What follows belongs to an exercise in optimizing a design on an open flow for small area, a short achievable clock period and few clock cycles per item; a production flow would make more cautious choices.
RTL that was checked went through simulation tests only; none was proved equivalent to the original.
Some runs may be left out. An edit can pass the tests and still lose a function that they never use.
For run 2, only the layout was checked, not whether the RTL still works.

==> design/flow/design.v <==
`default_nettype none
module chacha20_quarter(input wire [31:0] ai, bi, ci, di,
                        output reg [31:0] a, b, c, d);
    always @(*) begin a=ai; b=bi; c=ci; d=di;
        a = a + b; d = d ^ a; d = {d[31-16:0], d[31:32-16]};
        c = c + d; b = b ^ c; b = {b[31-12:0], b[31:32-12]};
        a = a + b; d = d ^ a; d = {d[31-8:0], d[31:32-8]};
        c = c + d; b = b ^ c; b = {b[31-7:0], b[31:32-7]};
    end
endmodule
module chacha20(input wire clock,
                input wire reset,  
                input wire start,
                input  wire [255:0] key,
                input  wire [63:0] index,  
                input  wire [63:0] nonce,
                output reg done,
                output wire [511:0] out);
    function automatic [31:0] LE32(input [31:0] a);
        LE32 = {a[7:0], a[15:8], a[23:16], a[31:24]};
    endfunction
    localparam CONST = 128'h657870616e642033322d62797465206b;  
    wire [511:0] init ={CONST, key, LE32(index[31:0]), LE32(index[63:32]), nonce};
    parameter ROUNDS=20;
    reg [4:0] i;  
    reg [31:0] x [0:15];
    wire [31:0] x_init [0:15];
    wire [31:0] x_final [0:15];
    genvar j; generate for (j = 0; j < 16; j = j + 1) begin: gen
        assign x_init [j] =      LE32(init[511 - 32*j -: 32]        );
        assign x_final[j] = LE32(LE32(init[511 - 32*j -: 32]) + x[j]);
    end endgenerate
    wire v = i[0] == 0;  
    wire [31:0] a1, a2, a3, a4, b1, b2, b3, b4, c1, c2, c3, c4, d1, d2, d3, d4;
    chacha20_quarter q1(.ai(x[0]), .bi(x[v?4:5]), .ci(x[v?8:10]), .di(x[v?12:15]),
                        .a(a1),    .b(b1),        .c(c1),         .d(d1));
    chacha20_quarter q2(.ai(x[1]), .bi(x[v?5:6]), .ci(x[v?9:11]), .di(x[v?13:12]),
                        .a(a2),    .b(b2),        .c(c2),         .d(d2));
    chacha20_quarter q3(.ai(x[2]), .bi(x[v?6:7]), .ci(x[v?10:8]), .di(x[v?14:13]),
                        .a(a3),    .b(b3),        .c(c3),         .d(d3));
    chacha20_quarter q4(.ai(x[3]), .bi(x[v?7:4]), .ci(x[v?11:9]), .di(x[v?15:14]),
                        .a(a4),    .b(b4),        .c(c4),         .d(d4));
    always @(posedge clock) begin
        if (i < ROUNDS) begin
            {x[0], x[4], x[ 8], x[12]} <= {a1, v?b1:b4, v?c1:c3, v?d1:d2};
            {x[1], x[5], x[ 9], x[13]} <= {a2, v?b2:b1, v?c2:c4, v?d2:d3};
            {x[2], x[6], x[10], x[14]} <= {a3, v?b3:b2, v?c3:c1, v?d3:d4};
            {x[3], x[7], x[11], x[15]} <= {a4, v?b4:b3, v?c4:c2, v?d4:d1};
        end
        if (start) begin
            i <= 0;
            {x[0],x[1],x[2],x[3],x[4],x[5],x[6],x[7],x[8],x[9],x[10],x[11],x[12],x[13],x[14],x[15]} <= {x_init[0],x_init[1],x_init[2],x_init[3],x_init[4],x_init[5],x_init[6],x_init[7],x_init[8],x_init[9],x_init[10],x_init[11],x_init[12],x_init[13],x_init[14],x_init[15]};
        end
        if (i < ROUNDS+1) i <= i + 1;
        if (i == ROUNDS) begin
            done <= 1;
            {x[0],x[1],x[2],x[3],x[4],x[5],x[6],x[7],x[8],x[9],x[10],x[11],x[12],x[13],x[14],x[15]} <= {x_final[0],x_final[1],x_final[2],x_final[3],x_final[4],x_final[5],x_final[6],x_final[7],x_final[8],x_final[9],x_final[10],x_final[11],x_final[12],x_final[13],x_final[14],x_final[15]};
        end
        if (done) done <= 0;
        if (reset) begin
            i <= ROUNDS+1;
            done <= 0;
        end
    end
    assign out = {x[0],x[1],x[2],x[3],x[4],x[5],x[6],x[7],x[8],x[9],x[10],x[11],x[12],x[13],x[14],x[15]};
endmodule
==> design/flow/run.sh <==
#!/bin/bash
# synth_recipe.tcl (not shown) runs the flow's synth.tcl, then flattens the netlist and writes it again
# the make line also repeats each setting of config.mk as NAME=value (left out here)
make -C /OpenROAD-flow-scripts/flow DESIGN_CONFIG=/design/flow/config.mk WORK_HOME=/design/flow/orfs CLKGATE_MAP_FILE= SYNTH_SCRIPT=/design/flow/synth_recipe.tcl finish
==> design/flow/config.mk <==
export PLATFORM = sky130hd
export DESIGN_NAME = chacha20
export DESIGN_NICKNAME = chacha20
export VERILOG_FILES = /design/flow/design.v
export SDC_FILE = /design/flow/constraint.sdc
export NUM_CORES = 8
export LEC_CHECK = 0
export CAP_MARGIN = 30
export CORE_MARGIN = 2
export CORE_UTILIZATION = 35
export SETUP_SLACK_MARGIN = 0.5
export SLEW_MARGIN = 20
==> design/flow/constraint.sdc <==
create_clock -name core_clock -period 14.0 [get_ports {clock}]
set_input_delay 2.8000 -clock core_clock [delete_from_list [all_inputs] [get_ports {clock}]]
set_output_delay 2.8000 -clock core_clock [all_outputs]
set_load 0.01 [all_outputs]
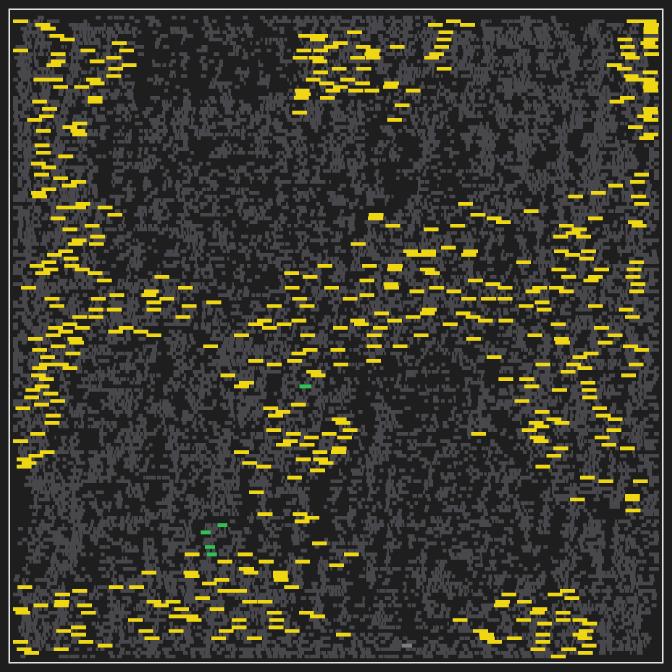
Figure 1: run 1, register map, names as in the netlist.
Other sequential cells in the stronger gray, the rest of the logic in the fainter gray.
| color | name in the netlist | flops |
|---|---|---|
| yellow | x | 512 |
| green | i | 5 |
Seq. cell area: 0.0155 mm^2
final design utilization: 49.3%

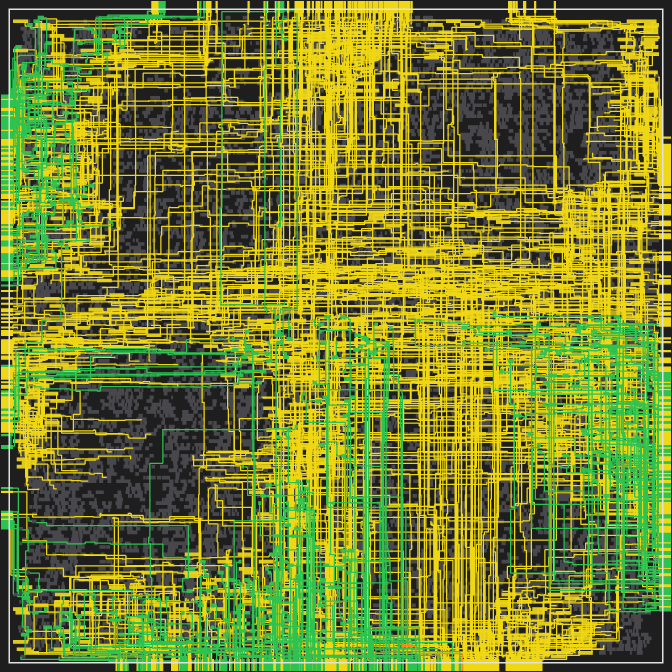
Figure 2: run 1, port wiring.
| color | port | bits | direction | edge | end cells | buffers | wire |
|---|---|---|---|---|---|---|---|
| orange | done | 1 | output | bottom | 1 | 1 | 52.9 um |
| green | key | 256 | input | 109 bottom, 71 left, 64 right, 12 top | 519 | 256 | 35.6 mm |
| yellow | out | 512 | output | 172 bottom, 140 right, 102 left, 98 top | 512 | 666 | 141 mm |
I/O pin total: 900
I/O Buffers: 899

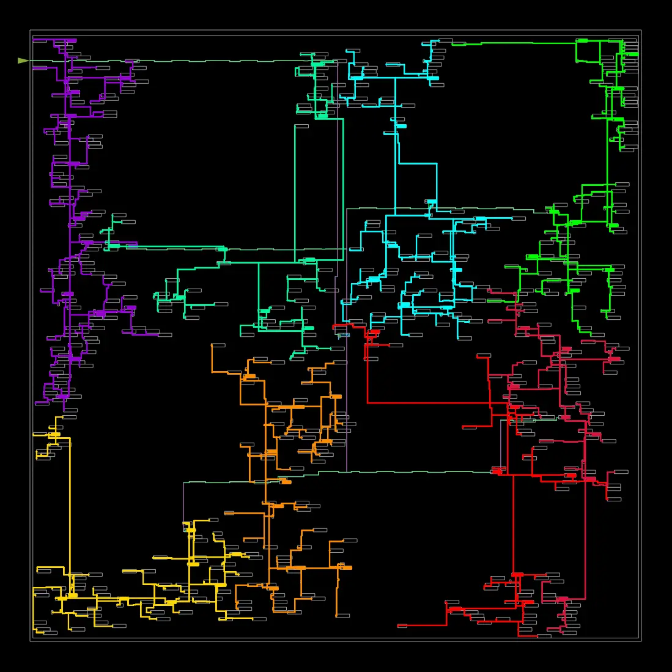
Figure 3: run 1, CTS result over the die.
CTS Root Buffer Type: clkbuf_16
Seq Cell Count: 518
clock sinks: 518
H-tree depth reported by CTS: 3
Num CTS Buffers: 76

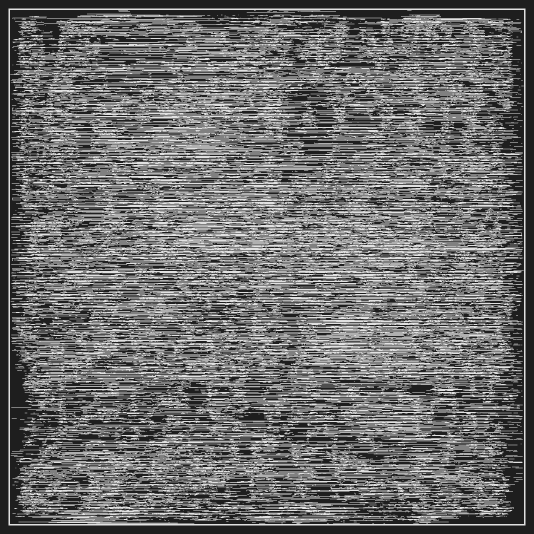
Figure 4: run 1, signal wires on met1.
longest straight run: 137 um
wire length on this layer: 234 mm
grt met1 use: 62.4%
Via Count: 102k
final WL: 643 mm

==> key figures, run 1 <==
Yosys
  – Synth Net Count: 11.3k
  – Most frequent cells after synthesis: 886 x a21oi_1, 842 x ha_1, 834 x xnor2_1
  – Synth top area cells: edfxtp_1 19%, ha_1 13%, xnor2_1 9.0%
  – Largest family of logic cells by synthesized area: compound AO/OA/AOI/OAI gates
  – Post-synthesis sequential area ratio: 19.1%
  – XOR/XNOR Fraction of Synth Area: 16.5%
  – Synth Area in Compound Gates: 23.7%
  – Yosys synthesis warning count: 4
  – Avg Cell Area, Syn: 8.10 um^2
  – Count leader, synth: a21oi_1
  – Synth area leader: edfxtp_1
  – Library cells used by synthesis: 124
  – Synth Area in Simple Gates: 16.3%
  – Post-synth EDFFs: 512
  – Yosys top cell area share: 18.9%
  – Post-synth ARST share: 0%

Layout
  – FILL cells: 22.3k
  – Multi-input logic area: 0.0661 mm^2
  – Final net count: 13.8k
  – Fraction of layout cells with a size suffix above 1: 22.7%

STA
  – Final hold violation count: 0
  – Achievable Freq: 73.0 MHz
  – Worst Tran Pin Value: 1.23 ns
  – RSZ-0062 raised after global routing: true
  – Max-slew violations: 0

Route
  – ANT nets after route: 0
  – Via/cell ratio: 6.49
  – DRC Markers: 0

Critical path
  – Reg-to-Reg End: x[9][30]
  – Crit path kind: reg2reg
  – RR Startpoint: i[0]
  – Crit path launch type: flip-flop
  – Data arrival, critical path: 14.30 ns
  – CP Max Fanout: 6
  – Worst path depth: 68
  – R2r setup slk: 0.29 ns
  – WP data required: 14.60 ns
  – Crit path to: x[9][30]
  – Slowest stage cell on the critical path: o211ai_1
  – Crit path capture type: flip-flop
  – Most used cell, CP: buf_4

Placement
  – Placed cell count: 15.3k
  – HPWL reported at the end of detailed placement: 544 mm
  – Pre-CTS WS: -1.12 ns

GRT
  – Remaining global-route overflow: 0
  – All-layer global routing usage: 51.8%
  – Initial antenna violation count: 137
  – First-pass GRT wire length: 827 mm

Clocking
  – Skew-Pair Late Insertion Delay: 0.82 ns

Flow run
  – Max Cap Viol: 0

Floorplan
  – Die height: 486 um

Run status
  – Status: no timing/DRC/antenna violations
Testbench counts for the RTL of run 1, summed over its fixed seeds: cycles 5,632, blocks 256.
[run 1: placed cells by master, fill, tap and decap left out, drive strengths merged, types with 91 or more instances in the layout]
cell type,n
nor3,270
a21o,215
mux2,204
a31oi,112
xnor2,841
ha,842
clkdlybuf4s50,898
xor2,563
o211ai,140
edfxtp,512
mux2i,324
a211oi,219
o21ai,722
inv,453
nand2b,126
buf,1866
diode,91
o21bai,96
or3,97
a21oi,889
nand2,803
nand3,221
nor2,829
clkbuf,97
and3,97
[run 1: repair_timing]
action / in CTS / in global routing
pin swaps: 88 / 279
buffers inserted: 43 / 113
hold endpoints to repair: 0 / 0
gates resized for setup: 199 / 425
setup endpoints to repair: 120 / 149
gates cloned: 1 / 4
[run 1: cells by family (layout without fill, tap and decap cells)]
kind of cell,after synthesis,in the layout
adder cells (fa/ha/maj),879,879
AO/OA/AOI/OAI,3011,3011
buffers and inverters,820,3356
AND/OR/NAND/NOR,2830,2830
flip-flops,518,518
other,0,91
multiplexers,528,528
XOR/XNOR,1449,1449
[run 1: state kept, by name, summed over array words and instances, names as in the netlist]
register and count:
x 512, done 1, i 5
[run 1: worst min path at each step]
stage               depth (start not counted)    to  slack, ns
finish                                      1  done       0.44
global route                                1  done       0.44
CTS                                         1  done       0.44
detailed placement                          1  done       0.43
global placement                            1  done       0.42
floorplan                                   1  done       0.47
[run 1: final cells by class]
| class | count | share of cell area, % |
|---|---|---|
| antenna | 91 | 0.200 |
| inverter | 452 | 1.50 |
| multi-input combinational | 8697 | 58.2 |
| clock inverter | 43 | 0.407 |
| clock buffer | 91 | 1.74 |
| sequential | 518 | 13.6 |
| tap | 3026 | 3.33 |
| timing repair buffer | 2770 | 21.0 |
[run 1: metal layers]
layer  GRT usage, %  routed length, um  up-vias  share of wire [%]
li1               -                  -    41900                  -
met1           62.4             234000    48900                 36
met2           70.4             246000     8793                 38
met3           21.5              92700     2222                 14
met4           44.6              69700       63                 11
met5          0.347                507        -              0.079
[run 1: metrics by stage]
stage,setup TNS (ns),instance area [um^2]
after CTS,0,110000
after global placement,-24.36,106000
after global routing,0,113000
after detailed placement,-28.05,106000
final,0,114000
after floorplan,0,81500
## Run 2: files that changed since run 1, shown whole
==> design/flow/design.v <==
`default_nettype none
module chacha20(input wire clock,
                input wire reset,
                input wire start,
                input  wire [255:0] key,
                input  wire [63:0] index,
                input  wire [63:0] nonce,
                output reg done,
                output wire [511:0] out);
    function automatic [31:0] LE32(input [31:0] a);
        LE32 = {a[7:0], a[15:8], a[23:16], a[31:24]};
    endfunction
    function automatic [31:0] ROTL(input [31:0] w, input integer n);
        ROTL = (w << n) | (w >> (32 - n));
    endfunction
function automatic [31:0] ADD(input [31:0] a, input [31:0] b);
    reg [31:0] p, g, pp, gg, c;
    begin
    p = a ^ b; g = a & b; pp = p; gg = g;
    gg[31] = gg[31] | (pp[31] & gg[30]); pp[31] = pp[31] & pp[30];
    gg[29] = gg[29] | (pp[29] & gg[28]); pp[29] = pp[29] & pp[28];
    gg[27] = gg[27] | (pp[27] & gg[26]); pp[27] = pp[27] & pp[26];
    gg[25] = gg[25] | (pp[25] & gg[24]); pp[25] = pp[25] & pp[24];
    gg[23] = gg[23] | (pp[23] & gg[22]); pp[23] = pp[23] & pp[22];
    gg[21] = gg[21] | (pp[21] & gg[20]); pp[21] = pp[21] & pp[20];
    gg[19] = gg[19] | (pp[19] & gg[18]); pp[19] = pp[19] & pp[18];
    gg[17] = gg[17] | (pp[17] & gg[16]); pp[17] = pp[17] & pp[16];
    gg[15] = gg[15] | (pp[15] & gg[14]); pp[15] = pp[15] & pp[14];
    gg[13] = gg[13] | (pp[13] & gg[12]); pp[13] = pp[13] & pp[12];
    gg[11] = gg[11] | (pp[11] & gg[10]); pp[11] = pp[11] & pp[10];
    gg[9] = gg[9] | (pp[9] & gg[8]); pp[9] = pp[9] & pp[8];
    gg[7] = gg[7] | (pp[7] & gg[6]); pp[7] = pp[7] & pp[6];
    gg[5] = gg[5] | (pp[5] & gg[4]); pp[5] = pp[5] & pp[4];
    gg[3] = gg[3] | (pp[3] & gg[2]); pp[3] = pp[3] & pp[2];
    gg[1] = gg[1] | (pp[1] & gg[0]); pp[1] = pp[1] & pp[0];
    gg[31] = gg[31] | (pp[31] & gg[29]); pp[31] = pp[31] & pp[29];
    gg[30] = gg[30] | (pp[30] & gg[29]); pp[30] = pp[30] & pp[29];
    gg[27] = gg[27] | (pp[27] & gg[25]); pp[27] = pp[27] & pp[25];
    gg[26] = gg[26] | (pp[26] & gg[25]); pp[26] = pp[26] & pp[25];
    gg[23] = gg[23] | (pp[23] & gg[21]); pp[23] = pp[23] & pp[21];
    gg[22] = gg[22] | (pp[22] & gg[21]); pp[22] = pp[22] & pp[21];
    gg[19] = gg[19] | (pp[19] & gg[17]); pp[19] = pp[19] & pp[17];
    gg[18] = gg[18] | (pp[18] & gg[17]); pp[18] = pp[18] & pp[17];
    gg[15] = gg[15] | (pp[15] & gg[13]); pp[15] = pp[15] & pp[13];
    gg[14] = gg[14] | (pp[14] & gg[13]); pp[14] = pp[14] & pp[13];
    gg[11] = gg[11] | (pp[11] & gg[9]); pp[11] = pp[11] & pp[9];
    gg[10] = gg[10] | (pp[10] & gg[9]); pp[10] = pp[10] & pp[9];
    gg[7] = gg[7] | (pp[7] & gg[5]); pp[7] = pp[7] & pp[5];
    gg[6] = gg[6] | (pp[6] & gg[5]); pp[6] = pp[6] & pp[5];
    gg[3] = gg[3] | (pp[3] & gg[1]); pp[3] = pp[3] & pp[1];
    gg[2] = gg[2] | (pp[2] & gg[1]); pp[2] = pp[2] & pp[1];
    gg[31] = gg[31] | (pp[31] & gg[27]); pp[31] = pp[31] & pp[27];
    gg[30] = gg[30] | (pp[30] & gg[27]); pp[30] = pp[30] & pp[27];
    gg[29] = gg[29] | (pp[29] & gg[27]); pp[29] = pp[29] & pp[27];
    gg[28] = gg[28] | (pp[28] & gg[27]); pp[28] = pp[28] & pp[27];
    gg[23] = gg[23] | (pp[23] & gg[19]); pp[23] = pp[23] & pp[19];
    gg[22] = gg[22] | (pp[22] & gg[19]); pp[22] = pp[22] & pp[19];
    gg[21] = gg[21] | (pp[21] & gg[19]); pp[21] = pp[21] & pp[19];
    gg[20] = gg[20] | (pp[20] & gg[19]); pp[20] = pp[20] & pp[19];
    gg[15] = gg[15] | (pp[15] & gg[11]); pp[15] = pp[15] & pp[11];
    gg[14] = gg[14] | (pp[14] & gg[11]); pp[14] = pp[14] & pp[11];
    gg[13] = gg[13] | (pp[13] & gg[11]); pp[13] = pp[13] & pp[11];
    gg[12] = gg[12] | (pp[12] & gg[11]); pp[12] = pp[12] & pp[11];
    gg[7] = gg[7] | (pp[7] & gg[3]); pp[7] = pp[7] & pp[3];
    gg[6] = gg[6] | (pp[6] & gg[3]); pp[6] = pp[6] & pp[3];
    gg[5] = gg[5] | (pp[5] & gg[3]); pp[5] = pp[5] & pp[3];
    gg[4] = gg[4] | (pp[4] & gg[3]); pp[4] = pp[4] & pp[3];
    gg[31] = gg[31] | (pp[31] & gg[23]); pp[31] = pp[31] & pp[23];
    gg[30] = gg[30] | (pp[30] & gg[23]); pp[30] = pp[30] & pp[23];
    gg[29] = gg[29] | (pp[29] & gg[23]); pp[29] = pp[29] & pp[23];
    gg[28] = gg[28] | (pp[28] & gg[23]); pp[28] = pp[28] & pp[23];
    gg[27] = gg[27] | (pp[27] & gg[23]); pp[27] = pp[27] & pp[23];
    gg[26] = gg[26] | (pp[26] & gg[23]); pp[26] = pp[26] & pp[23];
    gg[25] = gg[25] | (pp[25] & gg[23]); pp[25] = pp[25] & pp[23];
    gg[24] = gg[24] | (pp[24] & gg[23]); pp[24] = pp[24] & pp[23];
    gg[15] = gg[15] | (pp[15] & gg[7]); pp[15] = pp[15] & pp[7];
    gg[14] = gg[14] | (pp[14] & gg[7]); pp[14] = pp[14] & pp[7];
    gg[13] = gg[13] | (pp[13] & gg[7]); pp[13] = pp[13] & pp[7];
    gg[12] = gg[12] | (pp[12] & gg[7]); pp[12] = pp[12] & pp[7];
    gg[11] = gg[11] | (pp[11] & gg[7]); pp[11] = pp[11] & pp[7];
    gg[10] = gg[10] | (pp[10] & gg[7]); pp[10] = pp[10] & pp[7];
    gg[9] = gg[9] | (pp[9] & gg[7]); pp[9] = pp[9] & pp[7];
    gg[8] = gg[8] | (pp[8] & gg[7]); pp[8] = pp[8] & pp[7];
    gg[31] = gg[31] | (pp[31] & gg[15]); pp[31] = pp[31] & pp[15];
    gg[30] = gg[30] | (pp[30] & gg[15]); pp[30] = pp[30] & pp[15];
    gg[29] = gg[29] | (pp[29] & gg[15]); pp[29] = pp[29] & pp[15];
    gg[28] = gg[28] | (pp[28] & gg[15]); pp[28] = pp[28] & pp[15];
    gg[27] = gg[27] | (pp[27] & gg[15]); pp[27] = pp[27] & pp[15];
    gg[26] = gg[26] | (pp[26] & gg[15]); pp[26] = pp[26] & pp[15];
    gg[25] = gg[25] | (pp[25] & gg[15]); pp[25] = pp[25] & pp[15];
    gg[24] = gg[24] | (pp[24] & gg[15]); pp[24] = pp[24] & pp[15];
    gg[23] = gg[23] | (pp[23] & gg[15]); pp[23] = pp[23] & pp[15];
    gg[22] = gg[22] | (pp[22] & gg[15]); pp[22] = pp[22] & pp[15];
    gg[21] = gg[21] | (pp[21] & gg[15]); pp[21] = pp[21] & pp[15];
    gg[20] = gg[20] | (pp[20] & gg[15]); pp[20] = pp[20] & pp[15];
    gg[19] = gg[19] | (pp[19] & gg[15]); pp[19] = pp[19] & pp[15];
    gg[18] = gg[18] | (pp[18] & gg[15]); pp[18] = pp[18] & pp[15];
    gg[17] = gg[17] | (pp[17] & gg[15]); pp[17] = pp[17] & pp[15];
    gg[16] = gg[16] | (pp[16] & gg[15]); pp[16] = pp[16] & pp[15];
    c = {gg[30:0], 1'b0};
    ADD = p ^ c;
    end
endfunction
    localparam CONST = 128'h657870616e642033322d62797465206b;
    wire [511:0] init = {CONST, key, LE32(index[31:0]), LE32(index[63:32]), nonce};
    reg [4:0] i;
    reg [31:0] x [0:15];
    wire [31:0] xi [0:15];
    wire [31:0] xn [0:15];
    genvar j;
    generate for (j = 0; j < 16; j = j + 1) begin: g_init
        assign xi[j] = LE32(init[511 - 32*j -: 32]);
    end endgenerate
    generate for (j = 0; j < 4; j = j + 1) begin: g_qr
        wire [31:0] a1 = ADD(x[j], x[4+j]);
        wire [31:0] d1 = ROTL(x[12+j] ^ a1, 16);
        wire [31:0] c1 = ADD(x[8+j], d1);
        wire [31:0] b1 = ROTL(x[4+j] ^ c1, 12);
        wire [31:0] a2 = ADD(a1, b1);
        wire [31:0] d2 = ROTL(d1 ^ a2, 8);
        wire [31:0] c2 = ADD(c1, d2);
        wire [31:0] b2 = ROTL(b1 ^ c2, 7);
        assign xn[     ((4 - j) % 4)] = a2;
        assign xn[4 +  ((5 - j) % 4)] = b2;
        assign xn[8 +  ((6 - j) % 4)] = c2;
        assign xn[12 + ((7 - j) % 4)] = d2;
    end endgenerate
    integer k;
    always @(posedge clock) begin
        for (k = 0; k < 16; k = k + 1)
            x[k] <= start ? xi[k] : (i == 20) ? x[k] + xi[k] : xn[k];
        if (i != 21) i <= i + 1;
        if (start) i <= 0;
        done <= (i == 20) && !start;
        if (reset) begin
            i <= 21;
            done <= 0;
        end
    end
    generate for (j = 0; j < 16; j = j + 1) begin: g_out
        assign out[511 - 32*j -: 32] = LE32(x[j]);
    end endgenerate
endmodule
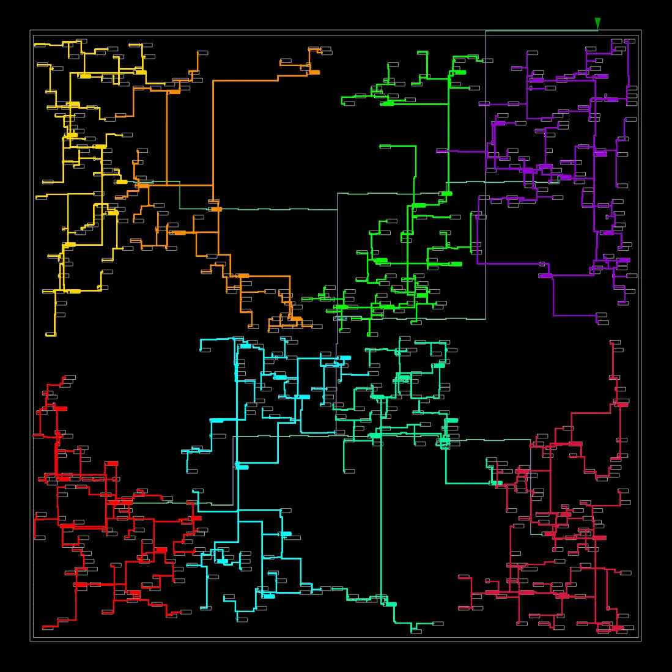
Figure 5: run 2, CTS result over the die.
Num CTS Buffers: 74

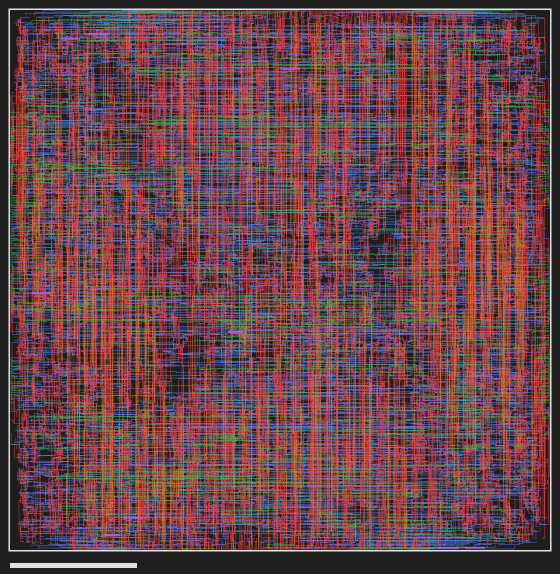
Figure 6: run 2, metal layers overlaid.
The bar under the picture is 100 um long.
| color | layer | wire length |
|---|---|---|
| red | M2 | 175 mm |
| green | M3 | 31.5 mm |
| orange | M4 | 29.9 mm |
| purple | M5 | 120 um |
| blue | M1 | 164 mm |
final WL: 401 mm
WL/cell: 35.3 um
Via Count: 67.4k
all-layer global routing usage: 42.6%

==> run 2 against run 1 <==
Compared with the run above: via count shrank 34%; global-route usage decreased by 9.2 points; register-to-register slack improved by 0.53 ns; area after synthesis decreased by 24%; count of clock-buffer cells in the layout grew 16; clock skew is 0.019 ns lower; hold slack better by 0.038 ns; critical path type unchanged; critical endpoint is now x[4][6]; highest routed layer unchanged.
==> key figures, run 2 <==
GRT
  – Remaining global-route overflow: 0

Yosys
  – Post-synth ARST share: 0%
  – Library cells used by synthesis: 101
  – Synth top area cells: ha_1 17%, dfxtp_1 17%, xor2_1 9.3%
  – Count leader, synth: ha_1
  – Avg Cell Area, Syn: 7.91 um^2
  – Yosys top cell area share: 17.3%

Run status
  – Status: no timing/DRC/antenna violations

Layout
  – Seq. cell area: 0.0104 mm^2
  – FILL cells: 17.9k
  – Design Area, Final: 0.0787 mm^2
  – Final net count: 10.3k

Route
  – ANT nets after route: 0
  – Via/cell ratio: 5.93
  – DRC Markers: 0

Clocking
  – CTS Root Buffer Type: clkbuf_16

Critical path
  – WP data required: 14.48 ns
  – Slowest stage cell on the critical path: dfxtp_1
  – CP Max Fanout: 5
  – Reg-to-Reg End: x[4][6]

STA
  – Achievable Freq: 75.9 MHz

Placement
  – HPWL reported at the end of detailed placement: 344 mm
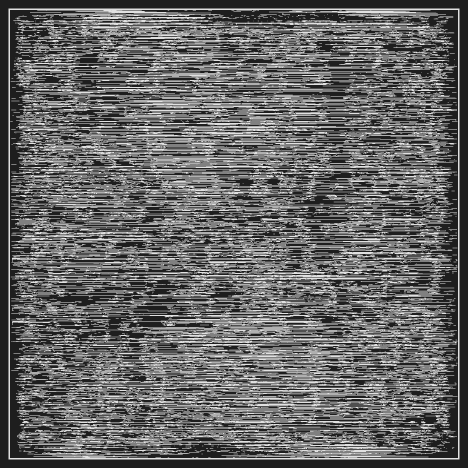
Figure 7: run 2, signal wires on met1.
wire length on this layer: 164 mm
main direction: horizontal
nets with wire on the layer: 9,752
longest straight run: 137 um
grt met1 use: 54.2%

==> run 2: cell count changes after synthesis, sizes merged, moves of 100 or more <==
cell	delta
a21oi	-122
nor3	-115
xnor2	-233
mux2i	-296
o21ai	-208
nor2	-177
nand3	-115
edfxtp	-512
nand2	-192
mux2	-184
dfxtp	+512
xor2	+100
==> run 2: timing repair <==
action	4_1_cts	5_1_grt
setup buffers	1	13
endpoints found under the setup margin	19	92
pin swaps	0	16
resized for setup	18	47
cloned	0	0
==> run 2: worst reg2reg max path: cells and delay by family (launching register included) <==
kind / cells / cell delay [ns]
AOI/OAI and AO/OA: 23 / 5.71
xor gates and xnor gates: 6 / 2.22
adders and majority gates: 5 / 1.60
buffers and inverters: 5 / 0.78
DFF: 1 / 0.52
and+or+nand+nor: 12 / 2.10
==> run 2: metal layers <==
layer  track usage, %  vias up  wire length, um
li1                 -    30300                -
met1             54.2    32900           164000
met2             66.0     3369           175000
met3             7.85      794            31500
met4             27.1       18            29900
met5                0        -              119
==> run 2: worst min-delay path by stage <==
stage,endpoint,cells past startpoint,start
2_1_floorplan,x[1][0],2,x[1][0]
3_3_place_gp,x[2][0],2,x[2][0]
3_5_place_dp,x[2][0],2,x[2][0]
4_1_cts,x[2][0],2,x[2][0]
5_1_grt,x[3][0],2,x[3][0]
6_report,x[2][0],2,x[2][0]
==> run 2: area by class of cell <==
type                            count  area share (%)
Clock buffer                      107            2.78
Sequential cell                   518            13.2
Inverter                          366            1.75
Tap cell                         2340            3.72
Timing Repair Buffer             1210            14.5
Clock inverter                     27           0.497
Antenna cell                       33           0.105
Multi-Input combinational cell   6755            63.5
==> run 2: kinds of logic (layout without fill, tap and decap cells) <==
| family | count (synthesis) | after routing | synth area share [%] |
|---|---|---|---|
| AO/OA/AOI/OAI | 2458 | 2458 | 25.3 |
| XOR/XNOR | 1288 | 1288 | 18.6 |
| other | 0 | 33 | 0 |
| adder cells (fa/ha/maj) | 951 | 951 | 20.3 |
| multiplexers | 48 | 48 | 0.814 |
| flip-flops | 518 | 518 | 16.7 |
| buffers and inverters | 579 | 1710 | 3.54 |
| AND/OR/NAND/NOR | 2010 | 2010 | 14.9 |
## Run 3: what changed since run 2
--- a/design/flow/design.v
+++ b/design/flow/design.v
@@ -1,8 +1,8 @@
 `default_nettype none
 module chacha20(input wire clock,
-                input wire reset,
+                input wire reset,  
                 input wire start,
                 input  wire [255:0] key,
-                input  wire [63:0] index,
+                input  wire [63:0] index,  
                 input  wire [63:0] nonce,
                 output reg done,
@@ -10,7 +10,4 @@
     function automatic [31:0] LE32(input [31:0] a);
         LE32 = {a[7:0], a[15:8], a[23:16], a[31:24]};
-    endfunction
-    function automatic [31:0] ROTL(input [31:0] w, input integer n);
-        ROTL = (w << n) | (w >> (32 - n));
     endfunction
 function automatic [31:0] ADD(input [31:0] a, input [31:0] b);
@@ -104,40 +101,57 @@
     localparam CONST = 128'h657870616e642033322d62797465206b;
     wire [511:0] init = {CONST, key, LE32(index[31:0]), LE32(index[63:32]), nonce};
-    reg [4:0] i;
-    reg [31:0] x [0:15];
+    reg [4:0] i;  
+    reg [31:0] y [0:15];  
     wire [31:0] xi [0:15];
-    wire [31:0] xn [0:15];
+    wire [31:0] h [0:15];
+    wire ld = start;
+    wire fa = i == 5'd19;
     genvar j;
     generate for (j = 0; j < 16; j = j + 1) begin: g_init
         assign xi[j] = LE32(init[511 - 32*j -: 32]);
     end endgenerate
-    generate for (j = 0; j < 4; j = j + 1) begin: g_qr
-        wire [31:0] a1 = ADD(x[j], x[4+j]);
-        wire [31:0] d1 = ROTL(x[12+j] ^ a1, 16);
-        wire [31:0] c1 = ADD(x[8+j], d1);
-        wire [31:0] b1 = ROTL(x[4+j] ^ c1, 12);
-        wire [31:0] a2 = ADD(a1, b1);
-        wire [31:0] d2 = ROTL(d1 ^ a2, 8);
-        wire [31:0] c2 = ADD(c1, d2);
-        wire [31:0] b2 = ROTL(b1 ^ c2, 7);
-        assign xn[     ((4 - j) % 4)] = a2;
-        assign xn[4 +  ((5 - j) % 4)] = b2;
-        assign xn[8 +  ((6 - j) % 4)] = c2;
-        assign xn[12 + ((7 - j) % 4)] = d2;
+    generate for (j = 0; j < 4; j = j + 1) begin: g_h2
+        wire [31:0] a2 = ADD(y[j], y[4+j]);
+        wire [31:0] t2 = y[12+j] ^ a2;
+        wire [31:0] d2 = {t2[23:0], t2[31:24]};
+        wire [31:0] c2 = ADD(y[8+j], d2);
+        wire [31:0] t3 = y[4+j] ^ c2;
+        wire [31:0] b2 = {t3[24:0], t3[31:25]};
+        assign h[     (4-j)%4] = a2;
+        assign h[4 +  (5-j)%4] = b2;
+        assign h[8 +  (6-j)%4] = c2;
+        assign h[12 + (7-j)%4] = d2;
     end endgenerate
-    integer k;
+    generate for (j = 0; j < 4; j = j + 1) begin: g_h1
+        wire [31:0] ai = ld ? xi[j]    : h[j];
+        wire [31:0] bi = ld ? xi[4+j]  : fa ? xi[j] : h[4+j];
+        wire [31:0] ci = ld ? xi[8+j]  : h[8+j];
+        wire [31:0] di = ld ? xi[12+j] : h[12+j];
+        wire [31:0] s1 = ADD(ai, bi);
+        wire [31:0] t0 = di ^ s1;
+        wire [31:0] d1 = {t0[15:0], t0[31:16]};
+        wire [31:0] s2 = ADD(ci, (fa ? xi[8+j] : d1));
+        wire [31:0] t1 = bi ^ s2;
+        wire [31:0] b1 = {t1[19:0], t1[31:20]};
+        wire [31:0] fb = h[4+j] + xi[4+j];
+        wire [31:0] fd = h[12+j] + xi[12+j];
+        always @(posedge clock) begin
+            y[j]    <= s1;
+            y[4+j]  <= fa ? fb : b1;
+            y[8+j]  <= s2;
+            y[12+j] <= fa ? fd : d1;
+        end
+    end endgenerate
     always @(posedge clock) begin
-        for (k = 0; k < 16; k = k + 1)
-            x[k] <= start ? xi[k] : (i == 20) ? x[k] + xi[k] : xn[k];
-        if (i != 21) i <= i + 1;
-        if (start) i <= 0;
-        done <= (i == 20) && !start;
+        if (i != 5'd20) i <= i + 5'd1;
+        if (start) i <= 5'd0;
+        done <= fa;
         if (reset) begin
-            i <= 21;
-            done <= 0;
+            i <= 5'd20;
+            done <= 1'b0;
         end
     end
     generate for (j = 0; j < 16; j = j + 1) begin: g_out
-        assign out[511 - 32*j -: 32] = LE32(x[j]);
+        assign out[511 - 32*j -: 32] = LE32(y[j]);
     end endgenerate
 endmodule
--- a/design/flow/config.mk
+++ b/design/flow/config.mk
@@ -6,4 +6,5 @@
 export NUM_CORES = 8
 export LEC_CHECK = 0
+export ABC_AREA = 1
 export CAP_MARGIN = 30
 export CORE_MARGIN = 2
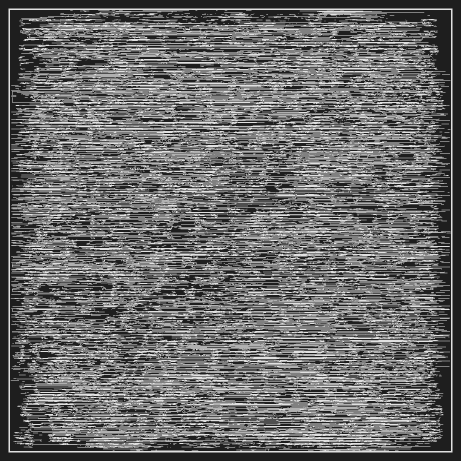
Figure 8: run 3, signal wires on met1.
share of all routed wire: 39%
wire length on this layer: 170 mm
main direction: horizontal
final WL: 440 mm
Via Count: 73.3k
grt met1 use: 60.3%

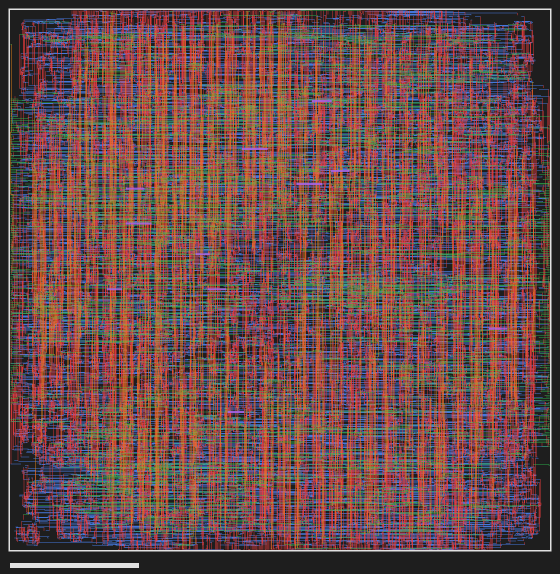
Figure 9: run 3, metal layers overlaid.
The bar under the picture is 100 um long.
| color | layer | wire length |
|---|---|---|
| green | M3 | 49.0 mm |
| blue | M1 | 170 mm |
| orange | M4 | 46.1 mm |
| purple | M5 | 151 um |
| red | M2 | 175 mm |
WL/cell: 34.6 um
all-layer global routing usage: 48.2%

==> run 3 against run 2 <==
Compared with the run above: area after synthesis is 3.0% lower; highest routed layer unchanged; still clean; synthesized cell count is 20% higher; critical endpoint is now y[5][3]; design area down 4.5%; die area fell by 2.9%; critical path depth up 7; cell count increased by 12%; global-route usage grew 5.6 points; hold slack better by 0.041 ns; wire length increased by 9.9%.
==> key figures, run 3 <==
Run status
  – Status: no timing/DRC/antenna violations

Placement
  – I/O Buffers: 899
  – HPWL reported at the end of detailed placement: 385 mm

STA
  – Final setup TNS: 0 ns

Yosys
  – Yosys top cell area share: 17.2%
  – Post-synthesis sequential area ratio: 17.2%
  – Synth Net Count: 10.6k
  – Yosys synthesis warning count: 2
  – Avg Cell Area, Syn: 6.42 um^2
  – Synth top area cells: dfxtp_1 17%, nand2_1 16%, ha_1 15%
  – Synthesized-area fraction occupied by adder cells: 18.1%
  – Most frequent cells after synthesis: 2,539 x nand2_1, 1,340 x inv_1, 730 x ha_1
  – Library cells used by synthesis: 69
  – Post-synth ARST share: 0%
  – Synth Area in Compound Gates: 17.1%
  – XOR/XNOR Fraction of Synth Area: 9.08%
  – Count leader, synth: nand2_1

GRT
  – First-pass GRT wire length: 569 mm
  – Met3 usage: 12.2%
  – GR peak layer: met2
  – GR met2 Demand/Resource: 67.6%
  – Remaining global-route overflow: 0

Layout
  – Fraction of layout cells with a size suffix above 1: 4.80%
  – Final design utilization: 43.9%
  – Max FFs per register: 512

Floorplan
  – Die height: 419 um

Flow run
  – Max Cap Viol: 0

Clocking
  – CTS Root Buffer Type: clkbuf_16
  – Post-CTS Setup Repair Bufs: 0
  – H-tree depth reported by CTS: 3
  – Clock sinks: 518

Critical path
  – Most used cell, CP: nand2_1
  – Data arrival, critical path: 13.15 ns
  – Crit path kind: reg2reg
  – Slowest stage cell on the critical path: xor2_1
  – Crit path launch type: flip-flop
  – WP data required: 14.57 ns
  – Crit path capture type: flip-flop

Route
  – DRC Markers: 0
  – ANT nets after route: 0

Hold path
  – Hold Crit Depth: 2
Testbench counts for the RTL of run 3, summed over its fixed seeds: cycles 5,376, blocks 256.
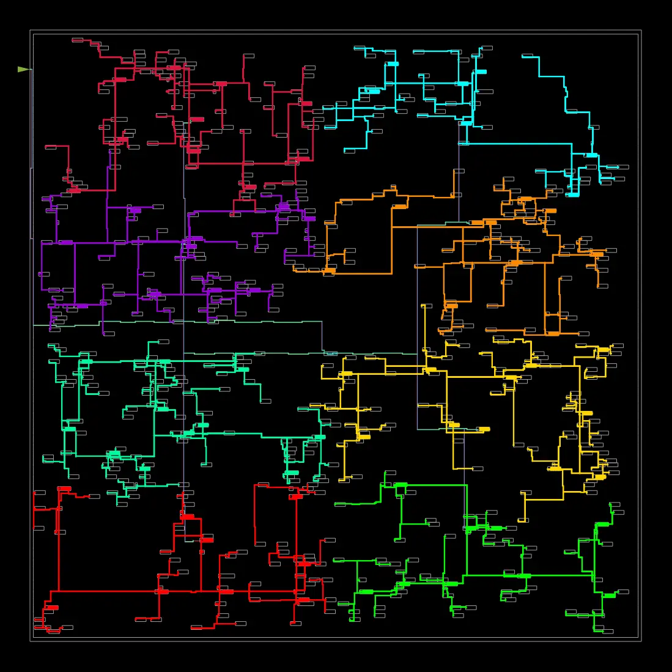
Figure 10: run 3, CTS result over the die.
Num CTS Buffers: 78

[run 3: per-layer routing]
layer  wire (um)  vias up  part of all wire (%)
met4       46100       22                    10
met1      170000    34700                    39
met2      175000     5054                    40
li1            -    32500                     -
met5         150        -                 0.034
met3       49000     1094                    11
[run 3: critical path, delay by kind of cell (launching register included)]
kind | cells | cell delay, ns
AND/OR/NAND/NOR | 33 | 4.34
XOR/XNOR | 4 | 2.20
flip-flops | 1 | 0.43
AO/OA/AOI/OAI | 6 | 1.35
adder cells (fa/ha/maj) | 8 | 3.11
buffers and inverters | 7 | 0.94
[run 3: final cells by class]
type	instances	area, um^2
Sequential cell	518	10400
Fill cell	18100	96200
Multi-Input combinational cell	7348	44200
Clock buffer	102	2250
Inverter	1349	5080
Timing Repair Buffer	1002	9780
Clock inverter	42	523
Antenna cell	36	90.1
Tap cell	2310	2890
[run 3: path summary, 6_finish.rpt]
check	start	end	slack [ns]
worst min-delay path	i[1]	i[1]	0.52
worst max register to register	y[4][0]	y[5][3]	1.42
worst min register to register	i[1]	i[1]	0.52
worst max-delay path	y[4][0]	y[5][3]	1.42
[run 3: kinds of logic after synthesis]
group,Yosys count
AND/OR/NAND/NOR,4077
AO/OA/AOI/OAI,1827
buffers and inverters,1521
adder cells (fa/ha/maj),818
XOR/XNOR,598
flip-flops,518
multiplexers,28
[run 3: through the flow]
stage | area (um^2) | setup slack, ns | hold slack [ns]
after floorplan | 60300 | 4.88 | 0.471
after global placement | 72000 | 1.64 | 0.481
after detailed placement | 72200 | 1.92 | 0.515
after CTS | 75000 | 1.88 | 0.522
after global routing | 75100 | 1.04 | 0.552
final | 75200 | 1.42 | 0.521
## Run 4: what changed since run 3
--- a/design/flow/config.mk
+++ b/design/flow/config.mk
@@ -6,8 +6,7 @@
 export NUM_CORES = 8
 export LEC_CHECK = 0
-export ABC_AREA = 1
 export CAP_MARGIN = 30
 export CORE_MARGIN = 2
 export CORE_UTILIZATION = 35
-export SETUP_SLACK_MARGIN = 0.5
+export SETUP_SLACK_MARGIN = 2.5
 export SLEW_MARGIN = 20
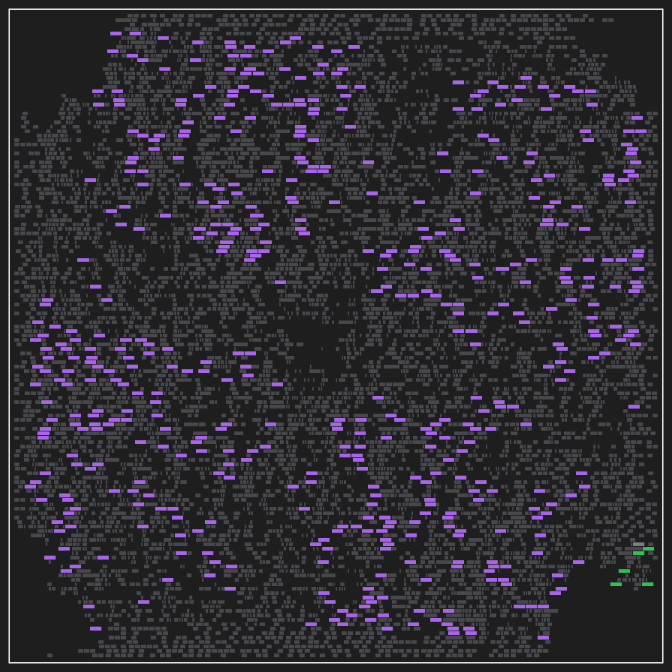
Figure 11: run 4, register map, names as in the netlist.
Other sequential cells in the stronger gray, the rest of the logic in the fainter gray.
| color | name in the netlist | flops | where |
|---|---|---|---|
| green | i | 5 | lower right |
| purple | y | 512 | spread over the die |
Seq. cell area: 0.0104 mm^2
final design utilization: 47.2%
Seq area share: 14.2%

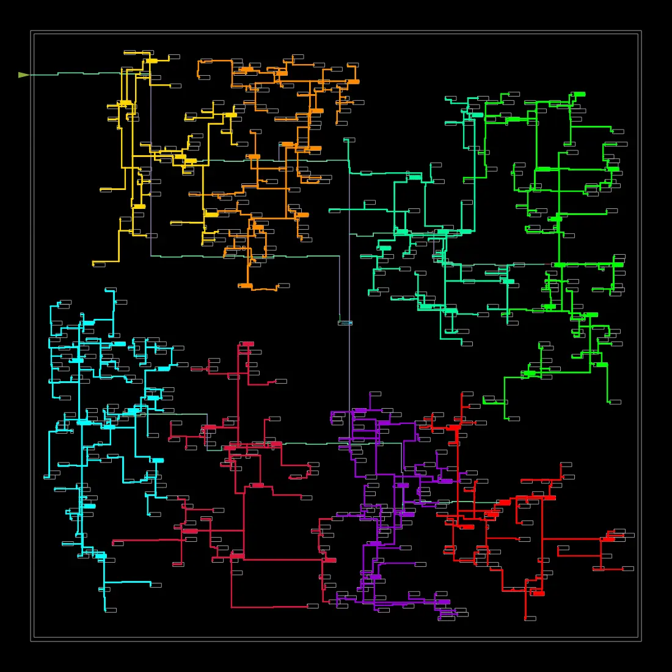
Figure 12: run 4, CTS result over the die.
Num CTS Buffers: 72

==> run 4 against run 3 <==
Compared with the run above: still clean on timing, DRC and antenna; register-to-register slack improved by 1.1 ns; hold slack improved by 0.058 ns; wire length fell by 16%; worst setup slack improved by 1.1 ns; clock skew fell by 0.011 ns; critical endpoint is now y[4][10].
==> key figures, run 4 <==
Layout
  – Final net count: 8,962
  – Most frequent cells in the layout: 898 x clkdlybuf4s50_1, 700 x ha_1, 593 x nor2_1
  – Design Area, Final: 0.0735 mm^2
  – Commonest non-fill, non-tap cell in the layout: clkdlybuf4s50_1
  – Fraction of layout cells with a size suffix above 1: 12.5%

Route
  – Routed wl met3: 41.0 mm
  – WL/cell: 37.2 um
  – Via/cell ratio: 6.08
  – DRC Markers: 0
  – Met2 WL: 149 mm

Critical path
  – Slowest stage cell on the critical path: fa_1
  – CP Max Fanout: 5
  – Crit path kind: reg2reg
  – Data arrival, critical path: 12.00 ns
  – Crit path launch type: flip-flop
  – Crit path capture type: flip-flop

Clocking
  – Skew-Pair Late Insertion Delay: 0.73 ns
  – CTS Root Buffer Type: clkbuf_16

Placement
  – DP Area: 0.0666 mm^2
  – I/O Buffers: 899
  – Pre-CTS WS: 0.199 ns
  – Placed cell count: 9,561

STA
  – Max-slew violations: 0
  – Hold WS: 0.579 ns
  – Worst Tran Pin Value: 1.12 ns
  – Achievable Freq: 87.4 MHz
  – RSZ-0062 raised after global routing: true
  – Final hold violation count: 0
  – Final setup TNS: 0 ns

GRT
  – First-pass GRT wire length: 472 mm
  – Remaining global-route overflow: 0

Yosys
  – Synth area leader: dfxtp_1
  – Yosys synthesis warning count: 2
  – Post-synthesis sequential area ratio: 19.0%
  – Post-synth EDFFs: 0
  – Most frequent cells after synthesis: 730 x ha_1, 619 x xnor2_1, 610 x nor2_1

Floorplan
  – Die height: 399 um

Run status
  – Status: no timing/DRC/antenna violations

Flow run
  – Max Cap Viol: 0
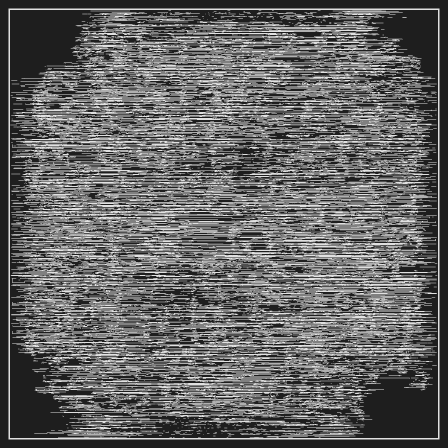
Figure 13: run 4, signal wires on met1.
wire length on this layer: 142 mm
nets with wire on the layer: 8,485
main direction: horizontal
Via Count: 60.0k
final WL: 368 mm
grt met1 use: 55.4%

-- run 4: timing repair --
action,CTS,global route
setup endpoints to repair,213,138
pin swaps,98,226
gates resized for setup,256,288
setup buffers,69,103
-- run 4: area by class of cell --
class | instances | area, um^2
inverters | 282 | 1070
clock inverters | 34 | 472
diodes | 16 | 40.0
clock buffers | 93 | 2000
multi-input cells | 5689 | 45600
well taps | 2058 | 2570
fillers | 15300 | 82200
flip-flops and latches | 518 | 10400
repair buffers | 1194 | 11300
-- run 4: per-layer routing --
layer | vias to the layer above | global-route usage, %
met4 | 22 | 34.0
met1 | 29000 | 55.4
met2 | 4165 | 63.3
met3 | 1050 | 11.6
li1 | 25800 | -
met5 | - | 0
-- run 4: cells by family (layout without fill, tap and decap cells) --
family | Yosys count | after routing | share of synthesized area [%]
AO/OA/AOI/OAI | 1803 | 1803 | 21.4
XOR/XNOR | 1093 | 1093 | 18.2
adder cells (fa/ha/maj) | 818 | 818 | 19.9
buffers and inverters | 446 | 1603 | 3.06
flip-flops | 518 | 518 | 19.0
multiplexers | 198 | 198 | 3.71
other | 0 | 16 | 0
AND/OR/NAND/NOR | 1777 | 1777 | 14.8
-- run 4: path summary, 6_finish.rpt --
path / startpoint / endpoint / slack [ns] / cells past startpoint
setup / recovery: y[5][0] / y[4][10] / 2.55 / 50
hold / removal: i[4] / i[4] / 0.58 / 2
setup reg to reg: y[5][0] / y[4][10] / 2.55 / 50
hold reg to reg: i[4] / i[4] / 0.58 / 2
-- run 4: worst max-delay path: cells and delay by family, from the launching register on --
kind,cells,cell delay (ns)
and+or+nand+nor,6,1.55
adders and majority gates,6,2.21
xor gates and xnor gates,7,1.35
AOI/OAI and AO/OA,25,4.96
buffers and inverters,6,0.83
DFF,1,0.35
## Run 5: what changed since run 4
--- a/design/flow/config.mk
+++ b/design/flow/config.mk
@@ -9,4 +9,4 @@
 export CORE_MARGIN = 2
 export CORE_UTILIZATION = 35
-export SETUP_SLACK_MARGIN = 2.5
+export SETUP_SLACK_MARGIN = 4
 export SLEW_MARGIN = 20
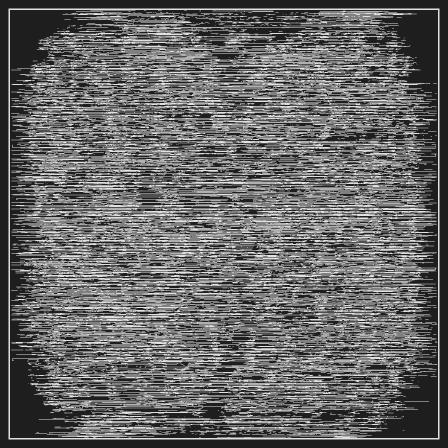
Figure 14: run 5, signal wires on met1.
nets with wire on the layer: 8,746
longest straight run: 171 um
wire length on this layer: 148 mm
main direction: horizontal
share of all routed wire: 39%
Via Count: 61.8k
grt met1 use: 58.4%
final WL: 380 mm

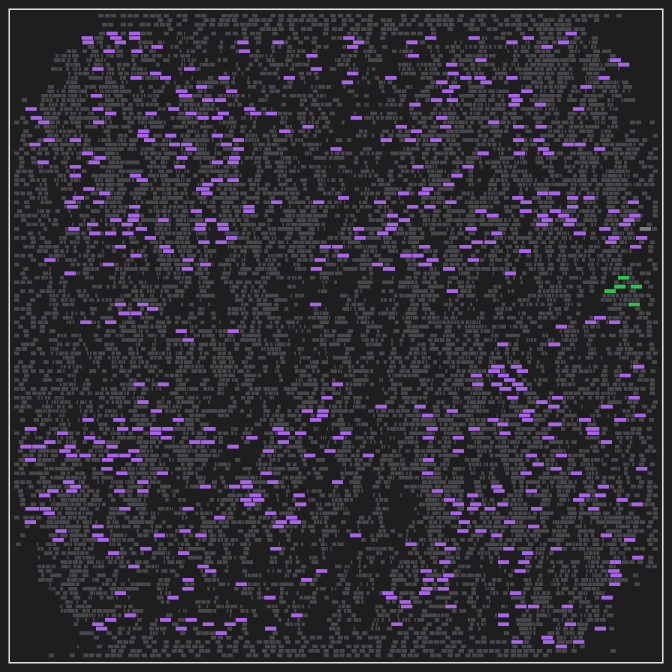
Figure 15: run 5, register map, names as in the netlist.
Other sequential cells in the stronger gray, the rest of the logic in the fainter gray.
| color | name in the netlist | flops | where |
|---|---|---|---|
| green | i | 5 | middle right |
| purple | y | 512 | spread over the die |
not colored: 1
Seq area share: 13.1%
Seq. cell area: 0.0104 mm^2
final design utilization: 51.0%

==> run 5 against run 4 <==
Compared with the run above: global-route usage rose by 1.4 points; non-clock buffer count rose by 276; utilization rose by 3.8 points; register-to-register slack got worse by 0.39 ns; wire length rose by 3.2%; sequential share of layout area fell by 1.0 points; maximum frequency fell by 3.3%.
==> key figures, run 5 <==
Run status
  – Status: no timing/DRC/antenna violations

Hold path
  – Hold Crit Depth: 2

Yosys
  – Synth area leader: dfxtp_1
  – Largest family of logic cells by synthesized area: compound AO/OA/AOI/OAI gates
  – Yosys top cell area share: 19.0%
  – Synth Area in Simple Gates: 14.8%
  – Yosys synthesis warning count: 2
  – Synthesized-area fraction occupied by adder cells: 19.9%
  – Most frequent cells after synthesis: 730 x ha_1, 619 x xnor2_1, 610 x nor2_1
  – Synth top area cells: dfxtp_1 19%, ha_1 17%, xnor2_1 9.9%
  – Synth Area in Compound Gates: 21.4%
  – Post-synthesis sequential area ratio: 19.0%
  – Multiplexer share of the synthesized area: 3.71%
  – Post-synth ARST share: 0%
  – Avg Cell Area, Syn: 8.22 um^2
  – Library cells used by synthesis: 94
  – XOR/XNOR Fraction of Synth Area: 18.2%

Layout
  – Fraction of layout cells with a size suffix above 1: 20.9%
  – Most frequent cells in the layout: 898 x clkdlybuf4s50_1, 663 x ha_1, 514 x nand2_1
  – Max FFs per register: 512
  – Final net count: 9,238
  – Design Area, Final: 0.0794 mm^2

Route
  – DRC Markers: 0
  – Via/cell ratio: 6.07
  – ANT nets after route: 0

Placement
  – HPWL reported at the end of detailed placement: 322 mm
  – Placed cell count: 9,580
  – I/O Buffers: 899
  – DP Area: 0.0674 mm^2

Critical path
  – WP data required: 14.56 ns
  – Data arrival, critical path: 12.40 ns
  – CP Max Fanout: 4
  – Crit path capture type: flip-flop
  – Crit path launch type: flip-flop
  – Reg-to-Reg End: y[4][11]
  – Slowest stage cell on the critical path: fa_1
  – R2R depth: 41
  – Crit path kind: reg2reg

GRT
  – Remaining global-route overflow: 0
  – Initial antenna violation count: 55
  – First-pass GRT wire length: 489 mm

Clocking
  – Clock sinks: 518
  – Num CTS Buffers: 72
  – H-tree depth reported by CTS: 3
  – Skew-Pair Late Insertion Delay: 0.70 ns

Floorplan
  – Die height: 399 um

STA
  – RSZ-0062 raised after global routing: true
  – Setup ws final: 2.16 ns
  – Worst Tran Pin Value: 1.20 ns
  – Final hold violation count: 0
  – Final setup TNS: 0 ns
  – Max-slew violations: 0

Flow run
  – Max Cap Viol: 0
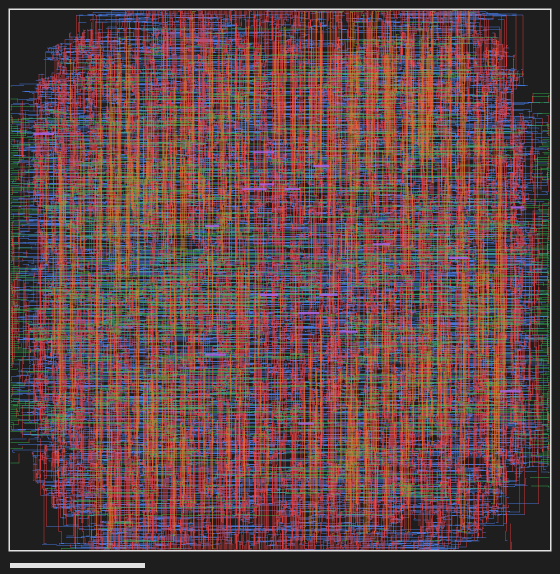
Figure 16: run 5, metal layers overlaid.
The bar under the picture is 100 um long.
| color | layer | wire length |
|---|---|---|
| orange | M4 | 32.7 mm |
| green | M3 | 42.2 mm |
| red | M2 | 156 mm |
| purple | M5 | 202 um |
| blue | M1 | 148 mm |
WL/cell: 37.3 um
all-layer global routing usage: 45.4%

-- run 5: metal layers --
layer / GRT usage, % / up-vias / part of all wire [%]
met5: 0 / - / 0.053
met4: 31.8 / 34 / 8.6
met3: 10.9 / 1080 / 11
met2: 66.4 / 4246 / 41
met1: 58.4 / 30100 / 39
li1: - / 26300 / -
-- run 5: cell type report --
class / count / area (um^2) / area share [%]
inverters: 282 / 1070 / 1.35
clock buffers: 92 / 2020 / 2.54
clock inverters: 41 / 502 / 0.632
well taps: 2058 / 2570 / 3.24
flip-flops and latches: 518 / 10400 / 13.1
repair buffers: 1470 / 13800 / 17.4
diodes: 26 / 65.1 / 0.0819
multi-input cells: 5689 / 48900 / 61.6
-- run 5: cell families (layout without fill, tap and decap cells) --
logic type | after synthesis | after routing
simple gates | 1777 | 1777
xor+xnor | 1093 | 1093
buf+inv | 446 | 1885
compound gates | 1803 | 1803
mux | 198 | 198
fa+ha+maj | 818 | 818
other cells | 0 | 26
flops | 518 | 518
-- run 5: worst max-delay path: cells and delay by family, from the launching register on --
kind	cells	cell delay [ns]
buffers and inverters	2	0.33
adder cells (fa/ha/maj)	5	2.20
XOR/XNOR	6	2.03
flip-flops	1	0.48
AO/OA/AOI/OAI	24	5.63
AND/OR/NAND/NOR	4	1.01
-- run 5: how the worst max path moves through the flow --
stage | startpoint | cells after the start | endpoint | slack, ns
3_5_place_dp | y[5][0] | 51 | y[4][11] | 0.19
4_1_cts | y[5][0] | 57 | y[4][9] | 2.51
3_3_place_gp | y[5][0] | 51 | y[4][11] | 0.13
5_1_grt | y[5][0] | 52 | y[4][11] | 2.02
2_1_floorplan | y[6][0] | 53 | y[7][10] | 3.92
6_report | y[5][9] | 41 | y[4][11] | 2.16
-- run 5: repair_timing --
action / 4_1_cts / 5_1_grt
setup buffers: 273 / 156
pin swaps: 386 / 413
gates cloned: 0 / 0
endpoints found under the setup margin: 276 / 225
resized for setup: 783 / 379
-- run 5: through the flow --
stage	utilization (%)	hold slack [ns]
6_report	51.0	0.592
5_1_grt	51.0	0.621
4_1_cts	48.9	0.591
3_5_place_dp	43.3	0.568
3_3_place_gp	43.2	0.555
2_1_floorplan	-	0.545
## Run 6: what changed since run 5
--- a/design/flow/config.mk
+++ b/design/flow/config.mk
@@ -9,4 +9,4 @@
 export CORE_MARGIN = 2
 export CORE_UTILIZATION = 35
-export SETUP_SLACK_MARGIN = 4
+export SETUP_SLACK_MARGIN = 5
 export SLEW_MARGIN = 20
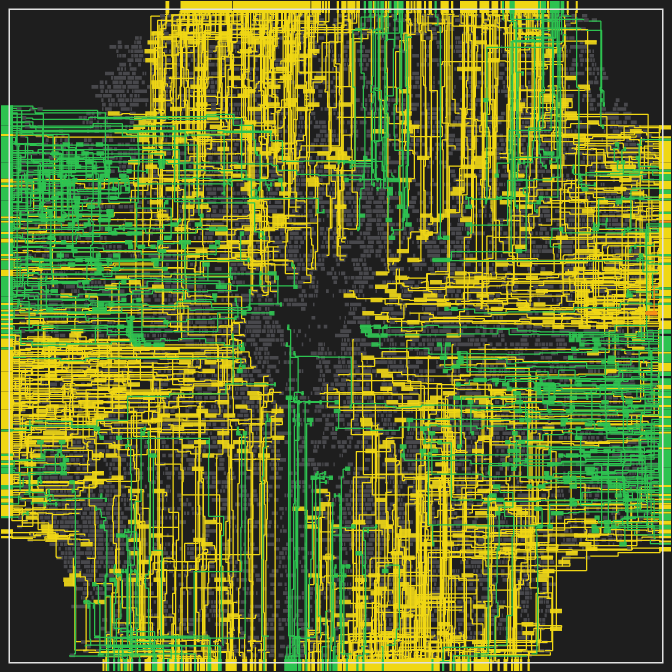
Figure 17: run 6, port wiring.
| color | port | bits | direction | edge | end cells | buffers | wire |
|---|---|---|---|---|---|---|---|
| yellow | out | 512 | output | 172 top, 149 bottom, 99 right, 92 left | 512 | 527 | 68.6 mm |
| green | key | 256 | input | 97 left, 84 right, 45 bottom, 30 top | 538 | 256 | 29.8 mm |
| orange | done | 1 | output | right | 1 | 1 | 60.8 um |

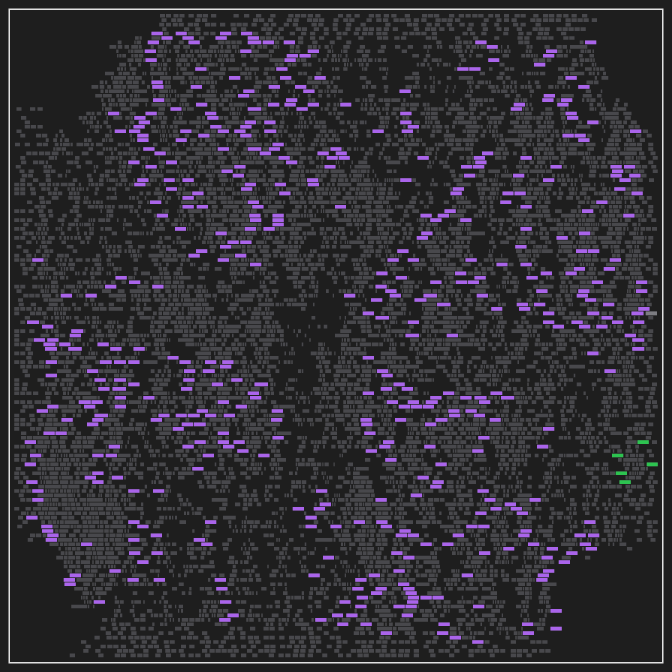
Figure 18: run 6, register map, names as in the netlist.
Other sequential cells in the stronger gray, the rest of the logic in the fainter gray.
| color | name in the netlist | flops |
|---|---|---|
| green | i | 5 |
| purple | y | 512 |
not colored: 1
final design utilization: 52.0%

==> run 6 against run 5 <==
Compared with the run above: still clean on timing, DRC and antenna; non-clock buffer count up 80; via count up 1.6%; area after synthesis unchanged; cell count is 0.70% higher; global-route usage is 0.21 points lower; wire length increased by 0.17%; utilization grew 1.0 points; critical path type unchanged; critical endpoint is now y[7][2]; highest routed layer unchanged.
==> key figures, run 6 <==
Yosys
  – Synth Net Count: 7,858
  – Post-synth EDFFs: 0
  – Synth Area in Simple Gates: 14.8%
  – Synthesized-area fraction occupied by adder cells: 19.9%
  – Synth top area cells: dfxtp_1 19%, ha_1 17%, xnor2_1 9.9%
  – Post-synth ARST share: 0%
  – Count leader, synth: ha_1
  – Most frequent cells after synthesis: 730 x ha_1, 619 x xnor2_1, 610 x nor2_1
  – Avg Cell Area, Syn: 8.22 um^2
  – XOR/XNOR Fraction of Synth Area: 18.2%
  – Yosys top cell area share: 19.0%

Layout
  – Fraction of layout cells with a size suffix above 1: 22.0%
  – Max FFs per register: 512
  – Most frequent cells in the layout: 898 x clkdlybuf4s50_1, 662 x ha_1, 515 x nor2_1
  – FILL cells: 14.3k
  – Final net count: 9,320

Flow run
  – Max Cap Viol: 0

STA
  – Setup ws final: 2.17 ns
  – Final setup TNS: 0 ns
  – Final hold violation count: 0
  – RSZ-0062 raised after global routing: true

Floorplan
  – I/O pin total: 900
  – Die height: 399 um

Critical path
  – Critical path's top delay family: compound AO/OA/AOI/OAI gates
  – Crit path kind: reg2reg
  – WP buf/inv: 4
  – CP Max Fanout: 4
  – Data arrival, critical path: 12.37 ns

Run status
  – Status: no timing/DRC/antenna violations

GRT
  – First-pass GRT wire length: 490 mm
  – Remaining global-route overflow: 0
  – All-layer global routing usage: 45.2%

Route
  – Final WL: 380 mm
  – DRC Markers: 0
  – WL/cell: 37.1 um

Clocking
  – CTS Root Buffer Type: clkbuf_16
  – Skew-Pair Late Insertion Delay: 0.71 ns
  – H-tree depth reported by CTS: 3
  – Clock sinks: 518
  – Post-CTS Setup Repair Bufs: 350
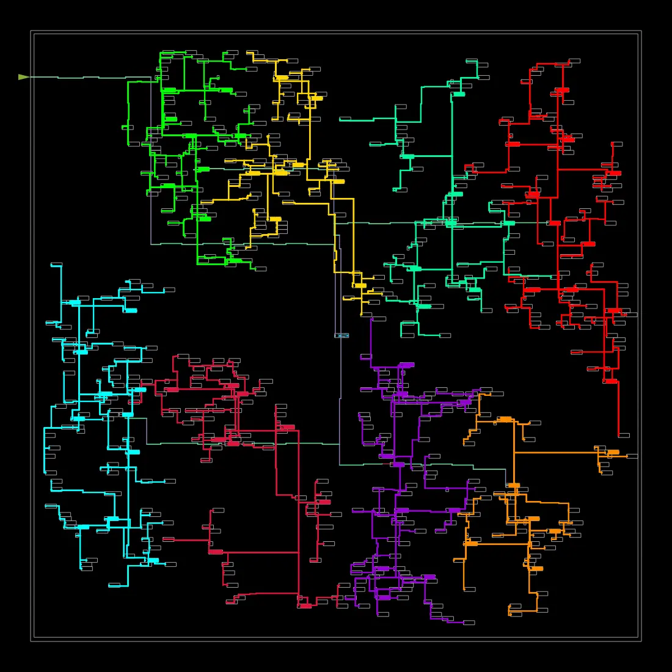
Figure 19: run 6, CTS result over the die.
Num CTS Buffers: 74

==> run 6: cell count changes in the layout (fill, tap and decap cells not counted), moves of 10 or more <==
cell      previous run  this run
buf_4              435       382
clkbuf_1             7        17
diode_2             26        15
xnor2_4             42        59
xnor2_1            438       422
o21ai_0            304       290
a21oi_1            441       424
buf_6              119       247
nor2_2              62        49
==> run 6: cell type report <==
type | instances | area, um^2 | area share (%)
Clock buffer | 100 | 2050 | 2.53
Inverter | 282 | 1080 | 1.33
Clock inverter | 35 | 404 | 0.499
Tap cell | 2058 | 2570 | 3.18
Timing Repair Buffer | 1550 | 14900 | 18.4
Antenna cell | 15 | 37.5 | 0.0463
Sequential cell | 518 | 10400 | 12.9
Multi-Input combinational cell | 5689 | 49500 | 61.1
==> run 6: worst paths after layout <==
check / startpoint / end / slack (ns) / cells past startpoint
worst min-delay path: i[0] / i[0] / 0.58 / 2
worst min register to register: i[0] / i[0] / 0.58 / 2
worst max register to register: y[6][3] / y[7][2] / 2.17 / 48
worst max-delay path: y[6][3] / y[7][2] / 2.17 / 48
==> run 6: logic make-up (layout without fill, tap and decap cells) <==
logic type               Yosys count  in the layout
AO/OA/AOI/OAI                   1803           1803
XOR/XNOR                        1093           1093
adder cells (fa/ha/maj)          818            818
buffers and inverters            446           1967
flip-flops                       518            518
multiplexers                     198            198
other                              0             15
AND/OR/NAND/NOR                 1777           1777
==> run 6: tightest hold or removal path, cell delays in order (launching register included) <==
cell	delay, ns
dfxtp_1	0.34
xnor2_1	0.16
nor3_1	0.04
==> run 6: per-stage QoR <==
step                      hold slack [ns]  area, um^2
after global routing                0.610       81000
after floorplan                     0.545       55500
final                               0.580       81000
after CTS                           0.580       77300
after detailed placement            0.571       67400
after global placement              0.557       67300
==> run 6: per-layer routing <==
metal / GRT usage, % / routed length (um) / part of all wire (%)
met1: 54.7 / 139000 / 37
met2: 65.1 / 153000 / 40
met3: 14.0 / 47100 / 12
met4: 37.6 / 40400 / 11
met5: 0 / 258 / 0.068
## Run 7: what changed since run 6
--- a/design/flow/config.mk
+++ b/design/flow/config.mk
@@ -9,4 +9,4 @@
 export CORE_MARGIN = 2
 export CORE_UTILIZATION = 35
-export SETUP_SLACK_MARGIN = 5
+export SETUP_SLACK_MARGIN = 0.5
 export SLEW_MARGIN = 20
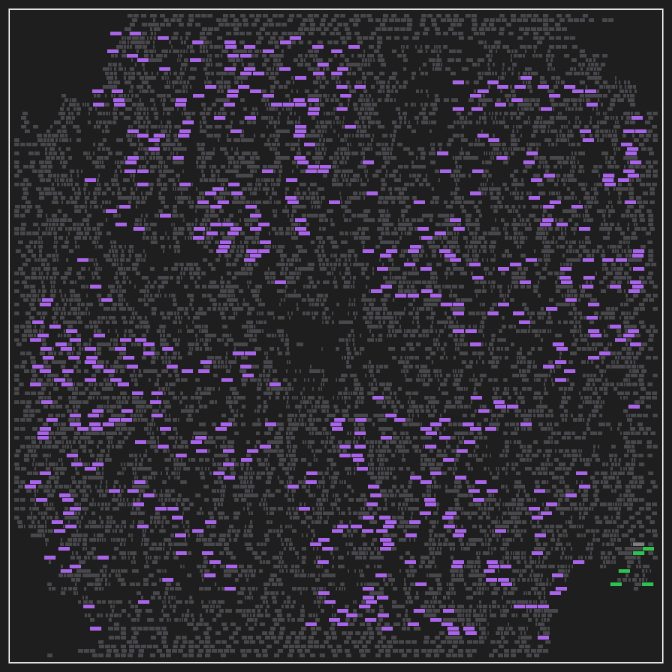
Figure 20: run 7, register map, names as in the netlist.
Other sequential cells in the stronger gray, the rest of the logic in the fainter gray.
| color | name in the netlist | flops | where |
|---|---|---|---|
| green | i | 5 | lower right |
| purple | y | 512 | spread over the die |
not colored: 1
Seq area share: 14.9%
Seq. cell area: 0.0104 mm^2

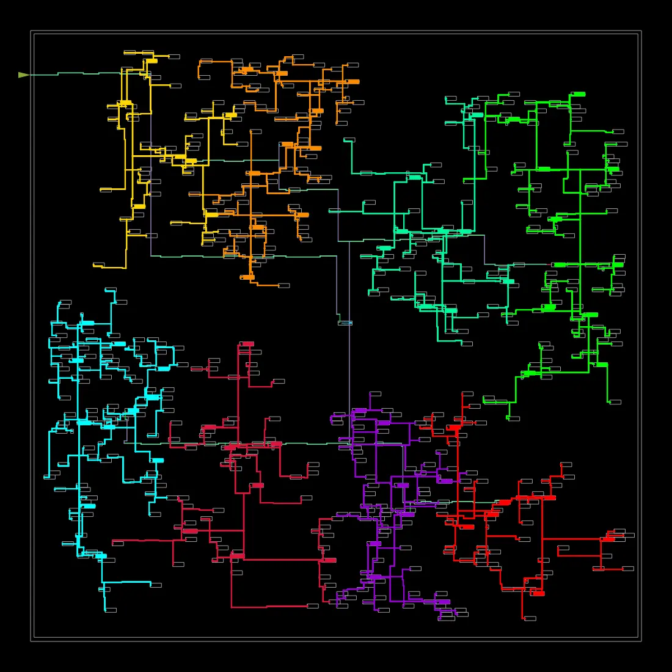
Figure 21: run 7, CTS result over the die.
Num CTS Buffers: 72

==> run 7 against run 6 <==
Compared with the run above: still clean on timing, DRC and antenna; maximum frequency is 9.2% lower; cell count is 5.3% lower; first-iteration DRC count is 8.4% lower; via count is 6.0% lower; count of clock-buffer cells in the layout is 7 lower; critical path depth is 1 lower; design area is 14% lower; sequential cell count stayed put; critical endpoint is now y[5][6]; highest routed layer unchanged.
==> key figures, run 7 <==
Layout
  – Most frequent cells in the layout: 898 x clkdlybuf4s50_1, 730 x ha_1, 608 x nor2_1
  – Final design utilization: 44.7%
  – Commonest non-fill, non-tap cell in the layout: clkdlybuf4s50_1
  – Final net count: 8,795
  – Fraction of layout cells with a size suffix above 1: 6.03%

STA
  – Achievable Freq: 76.7 MHz
  – Final hold violation count: 0
  – Setup ws final: 0.970 ns
  – RSZ-0062 raised after global routing: true
  – Worst Tran Pin Value: 1.21 ns
  – Final setup TNS: 0 ns

Critical path
  – Crit path kind: reg2reg
  – Data arrival, critical path: 13.60 ns
  – CP Max Fanout: 5
  – Most used cell, CP: a21oi_1
  – WP data required: 14.57 ns
  – Slowest stage cell on the critical path: xnor2_1
  – Critical path's top delay family: compound AO/OA/AOI/OAI gates
  – R2r setup slk: 0.97 ns
  – Crit path to: y[5][6]
  – WP buf/inv: 0
  – Worst Setup SP: y[4][5]
  – Worst path depth: 47
  – Crit path launch type: flip-flop

Yosys
  – Post-synth ARST share: 0%
  – Post-synth EDFFs: 0
  – Synth Area in Simple Gates: 14.8%
  – Post-synthesis sequential area ratio: 19.0%
  – Synth Net Count: 7,858
  – Most frequent cells after synthesis: 730 x ha_1, 619 x xnor2_1, 610 x nor2_1
  – Synthesized-area fraction occupied by adder cells: 19.9%
  – Count leader, synth: ha_1
  – XOR/XNOR Fraction of Synth Area: 18.2%
  – Synth area leader: dfxtp_1
  – Yosys synthesis warning count: 2
  – Largest family of logic cells by synthesized area: compound AO/OA/AOI/OAI gates
  – Yosys top cell area share: 19.0%
  – Library cells used by synthesis: 94
  – Multiplexer share of the synthesized area: 3.71%
  – Synth Area in Compound Gates: 21.4%

Clocking
  – Skew-Pair Late Insertion Delay: 0.73 ns
  – CTS Root Buffer Type: clkbuf_16
  – H-tree depth reported by CTS: 3
  – Clock sinks: 518

GRT
  – Remaining global-route overflow: 0

Floorplan
  – I/O pin total: 900

Run status
  – Status: no timing/DRC/antenna violations

Placement
  – HPWL reported at the end of detailed placement: 319 mm
  – Pre-CTS WS: 0.199 ns
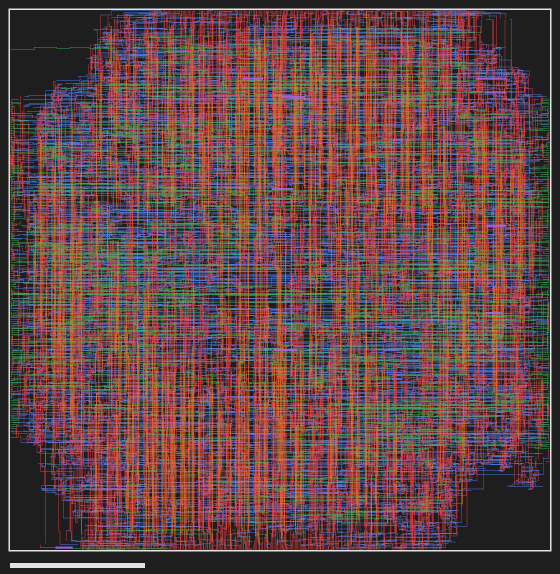
Figure 22: run 7, metal layers overlaid.
The bar under the picture is 100 um long.
| color | layer | wire length |
|---|---|---|
| blue | M1 | 143 mm |
| orange | M4 | 33.6 mm |
| red | M2 | 148 mm |
| purple | M5 | 127 um |
| green | M3 | 39.8 mm |
all-layer global routing usage: 43.6%
final WL: 365 mm
WL/cell: 37.6 um
Via Count: 59.0k

run 7: metrics by stage:
stage | hold slack [ns] | cell area [um^2] | instances
2_1_floorplan | 0.545 | 54700 | 6653
3_3_place_gp | 0.558 | 66500 | 9548
3_5_place_dp | 0.568 | 66600 | 9561
4_1_cts | 0.586 | 69100 | 9688
5_1_grt | 0.610 | 69600 | 9701
6_report | 0.579 | 69600 | 9708
run 7: tightest hold or removal path, delay by kind of cell (launching register included):
kind | cells | cell delay [ns]
DFF | 1 | 0.33
xor gates and xnor gates | 1 | 0.12
AOI/OAI and AO/OA | 1 | 0.10
run 7: worst min path at each step:
stage	cells past startpoint	end	slack, ns	startpoint
CTS	2	i[4]	0.59	i[4]
detailed placement	2	i[4]	0.57	i[4]
global route	2	i[4]	0.61	i[4]
finish	2	i[4]	0.58	i[4]
global placement	2	i[4]	0.56	i[4]
floorplan	2	i[4]	0.55	i[4]
run 7: cells by family after synthesis:
kind of cell    Yosys count
xor+xnor               1093
simple gates           1777
fa+ha+maj               818
compound gates         1803
mux                     198
buf+inv                 446
flops                   518
run 7: repair_timing:
item	4_1_cts	5_1_grt
buffers inserted	0	5
resized for setup	7	60
endpoints found under the setup margin	8	75
pin swaps	0	6
hold buffers	0	0
run 7: layout make-up:
class                   instances  area, um^2
fillers                     15600       86100
multi-input cells            5689       43100
flip-flops and latches        518       10400
repair buffers               1027       10000
well taps                    2058        2570
clock buffers                  93        2000
inverters                     282        1070
clock inverters                34         472
diodes                          7        17.5
run 7: routing by layer:
metal  routed length, um  GRT usage (%)  share of wire [%]
met3               39800           11.0                 11
met4               33600           33.0                9.2
met2              148000           63.1                 41
met1              143000           55.5                 39
met5                 126              0              0.035
## Run 8: what changed since run 7
==> design/flow/flow/run.sh (new file) <==
#!/bin/bash
# The standard layout, with the port buffers made from the smallest buffer cell.
set -euo pipefail
export BUFFER_PORTS_ARGS="-buffer_cell sky130_fd_sc_hd__buf_1"
bash standard.sh > standard_flow.log 2>&1
==> design/flow/standard.sh (new file) <==
#!/bin/bash
# synth_recipe.tcl (not shown) runs the flow's synth.tcl, then flattens the netlist and writes it again
# the make line also repeats each setting of config.mk as NAME=value (left out here)
make -C /OpenROAD-flow-scripts/flow DESIGN_CONFIG=/design/flow/config.mk WORK_HOME=/design/flow/orfs CLKGATE_MAP_FILE= SYNTH_SCRIPT=/design/flow/synth_recipe.tcl "${@:-finish}"
removed: design/flow/run.sh
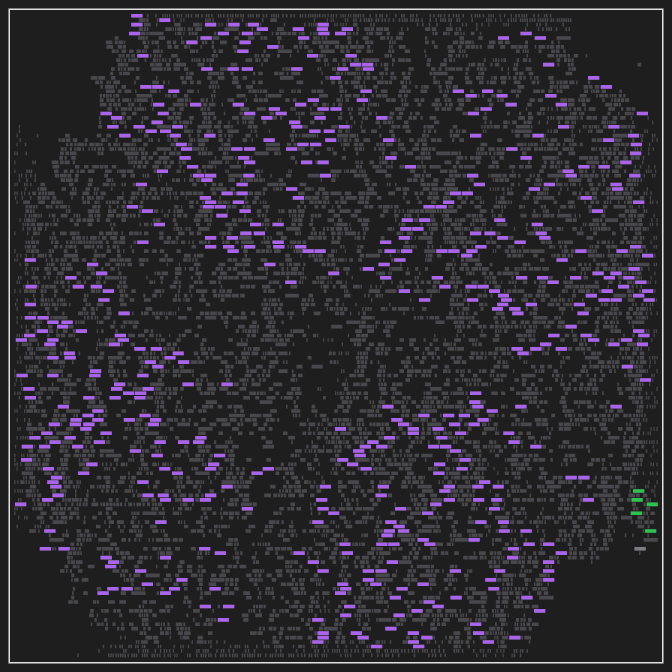
Figure 23: run 8, register map, names as in the netlist.
Other sequential cells in the stronger gray, the rest of the logic in the fainter gray.
| color | name in the netlist | flops | where |
|---|---|---|---|
| purple | y | 512 | spread over the die |
| green | i | 5 | lower right |
not colored: 1
final design utilization: 41.3%

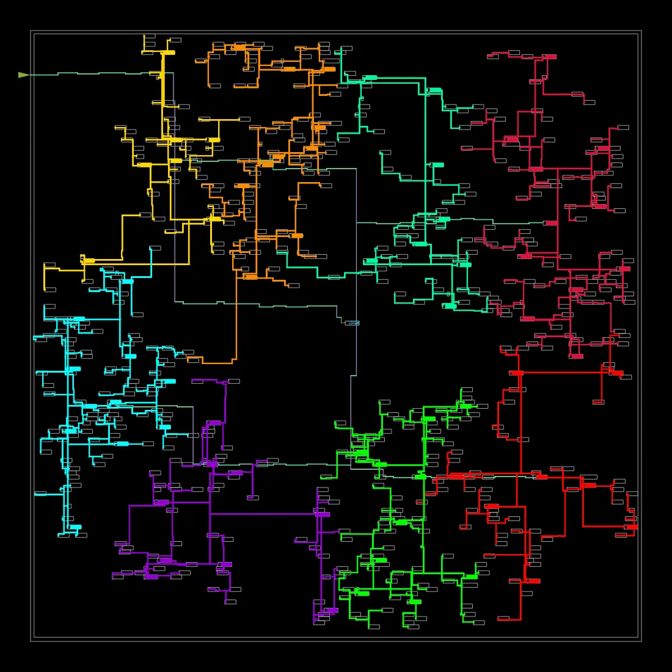
Figure 24: run 8, CTS result over the die.
Num CTS Buffers: 75

==> run 8 against run 7 <==
Compared with the run above: sequential cell count did not move; critical path depth grew 2; area after synthesis did not move; utilization fell by 3.4 points; register-to-register slack got worse by 0.22 ns; largest cell class unchanged.
==> key figures, run 8 <==
Route
  – Via Count: 59.6k
  – Final WL: 369 mm
  – ANT nets after route: 0
  – Via/cell ratio: 6.11

STA
  – Worst Tran Pin Value: 1.14 ns
  – Final hold violation count: 0
  – Hold WS: 0.582 ns
  – RSZ-0062 raised after global routing: true
  – Achievable Freq: 75.5 MHz

Flow run
  – Max Cap Viol: 0

Run status
  – Status: no timing/DRC/antenna violations

GRT
  – First-pass GRT wire length: 474 mm
  – Remaining global-route overflow: 0
  – All-layer global routing usage: 44.2%

Layout
  – Fraction of layout cells with a size suffix above 1: 6.49%
  – Final net count: 8,820
  – Commonest non-fill, non-tap cell in the layout: buf_1
  – Non-filler cells, final: 9,750
  – Most frequent cells in the layout: 898 x buf_1, 730 x ha_1, 607 x nor2_1

Critical path
  – CP Max Fanout: 5
  – Crit path launch type: flip-flop
  – Slowest stage cell on the critical path: dfxtp_1
  – Crit path kind: reg2reg
  – Crit path capture type: flip-flop
  – WP data required: 14.64 ns
  – Data arrival, critical path: 13.89 ns
  – R2r setup slk: 0.75 ns
  – Most used cell, CP: a21o_1

Yosys
  – Synth Net Count: 7,858
  – Yosys synthesis warning count: 2
  – Count leader, synth: ha_1
  – Avg Cell Area, Syn: 8.22 um^2
  – Post-synthesis sequential area ratio: 19.0%
  – Synth top area cells: dfxtp_1 19%, ha_1 17%, xnor2_1 9.9%
  – Synth area leader: dfxtp_1

Clocking
  – Skew-Pair Late Insertion Delay: 0.72 ns
  – Hold_buf cts: 0
  – CTS Root Buffer Type: clkbuf_16
  – Clock sinks: 518

Floorplan
  – I/O pin total: 900
  – Die height: 399 um

Placement
  – HPWL reported at the end of detailed placement: 321 mm
  – Placed cell count: 9,585
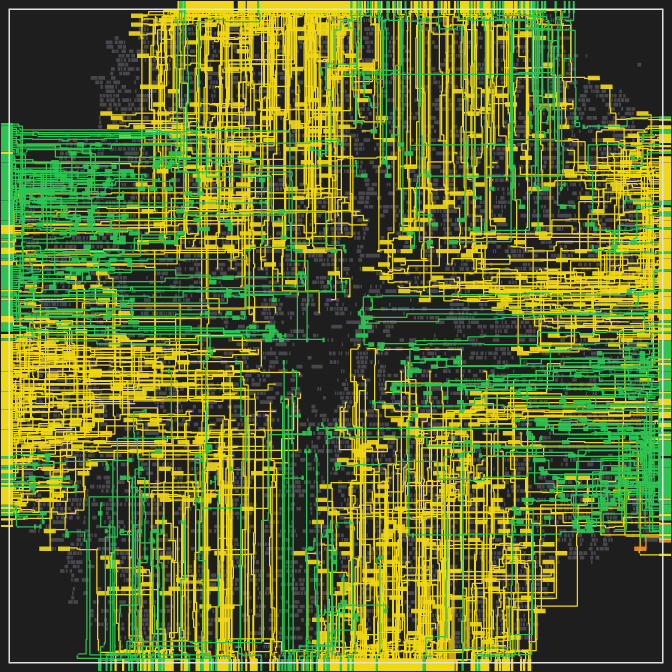
Figure 25: run 8, port wiring.
| color | port | bits | direction | edge | end cells | buffers | wire |
|---|---|---|---|---|---|---|---|
| orange | done | 1 | output | right | 1 | 1 | 20.6 um |
| green | key | 256 | input | 89 left, 83 right, 46 bottom, 38 top | 538 | 256 | 30.0 mm |
| yellow | out | 512 | output | 166 top, 158 bottom, 99 right, 89 left | 512 | 520 | 67.9 mm |

==> run 8: cell count changes in the layout (fill, tap and decap cells not counted), moves of 6 or more <==
cell	change
clkbuf_8	+10
buf_1	+898
diode_2	+14
xor2_2	+6
buf_4	+18
clkdlybuf4s50_1	-898
==> run 8: what timing repair did <==
item,CTS,global route
pin swaps,1,11
setup buffers,1,6
setup endpoints to repair,31,74
resized for setup,19,48
==> run 8: layout make-up <==
type,instances,area [um^2]
multi-input combinational,5689,43100
clock inverter,29,383
sequential,518,10400
fill,16300,91300
timing repair buffer,1049,4580
antenna,21,52.6
tap,2058,2570
inverter,282,1070
clock buffer,104,2230
==> run 8: cell families after synthesis <==
group	share of synthesized area, %
AOI/OAI and AO/OA	21.4
and+or+nand+nor	14.8
xor gates and xnor gates	18.2
adders and majority gates	19.9
DFF	19.0
buffers and inverters	3.06
muxes	3.71
==> run 8: critical path: cells and delay by family, from the launching register on <==
kind	cells	cell delay [ns]
AOI/OAI and AO/OA	33	7.95
adders and majority gates	5	1.58
and+or+nand+nor	6	1.48
xor gates and xnor gates	5	1.48
DFF	1	0.66
==> run 8: final timing paths <==
| path | from | to | depth (start not counted) |
|---|---|---|---|
| worst min-delay path | i[4] | i[4] | 2 |
| worst min register to register | i[4] | i[4] | 2 |
| worst max register to register | y[5][17] | y[4][11] | 49 |
| worst max-delay path | y[5][17] | y[4][11] | 49 |
==> run 8: stage by stage <==
step	utilization (%)	setup TNS [ns]	setup WS [ns]	area [um^2]
floorplan	-	0	2.76	54700
global placement	39.1	-1.15	-0.327	60900
detailed placement	39.3	-0.910	-0.301	61200
CTS	41.1	0	0.518	64000
global route	41.3	0	0.469	64300
finish	41.3	0	0.750	64400
==> run 8: metal layers <==
layer / track usage (%) / routed length, um / vias up
met2: 63.9 / 150000 / 4094
met3: 13.0 / 42600 / 1003
li1: - / - / 25500
met5: 0 / 317 / -
met4: 32.7 / 33100 / 26
met1: 55.4 / 143000 / 28900
## Run 9: what changed since run 8
--- a/design/flow/config.mk
+++ b/design/flow/config.mk
@@ -9,4 +9,4 @@
 export CORE_MARGIN = 2
 export CORE_UTILIZATION = 35
-export SETUP_SLACK_MARGIN = 0.5
+export SETUP_SLACK_MARGIN = 3
 export SLEW_MARGIN = 20
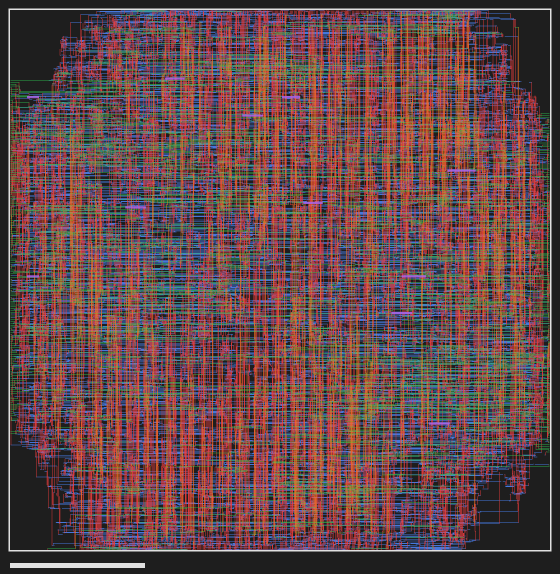
Figure 26: run 9, metal layers overlaid.
The bar under the picture is 100 um long.
| color | layer | wire length |
|---|---|---|
| orange | M4 | 32.5 mm |
| red | M2 | 156 mm |
| green | M3 | 43.3 mm |
| purple | M5 | 144 um |
| blue | M1 | 150 mm |
WL/cell: 38.1 um
all-layer global routing usage: 45.5%

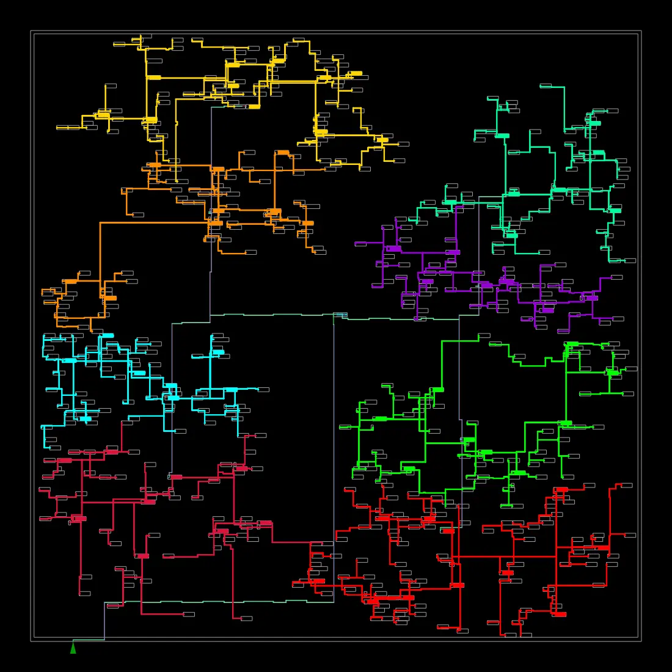
Figure 27: run 9, CTS result over the die.
Num CTS Buffers: 73

==> run 9 against run 8 <==
Compared with the run above: die area stayed put; first-iteration DRC count shrank 0.53%; highest routed layer unchanged; synthesized cell count unchanged; still clean; wire length increased by 3.4%; maximum frequency is 16% higher; worst setup slack better by 1.8 ns; global-route usage grew 1.3 points; largest cell class unchanged; design area up 8.6%; clock skew increased by 0.013 ns.
==> key figures, run 9 <==
Yosys
  – Post-synth ARST share: 0%
  – Yosys top cell area share: 19.0%
  – Avg Cell Area, Syn: 8.22 um^2
  – Synth Net Count: 7,858
  – Yosys synthesis warning count: 2
  – Most frequent cells after synthesis: 730 x ha_1, 619 x xnor2_1, 610 x nor2_1
  – Post-synthesis sequential area ratio: 19.0%
  – Synth top area cells: dfxtp_1 19%, ha_1 17%, xnor2_1 9.9%
  – Synth area leader: dfxtp_1
  – Library cells used by synthesis: 94

Critical path
  – Slowest stage cell on the critical path: or4_4
  – Crit path capture type: flip-flop
  – Crit path kind: reg2reg
  – CP Max Fanout: 5
  – R2r setup slk: 2.55 ns
  – WP data required: 14.57 ns
  – Data arrival, critical path: 12.02 ns
  – Most used cell, CP: a31oi_4

STA
  – Hold WS: 0.588 ns
  – RSZ-0062 raised after global routing: true
  – Max-slew violations: 0
  – Achievable Freq: 87.4 MHz
  – Worst Tran Pin Value: 1.15 ns
  – Final hold violation count: 0

Layout
  – Max FFs per register: 512
  – Fraction of layout cells with a size suffix above 1: 15.6%
  – Final net count: 9,062
  – Most frequent cells in the layout: 898 x buf_1, 685 x ha_1, 559 x nor2_1

GRT
  – Remaining global-route overflow: 0
  – Initial antenna violation count: 42
  – First-pass GRT wire length: 487 mm

Floorplan
  – I/O pin total: 900
  – Die height: 399 um

Route
  – Final WL: 381 mm
  – Via Count: 61.0k
  – DRC Markers: 0

Placement
  – HPWL reported at the end of detailed placement: 329 mm

Clocking
  – CTS Root Buffer Type: clkbuf_16
  – Skew-Pair Late Insertion Delay: 0.71 ns
  – Clock sinks: 518

Run status
  – Status: no timing/DRC/antenna violations
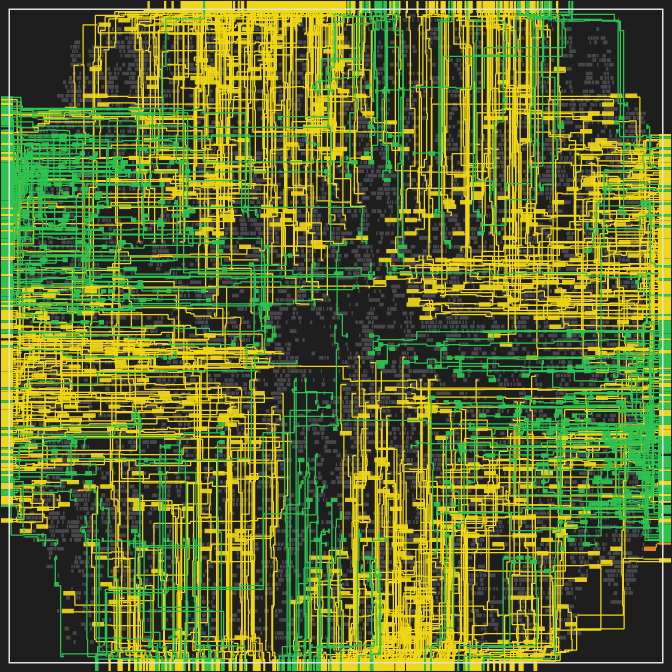
Figure 28: run 9, port wiring.
| color | port | bits | direction | edge | end cells | buffers | wire |
|---|---|---|---|---|---|---|---|
| orange | done | 1 | output | right | 1 | 1 | 5.10 um |
| yellow | out | 512 | output | 168 top, 156 bottom, 98 right, 90 left | 512 | 524 | 70.9 mm |
| green | key | 256 | input | 95 left, 85 right, 46 bottom, 30 top | 538 | 256 | 30.3 mm |

[run 9: cell counts after synthesis]
No cell type changed its count.
[run 9: routing by layer]
| metal | vias up | global-route usage, % | wire length [um] |
|---|---|---|---|
| met4 | 22 | 32.1 | 32500 |
| li1 | 26000 | - | - |
| met2 | 4125 | 65.6 | 156000 |
| met3 | 1004 | 12.8 | 43300 |
| met5 | - | 0 | 143 |
| met1 | 29800 | 58.1 | 150000 |
[run 9: final timing paths]
path / from / endpoint / cells after the start
max: y[5][5] / y[4][10] / 50
min: i[3] / i[3] / 2
max reg2reg: y[5][5] / y[4][10] / 50
min reg2reg: i[3] / i[3] / 2
[run 9: per-stage QoR]
stage / utilization [%] / cell area (um^2) / std cells / setup WS (ns)
2_1_floorplan: - / 54700 / 6653 / 3.04
3_3_place_gp: 39.1 / 60900 / 9555 / -0.207
3_5_place_dp: 39.3 / 61100 / 9574 / 0.265
4_1_cts: 43.0 / 67000 / 9841 / 2.91
5_1_grt: 44.9 / 69800 / 9968 / 2.30
6_report: 44.9 / 69900 / 9994 / 2.55
[run 9: final cells by class]
type	count	area (um^2)
Multi-Input combinational cell	5689	46700
Fill cell	15800	85800
Timing Repair Buffer	1293	6500
Clock inverter	24	430
Tap cell	2058	2570
Inverter	282	1070
Sequential cell	518	10400
Antenna cell	27	67.6
Clock buffer	103	2090
[run 9: timing repair]
action | CTS | global route
pin swaps | 218 | 298
gates resized for setup | 417 | 371
setup endpoints to repair | 225 | 156
endpoints found under the hold margin | 0 | 0
setup buffers | 140 | 115
hold buffers | 0 | 0
[run 9: kinds of logic after synthesis]
group | count (synthesis) | share of synthesized area, %
buf+inv | 446 | 3.06
xor+xnor | 1093 | 18.2
compound gates | 1803 | 21.4
simple gates | 1777 | 14.8
mux | 198 | 3.71
flops | 518 | 19.0
fa+ha+maj | 818 | 19.9
[run 9: critical path: cells and delay by family, from the launching register on]
family                   cells  cell delay, ns
AO/OA/AOI/OAI               30            6.30
XOR/XNOR                     8            1.62
adder cells (fa/ha/maj)      5            1.69
buffers and inverters        3            0.48
flip-flops                   1            0.37
AND/OR/NAND/NOR              4            0.84
## Run 10: what changed since run 9
--- a/design/flow/config.mk
+++ b/design/flow/config.mk
@@ -9,4 +9,4 @@
 export CORE_MARGIN = 2
 export CORE_UTILIZATION = 35
-export SETUP_SLACK_MARGIN = 3
+export SETUP_SLACK_MARGIN = 2
 export SLEW_MARGIN = 20
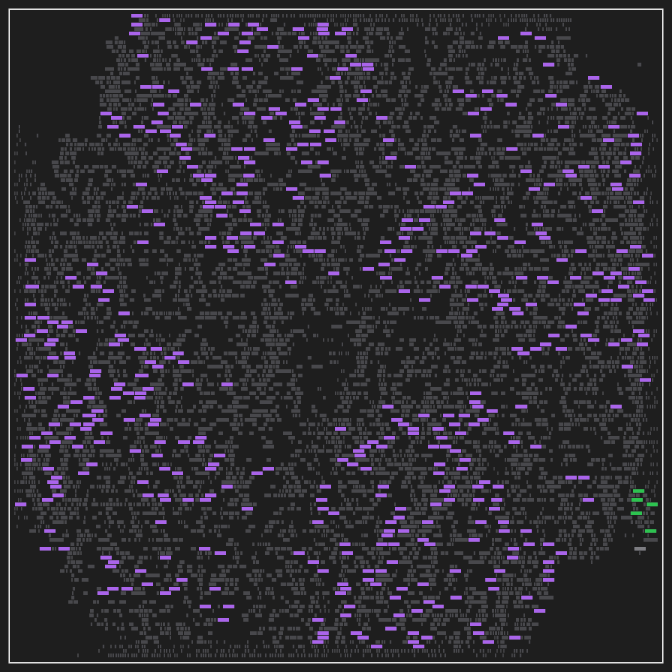
Figure 29: run 10, register map, names as in the netlist.
Other sequential cells in the stronger gray, the rest of the logic in the fainter gray.
| color | name in the netlist | flops | where |
|---|---|---|---|
| green | i | 5 | lower right |
| purple | y | 512 | spread over the die |
Seq. cell area: 0.0104 mm^2
Seq area share: 15.6%
final design utilization: 42.8%

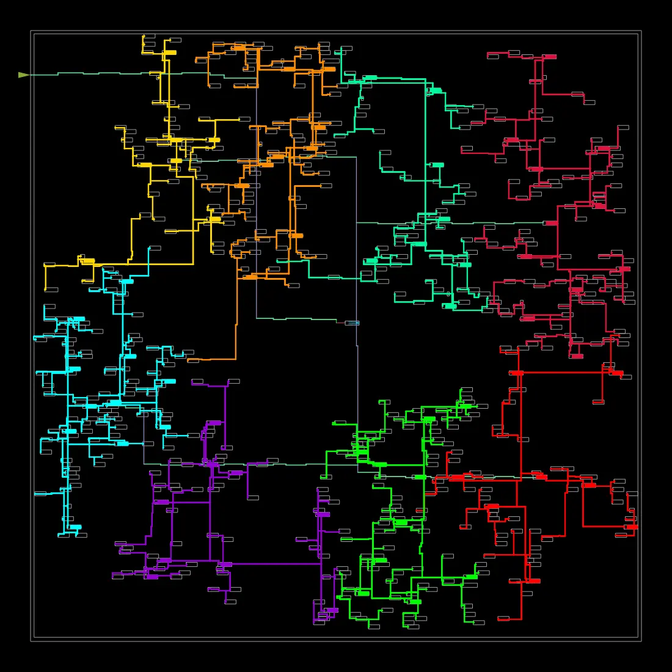
Figure 30: run 10, CTS result over the die.
Num CTS Buffers: 75

==> run 10 against run 9 <==
Compared with the run above: area after synthesis did not move; hold slack got worse by 0.0048 ns; count of clock-buffer cells in the layout rose by 1; design area fell by 4.6%; maximum frequency fell by 3.4%; sequential share of layout area rose by 0.68 points.
==> key figures, run 10 <==
Critical path
  – R2R depth: 56
  – Crit path kind: reg2reg
  – Crit path capture type: flip-flop
  – Crit path launch type: flip-flop
  – Worst Setup SP: y[5][0]
  – R2r setup slk: 2.15 ns

STA
  – Final hold violation count: 0
  – Max-slew violations: 0
  – RSZ-0062 raised after global routing: true
  – Achievable Freq: 84.4 MHz
  – Worst Tran Pin Value: 1.14 ns

Floorplan
  – Die height: 399 um

Layout
  – Final net count: 8,921
  – Commonest non-fill, non-tap cell in the layout: buf_1
  – Max FFs per register: 512
  – Most frequent cells in the layout: 898 x buf_1, 716 x ha_1, 593 x nor2_1
  – Non-filler cells, final: 9,854
  – Multi-input logic area: 0.0446 mm^2

Yosys
  – Post-synthesis sequential area ratio: 19.0%
  – Most frequent cells after synthesis: 730 x ha_1, 619 x xnor2_1, 610 x nor2_1
  – Library cells used by synthesis: 94
  – Post-synth ARST share: 0%
  – Avg Cell Area, Syn: 8.22 um^2
  – Synth area leader: dfxtp_1
  – Count leader, synth: ha_1

Run status
  – Status: no timing/DRC/antenna violations

Hold path
  – Hold Crit Depth: 2
  – Worst hold start: i[4]

Route
  – Via/cell ratio: 6.10
  – Final WL: 371 mm

Clocking
  – H-tree depth reported by CTS: 3
  – CTS Root Buffer Type: clkbuf_16

GRT
  – Remaining global-route overflow: 0

Placement
  – I/O Buffers: 899
  – HPWL reported at the end of detailed placement: 321 mm
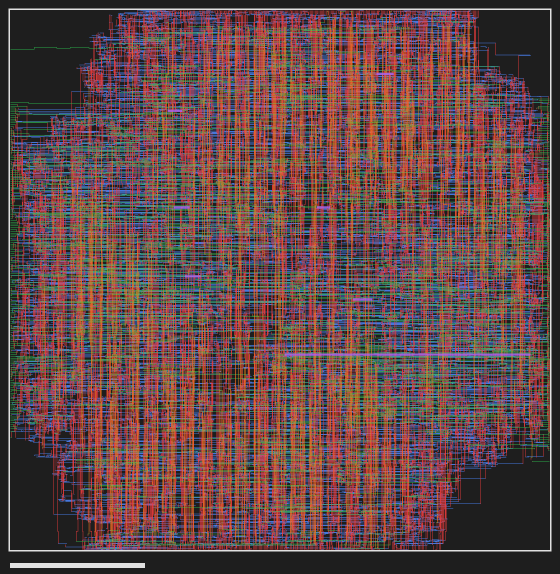
Figure 31: run 10, metal layers overlaid.
The bar under the picture is 100 um long.
| color | layer | wire length |
|---|---|---|
| red | M2 | 150 mm |
| blue | M1 | 141 mm |
| purple | M5 | 242 um |
| orange | M4 | 34.8 mm |
| green | M3 | 44.4 mm |
Via Count: 60.1k
all-layer global routing usage: 44.3%
WL/cell: 37.6 um

==> run 10: cell counts after synthesis <==
Identical to the previous run, type by type.
==> run 10: final cells by class <==
cell class              instances  share of cell area, %
repair buffers               1150                   8.03
well taps                    2058                   3.86
inverters                     282                   1.60
multi-input cells            5689                   66.9
clock buffers                 104                   3.34
clock inverters                29                  0.575
diodes                         24                 0.0901
flip-flops and latches        518                   15.6
==> run 10: worst max path at each step <==
stage / endpoint / cells past startpoint
after floorplan: y[7][11] / 53
after global placement: y[4][11] / 51
after detailed placement: y[4][11] / 51
after CTS: y[4][11] / 52
after global routing: y[5][11] / 52
final: y[4][9] / 56
==> run 10: timing repair <==
action,4_1_cts,5_1_grt
hold endpoints to repair,0,0
pin swaps,48,119
setup endpoints to repair,159,128
resized for setup,141,201
buffers inserted,40,69
hold buffers,0,0
==> run 10: metal layers <==
| layer | wire length (um) | track usage (%) |
|---|---|---|
| met1 | 141000 | 55.3 |
| met3 | 44400 | 13.3 |
| met5 | 241 | 0 |
| met2 | 150000 | 63.8 |
| met4 | 34800 | 33.6 |
==> run 10: metrics by stage <==
stage / util, % / setup TNS (ns) / setup WS [ns] / hold WS [ns] / instance area (um^2)
after floorplan: - / 0 / 2.76 / 0.545 / 54700
after global placement: 39.1 / -1.15 / -0.327 / 0.564 / 60900
after detailed placement: 39.3 / -0.910 / -0.301 / 0.564 / 61200
after CTS: 41.7 / 0 / 1.98 / 0.583 / 64900
after global routing: 42.8 / 0 / 1.80 / 0.604 / 66600
final: 42.8 / 0 / 2.15 / 0.583 / 66600
==> run 10: cells by family (layout without fill, tap and decap cells) <==
family	Yosys count	in the layout	share of synthesized area (%)
muxes	198	198	3.71
buffers and inverters	446	1565	3.06
adders and majority gates	818	818	19.9
AOI/OAI and AO/OA	1803	1803	21.4
DFF	518	518	19.0
other	0	24	0
xor gates and xnor gates	1093	1093	18.2
and+or+nand+nor	1777	1777	14.8
==> run 10: critical path, delay by kind of cell, from the launching register on <==
kind                       cells  cell delay [ns]
AOI/OAI and AO/OA             27             5.33
buffers and inverters          7             0.89
DFF                            1             0.39
adders and majority gates      7             2.15
xor gates and xnor gates       7             1.39
and+or+nand+nor                8             1.57
## Run 11: what changed since run 10
--- a/design/flow/config.mk
+++ b/design/flow/config.mk
@@ -6,4 +6,5 @@
 export NUM_CORES = 8
 export LEC_CHECK = 0
+export ABC_AREA = 1
 export CAP_MARGIN = 30
 export CORE_MARGIN = 2
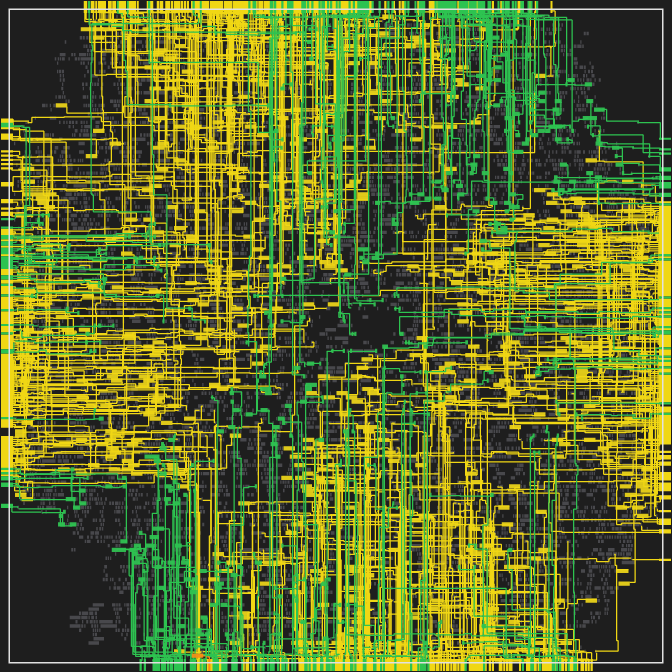
Figure 32: run 11, port wiring.
| color | port | bits | direction | edge | end cells | buffers | wire |
|---|---|---|---|---|---|---|---|
| orange | done | 1 | output | bottom | 1 | 1 | 10.5 um |
| yellow | out | 512 | output | 149 top, 138 bottom, 119 right, 106 left | 512 | 515 | 77.6 mm |
| green | key | 256 | input | 98 bottom, 94 top, 35 left, 29 right | 519 | 256 | 30.0 mm |

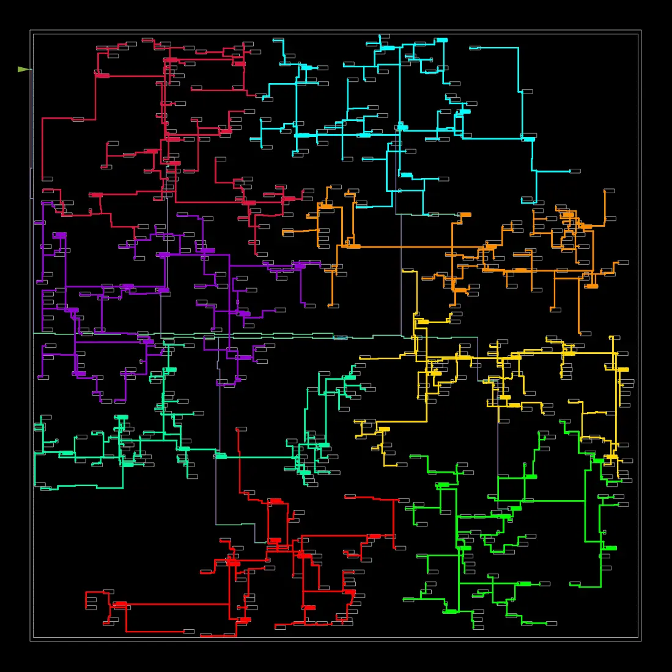
Figure 33: run 11, CTS result over the die.
Num CTS Buffers: 77

==> run 11 against run 10 <==
Compared with the run above: first-iteration DRC count grew 33%; sequential cell count is the same; synthesized cell count grew 41%; register-to-register slack gained 0.06 ns; area after synthesis grew 10%; hold slack lost 0.075 ns; worst setup slack gained 0.056 ns; via count grew 22%; highest routed layer unchanged.
==> key figures, run 11 <==
Clocking
  – Skew-Pair Late Insertion Delay: 0.75 ns
  – H-tree depth reported by CTS: 3

Yosys
  – Post-synth EDFFs: 0
  – Synth Net Count: 10.6k
  – XOR/XNOR Fraction of Synth Area: 9.08%
  – Post-synth ARST share: 0%
  – Avg Cell Area, Syn: 6.42 um^2
  – Multiplexer share of the synthesized area: 0.465%
  – Count leader, synth: nand2_1
  – Library cells used by synthesis: 69
  – Yosys top cell area share: 17.2%

Critical path
  – WP data required: 14.56 ns
  – Reg-to-Reg End: y[5][10]
  – RR Startpoint: y[4][0]
  – Most used cell, CP: nand2_1
  – Crit path kind: reg2reg
  – R2R depth: 53
  – Crit path launch type: flip-flop
  – Crit path to: y[5][10]

STA
  – Max-slew violations: 0
  – Final hold violation count: 0

Placement
  – Placed cell count: 12.5k

Layout
  – Most frequent cells in the layout: 2,536 x nand2_1, 1,338 x inv_1, 898 x buf_1
  – Non-filler cells, final: 12.7k

Run status
  – Status: no timing/DRC/antenna violations

Floorplan
  – I/O pin total: 900
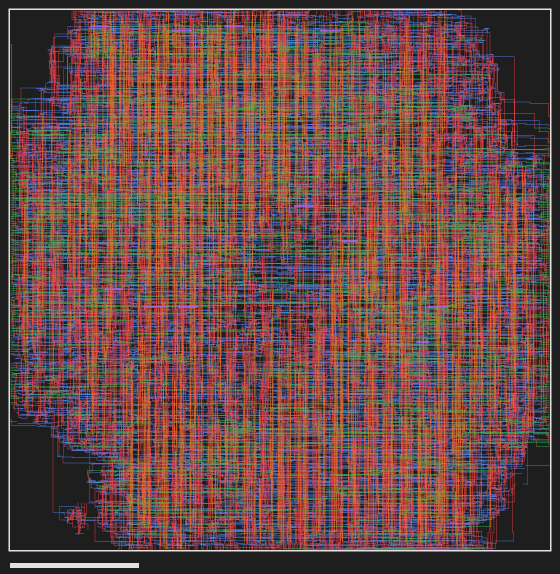
Figure 34: run 11, metal layers overlaid.
The bar under the picture is 100 um long.
| color | layer | wire length |
|---|---|---|
| blue | M1 | 159 mm |
| green | M3 | 47.7 mm |
| purple | M5 | 142 um |
| orange | M4 | 46.6 mm |
| red | M2 | 170 mm |
all-layer global routing usage: 46.2%
Via Count: 73.3k
final WL: 423 mm

==> run 11: worst min-delay path by stage <==
stage | start | endpoint
after floorplan | i[1] | i[1]
after global placement | i[1] | i[1]
after detailed placement | i[1] | i[1]
after CTS | i[1] | i[1]
after global routing | i[1] | i[1]
final | i[1] | i[1]
==> run 11: worst max-delay path, delay by kind of cell, from the launching register on <==
family | cells | cell delay (ns)
fa+ha+maj | 6 | 2.18
xor+xnor | 3 | 1.37
simple gates | 25 | 3.36
buf+inv | 7 | 0.83
compound gates | 12 | 3.36
flops | 1 | 0.48
==> run 11: layout make-up <==
class / count / area [um^2]
Antenna cell: 45 / 113
Clock buffer: 111 / 2280
Clock inverter: 32 / 394
Fill cell: 18700 / 102000
Inverter: 1349 / 5080
Multi-Input combinational cell: 7348 / 44300
Sequential cell: 518 / 10400
Tap cell: 2310 / 2890
Timing Repair Buffer: 984 / 4040
==> run 11: cells by family (layout without fill, tap and decap cells) <==
| kind of cell | count (synthesis) | in the layout |
|---|---|---|
| muxes | 28 | 28 |
| and+or+nand+nor | 4077 | 4077 |
| AOI/OAI and AO/OA | 1827 | 1827 |
| DFF | 518 | 518 |
| buffers and inverters | 1521 | 2476 |
| adders and majority gates | 818 | 818 |
| xor gates and xnor gates | 598 | 598 |
| other | 0 | 45 |
==> run 11: repair_timing <==
action,4_1_cts,5_1_grt
resized for setup,4,23
endpoints found under the hold margin,0,0
endpoints found under the setup margin,19,55
pin swaps,0,3
buffers inserted,0,1
==> run 11: per-layer routing <==
layer  share of wire (%)  GRT usage [%]  routed length, um  vias up
li1                    -              -                  -    32500
met4                  11           42.8              46600       22
met5               0.034              0                142        -
met3                  11           10.9              47700     1217
met2                  40           66.0             170000     5169
met1                  38           56.9             159000    34400
## Run 12: what changed since run 11
--- a/design/flow/design.v
+++ b/design/flow/design.v
@@ -134,6 +134,6 @@
         wire [31:0] t1 = bi ^ s2;
         wire [31:0] b1 = {t1[19:0], t1[31:20]};
-        wire [31:0] fb = h[4+j] + xi[4+j];
-        wire [31:0] fd = h[12+j] + xi[12+j];
+        wire [31:0] fb = ADD(h[4+j], xi[4+j]);
+        wire [31:0] fd = ADD(h[12+j], xi[12+j]);
         always @(posedge clock) begin
             y[j]    <= s1;
--- a/design/flow/config.mk
+++ b/design/flow/config.mk
@@ -6,5 +6,4 @@
 export NUM_CORES = 8
 export LEC_CHECK = 0
-export ABC_AREA = 1
 export CAP_MARGIN = 30
 export CORE_MARGIN = 2
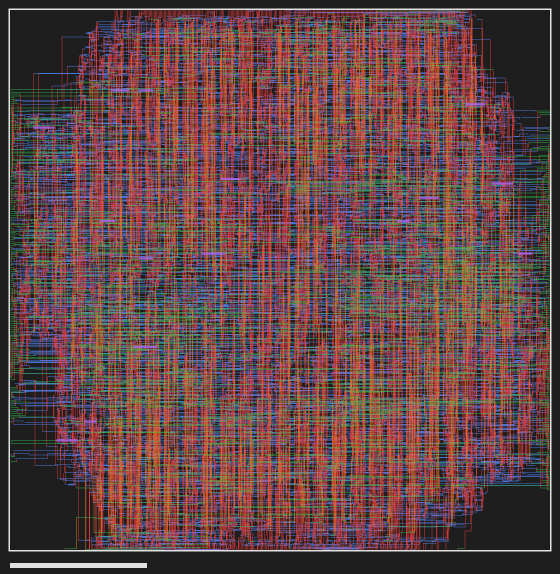
Figure 35: run 12, metal layers overlaid.
The bar under the picture is 100 um long.
| color | layer | wire length |
|---|---|---|
| red | M2 | 147 mm |
| purple | M5 | 174 um |
| green | M3 | 38.1 mm |
| orange | M4 | 32.5 mm |
| blue | M1 | 136 mm |
WL/cell: 37.7 um
all-layer global routing usage: 43.6%
final WL: 354 mm
Via Count: 56.6k

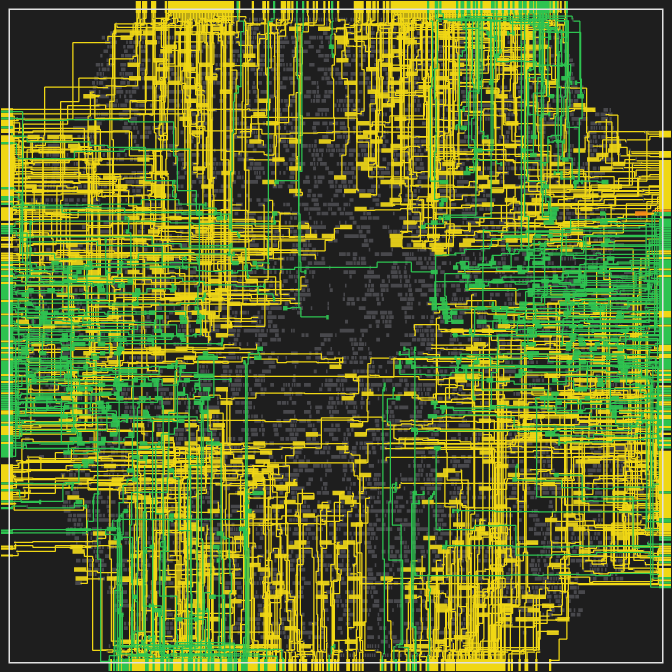
Figure 36: run 12, port wiring.
| color | port | bits | direction | edge | end cells | buffers | wire |
|---|---|---|---|---|---|---|---|
| orange | done | 1 | output | right | 1 | 1 | 9.60 um |
| green | key | 256 | input | 84 right, 83 left, 48 bottom, 41 top | 539 | 256 | 28.4 mm |
| yellow | out | 512 | output | 162 top, 157 bottom, 104 right, 89 left | 512 | 523 | 71.1 mm |

==> run 12 against run 11 <==
Compared with the run above: count of clock-buffer cells in the layout down 8; design area fell by 7.0%; sequential cell count is the same; register-to-register slack worse by 0.04 ns.
==> key figures, run 12 <==
Clocking
  – Skew-Pair Late Insertion Delay: 0.72 ns
  – H-tree depth reported by CTS: 3
  – Num CTS Buffers: 74
  – CTS Root Buffer Type: clkbuf_16

Yosys
  – Count leader, synth: ha_1
  – Post-synthesis sequential area ratio: 19.5%
  – Synth Area in Compound Gates: 20.1%
  – Synth top area cells: dfxtp_1 20%, ha_1 17%, xnor2_1 9.4%
  – Yosys top cell area share: 19.5%
  – Avg Cell Area, Syn: 8.49 um^2
  – Post-synth ARST share: 0%
  – Synthesized-area fraction occupied by adder cells: 21.5%
  – Synth Net Count: 7,483
  – Multiplexer share of the synthesized area: 3.86%
  – Library cells used by synthesis: 101
  – Post-synth EDFFs: 0
  – Largest family of logic cells by synthesized area: adder cells
  – Yosys synthesis warning count: 2
  – Synth area leader: dfxtp_1

Layout
  – Fraction of layout cells with a size suffix above 1: 11.0%
  – Max FFs per register: 512
  – Most frequent cells in the layout: 898 x buf_1, 719 x ha_1, 513 x xnor2_1
  – FILL cells: 15.5k
  – Final net count: 8,517
  – Final design utilization: 43.1%

GRT
  – Remaining global-route overflow: 0
  – Initial antenna violation count: 58

Floorplan
  – I/O pin total: 900
  – Die height: 393 um

Flow run
  – Max Cap Viol: 0

Placement
  – HPWL reported at the end of detailed placement: 308 mm
  – I/O Buffers: 899
  – Pre-CTS WS: -0.483 ns

Critical path
  – Crit path launch type: flip-flop
  – R2R depth: 44
  – CP Max Fanout: 6
  – Slowest stage cell on the critical path: xor2_1
  – WP data required: 14.57 ns
  – Reg-to-Reg End: y[4][11]
  – Crit path kind: reg2reg
  – Crit path capture type: flip-flop
  – Data arrival, critical path: 12.41 ns

Hold path
  – Worst Hold Path EP: i[4]
  – Worst hold start: i[4]
  – Hold Crit Depth: 2

Route
  – ANT nets after route: 0
  – DRC Markers: 0

STA
  – Setup ws final: 2.17 ns
  – Max-slew violations: 0
  – Worst Tran Pin Value: 1.17 ns
  – RSZ-0062 raised after global routing: false

Run status
  – Status: no timing/DRC/antenna violations
Testbench counts for the RTL of run 12, summed over its fixed seeds: cycles 5,376, blocks 256.
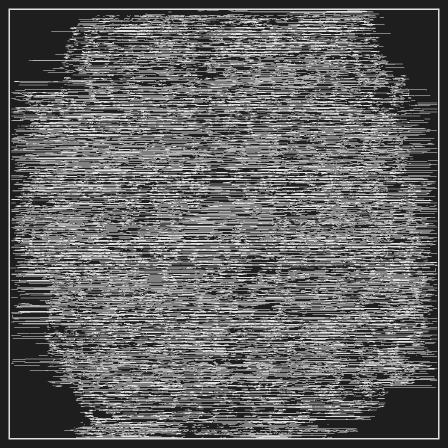
Figure 37: run 12, signal wires on met1.
wire length on this layer: 136 mm
main direction: horizontal
grt met1 use: 54.7%

[run 12: changes by cell type in the layout (fill, tap and decap cells not counted), sizes merged, moves of 126 or more]
| cell | before | now |
|---|---|---|
| xnor2 | 243 | 580 |
| nand2 | 2588 | 506 |
| a21oi | 746 | 425 |
| inv | 1353 | 316 |
| o21ai | 703 | 352 |
| xor2 | 350 | 476 |
| a21o | 54 | 247 |
| nand3 | 635 | 61 |
| buf | 980 | 1117 |
[run 12: stage by stage]
stage	setup TNS, ns	cells	hold WS (ns)	instance area [um^2]
final	0	9389	0.578	64700
after global routing	0	9371	0.619	64600
after CTS	0	9301	0.577	63000
after detailed placement	-1.68	9138	0.557	59500
after global placement	-3.80	9121	0.556	59400
after floorplan	0	6254	0.545	53100
[run 12: timing repair]
action,4_1_cts,5_1_grt
endpoints found under the setup margin,168,132
gates resized for setup,158,195
cloned,0,0
pin swaps,35,101
buffers inserted,32,52
[run 12: worst max-delay path by stage]
stage                     startpoint  slack (ns)  endpoint  cells past startpoint
final                        y[5][0]        2.17  y[4][11]                     44
after global routing         y[7][0]        1.96  y[6][10]                     55
after CTS                    y[5][0]        1.99  y[4][11]                     54
after detailed placement     y[5][0]       -0.48  y[4][11]                     51
after global placement       y[5][0]       -0.59  y[4][11]                     51
after floorplan              y[4][5]        3.42  y[5][11]                     53
[run 12: critical path: cells and delay by family (launching register included)]
family	cells	cell delay, ns
AO/OA/AOI/OAI	26	4.84
XOR/XNOR	8	3.83
adder cells (fa/ha/maj)	5	1.70
AND/OR/NAND/NOR	3	0.64
flip-flops	1	0.42
buffers and inverters	2	0.21
[run 12: per-layer routing]
metal  up-vias  part of all wire, %  GRT usage, %
met3       995                   11          10.4
met4        30                  9.2          33.5
met5         -                0.049             0
li1      24100                    -             -
met2      3846                   42          64.2
met1     27700                   39          54.7
[run 12: final cells by class]
type / instances / area (um^2) / area share (%)
sequential: 518 / 10400 / 16.1
antenna: 30 / 75.1 / 0.116
tap: 2016 / 2520 / 3.90
clock buffer: 103 / 2130 / 3.30
timing repair buffer: 1118 / 5130 / 7.93
multi-input combinational: 5264 / 42900 / 66.4
inverter: 312 / 1180 / 1.82
clock inverter: 28 / 292 / 0.451

==> screenshots <==
Port wiring.
image #1
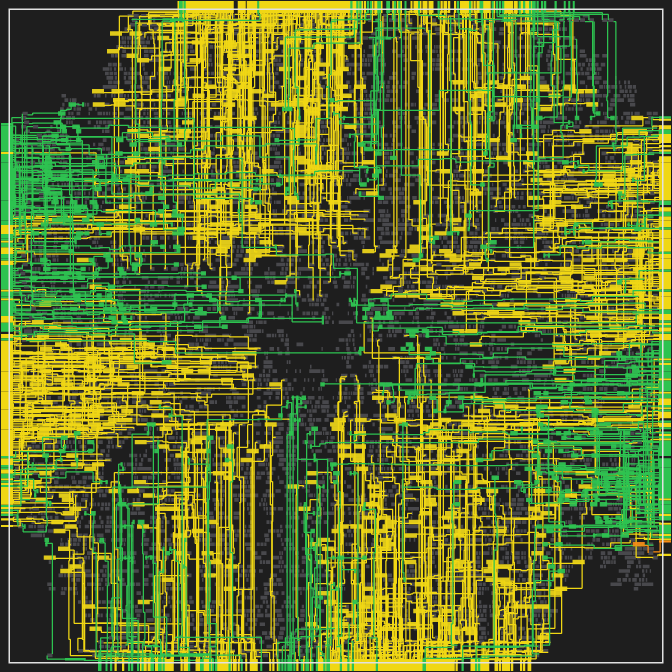
image #2
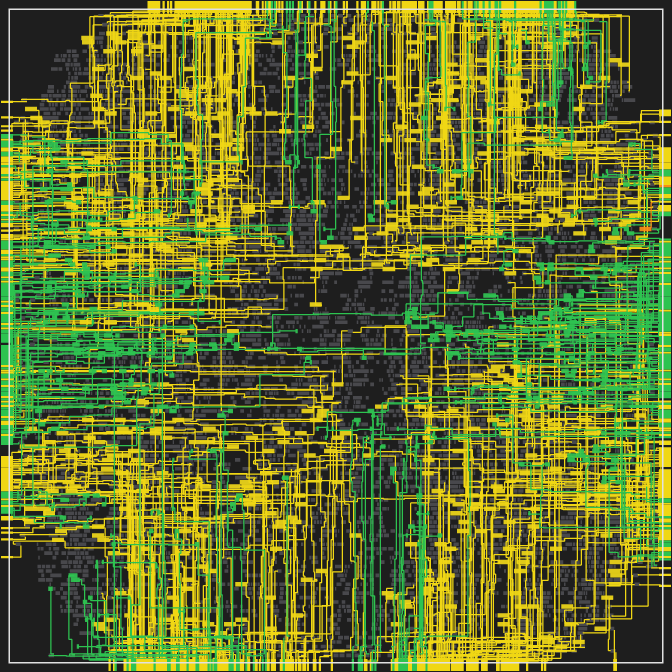
image #3
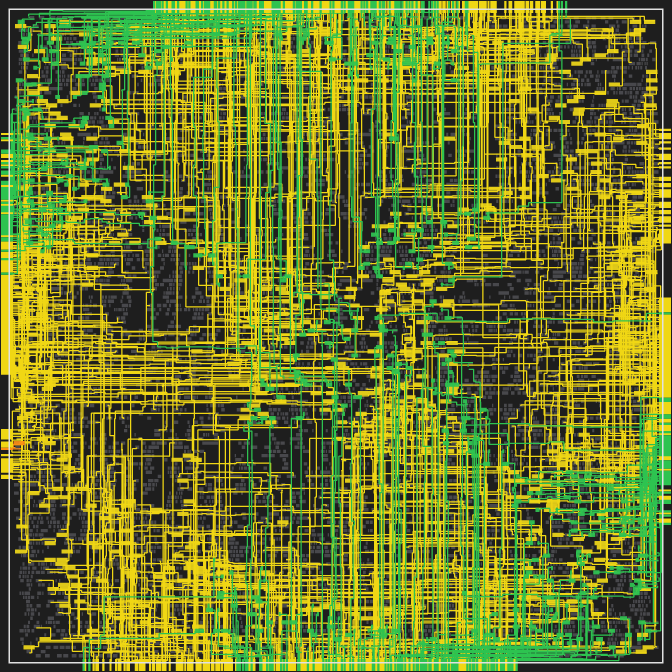
image #4
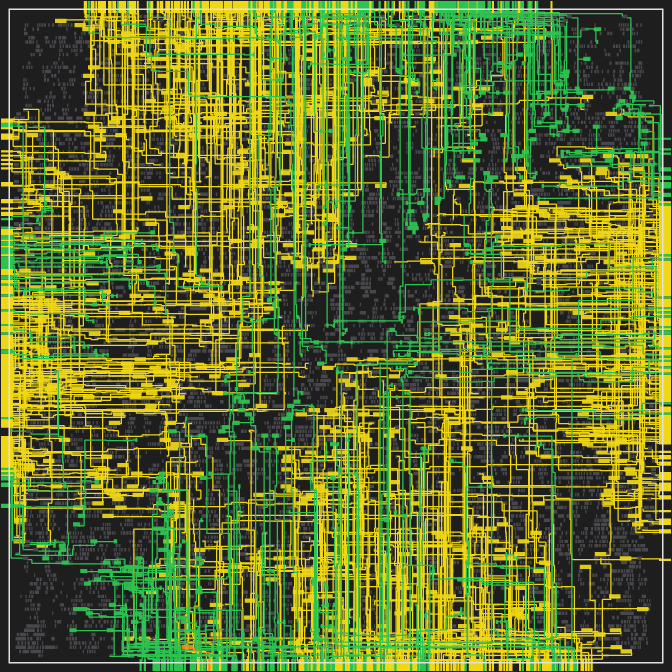
image #2: run 5
image #4: run 3
image #1: run 7
image #3: run 2


## Gallery

Signal wires on met1.
Plate I
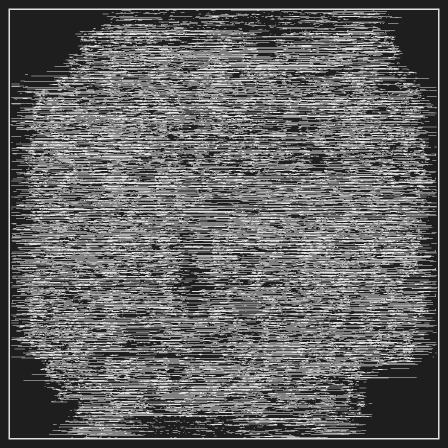
Plate II
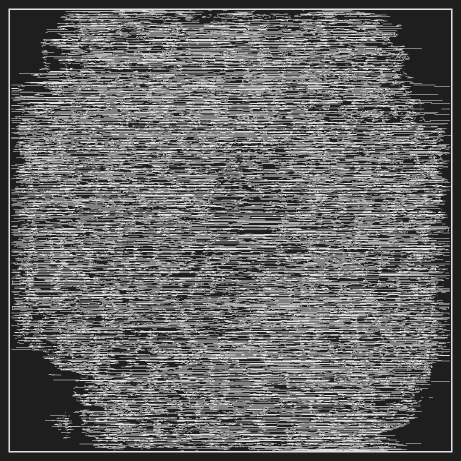
- run 6 = Plate I
- run 11 = Plate II

Key to Plate I:
main direction: horizontal
share of all routed wire: 37%
wire length on this layer: 139 mm
longest straight run: 127 um
nets with wire on the layer: 8,804

## afterwards: timing with drivers on the ports
In the flow no input, the clock included, has a driving cell. The finished layouts below were timed again as built, in two steps.
Step 1 sets driving cells, clkbuf_16 on the clock port and buf_2 on the other inputs (assumed; they add their load-dependent delay and slew).
Step 2 also shifts input and output timing later by t, the mid clock arrival at the registers, as if the neighbouring blocks saw the same clock.
Three values: ideal, step 1, step 2; two values: the first two.
| run | t, ns | setup slack, ns | worst setup path at the end | slew at the worst register clock pin (ns) |
|---|---|---|---|---|
| run 1 | 0.898 | 0.295 / 0.295 / 0.295 | register to register | 0.08 / 0.08 |
| run 2 | 0.820 | 0.828 / 0.828 / 0.828 | register to register | 0.07 / 0.07 |
| run 3 | 0.819 | 1.420 / 1.420 / 1.420 | register to register | 0.07 / 0.07 |
| run 4 | 0.793 | 2.552 / 2.552 / 2.552 | register to register | 0.07 / 0.07 |
| run 5 | 0.776 | 2.160 / 2.160 / 2.160 | register to register | 0.07 / 0.07 |
| run 6 | 0.780 | 2.167 / 2.167 / 2.167 | register to register | 0.07 / 0.07 |
| run 7 | 0.796 | 0.970 / 0.970 / 0.970 | register to register | 0.07 / 0.07 |
| run 8 | 0.792 | 0.750 / 0.750 / 0.750 | register to register | 0.07 / 0.07 |
| run 9 | 0.786 | 2.554 / 2.554 / 2.554 | register to register | 0.07 / 0.07 |
| run 10 | 0.796 | 2.148 / 2.148 / 2.148 | register to register | 0.07 / 0.07 |
| run 11 | 0.820 | 2.204 / 2.204 / 2.204 | register to register | 0.07 / 0.07 |
| run 12 | 0.782 | 2.165 / 2.165 / 2.165 | register to register | 0.07 / 0.07 |
After both steps setup and hold are still met in every run listed.
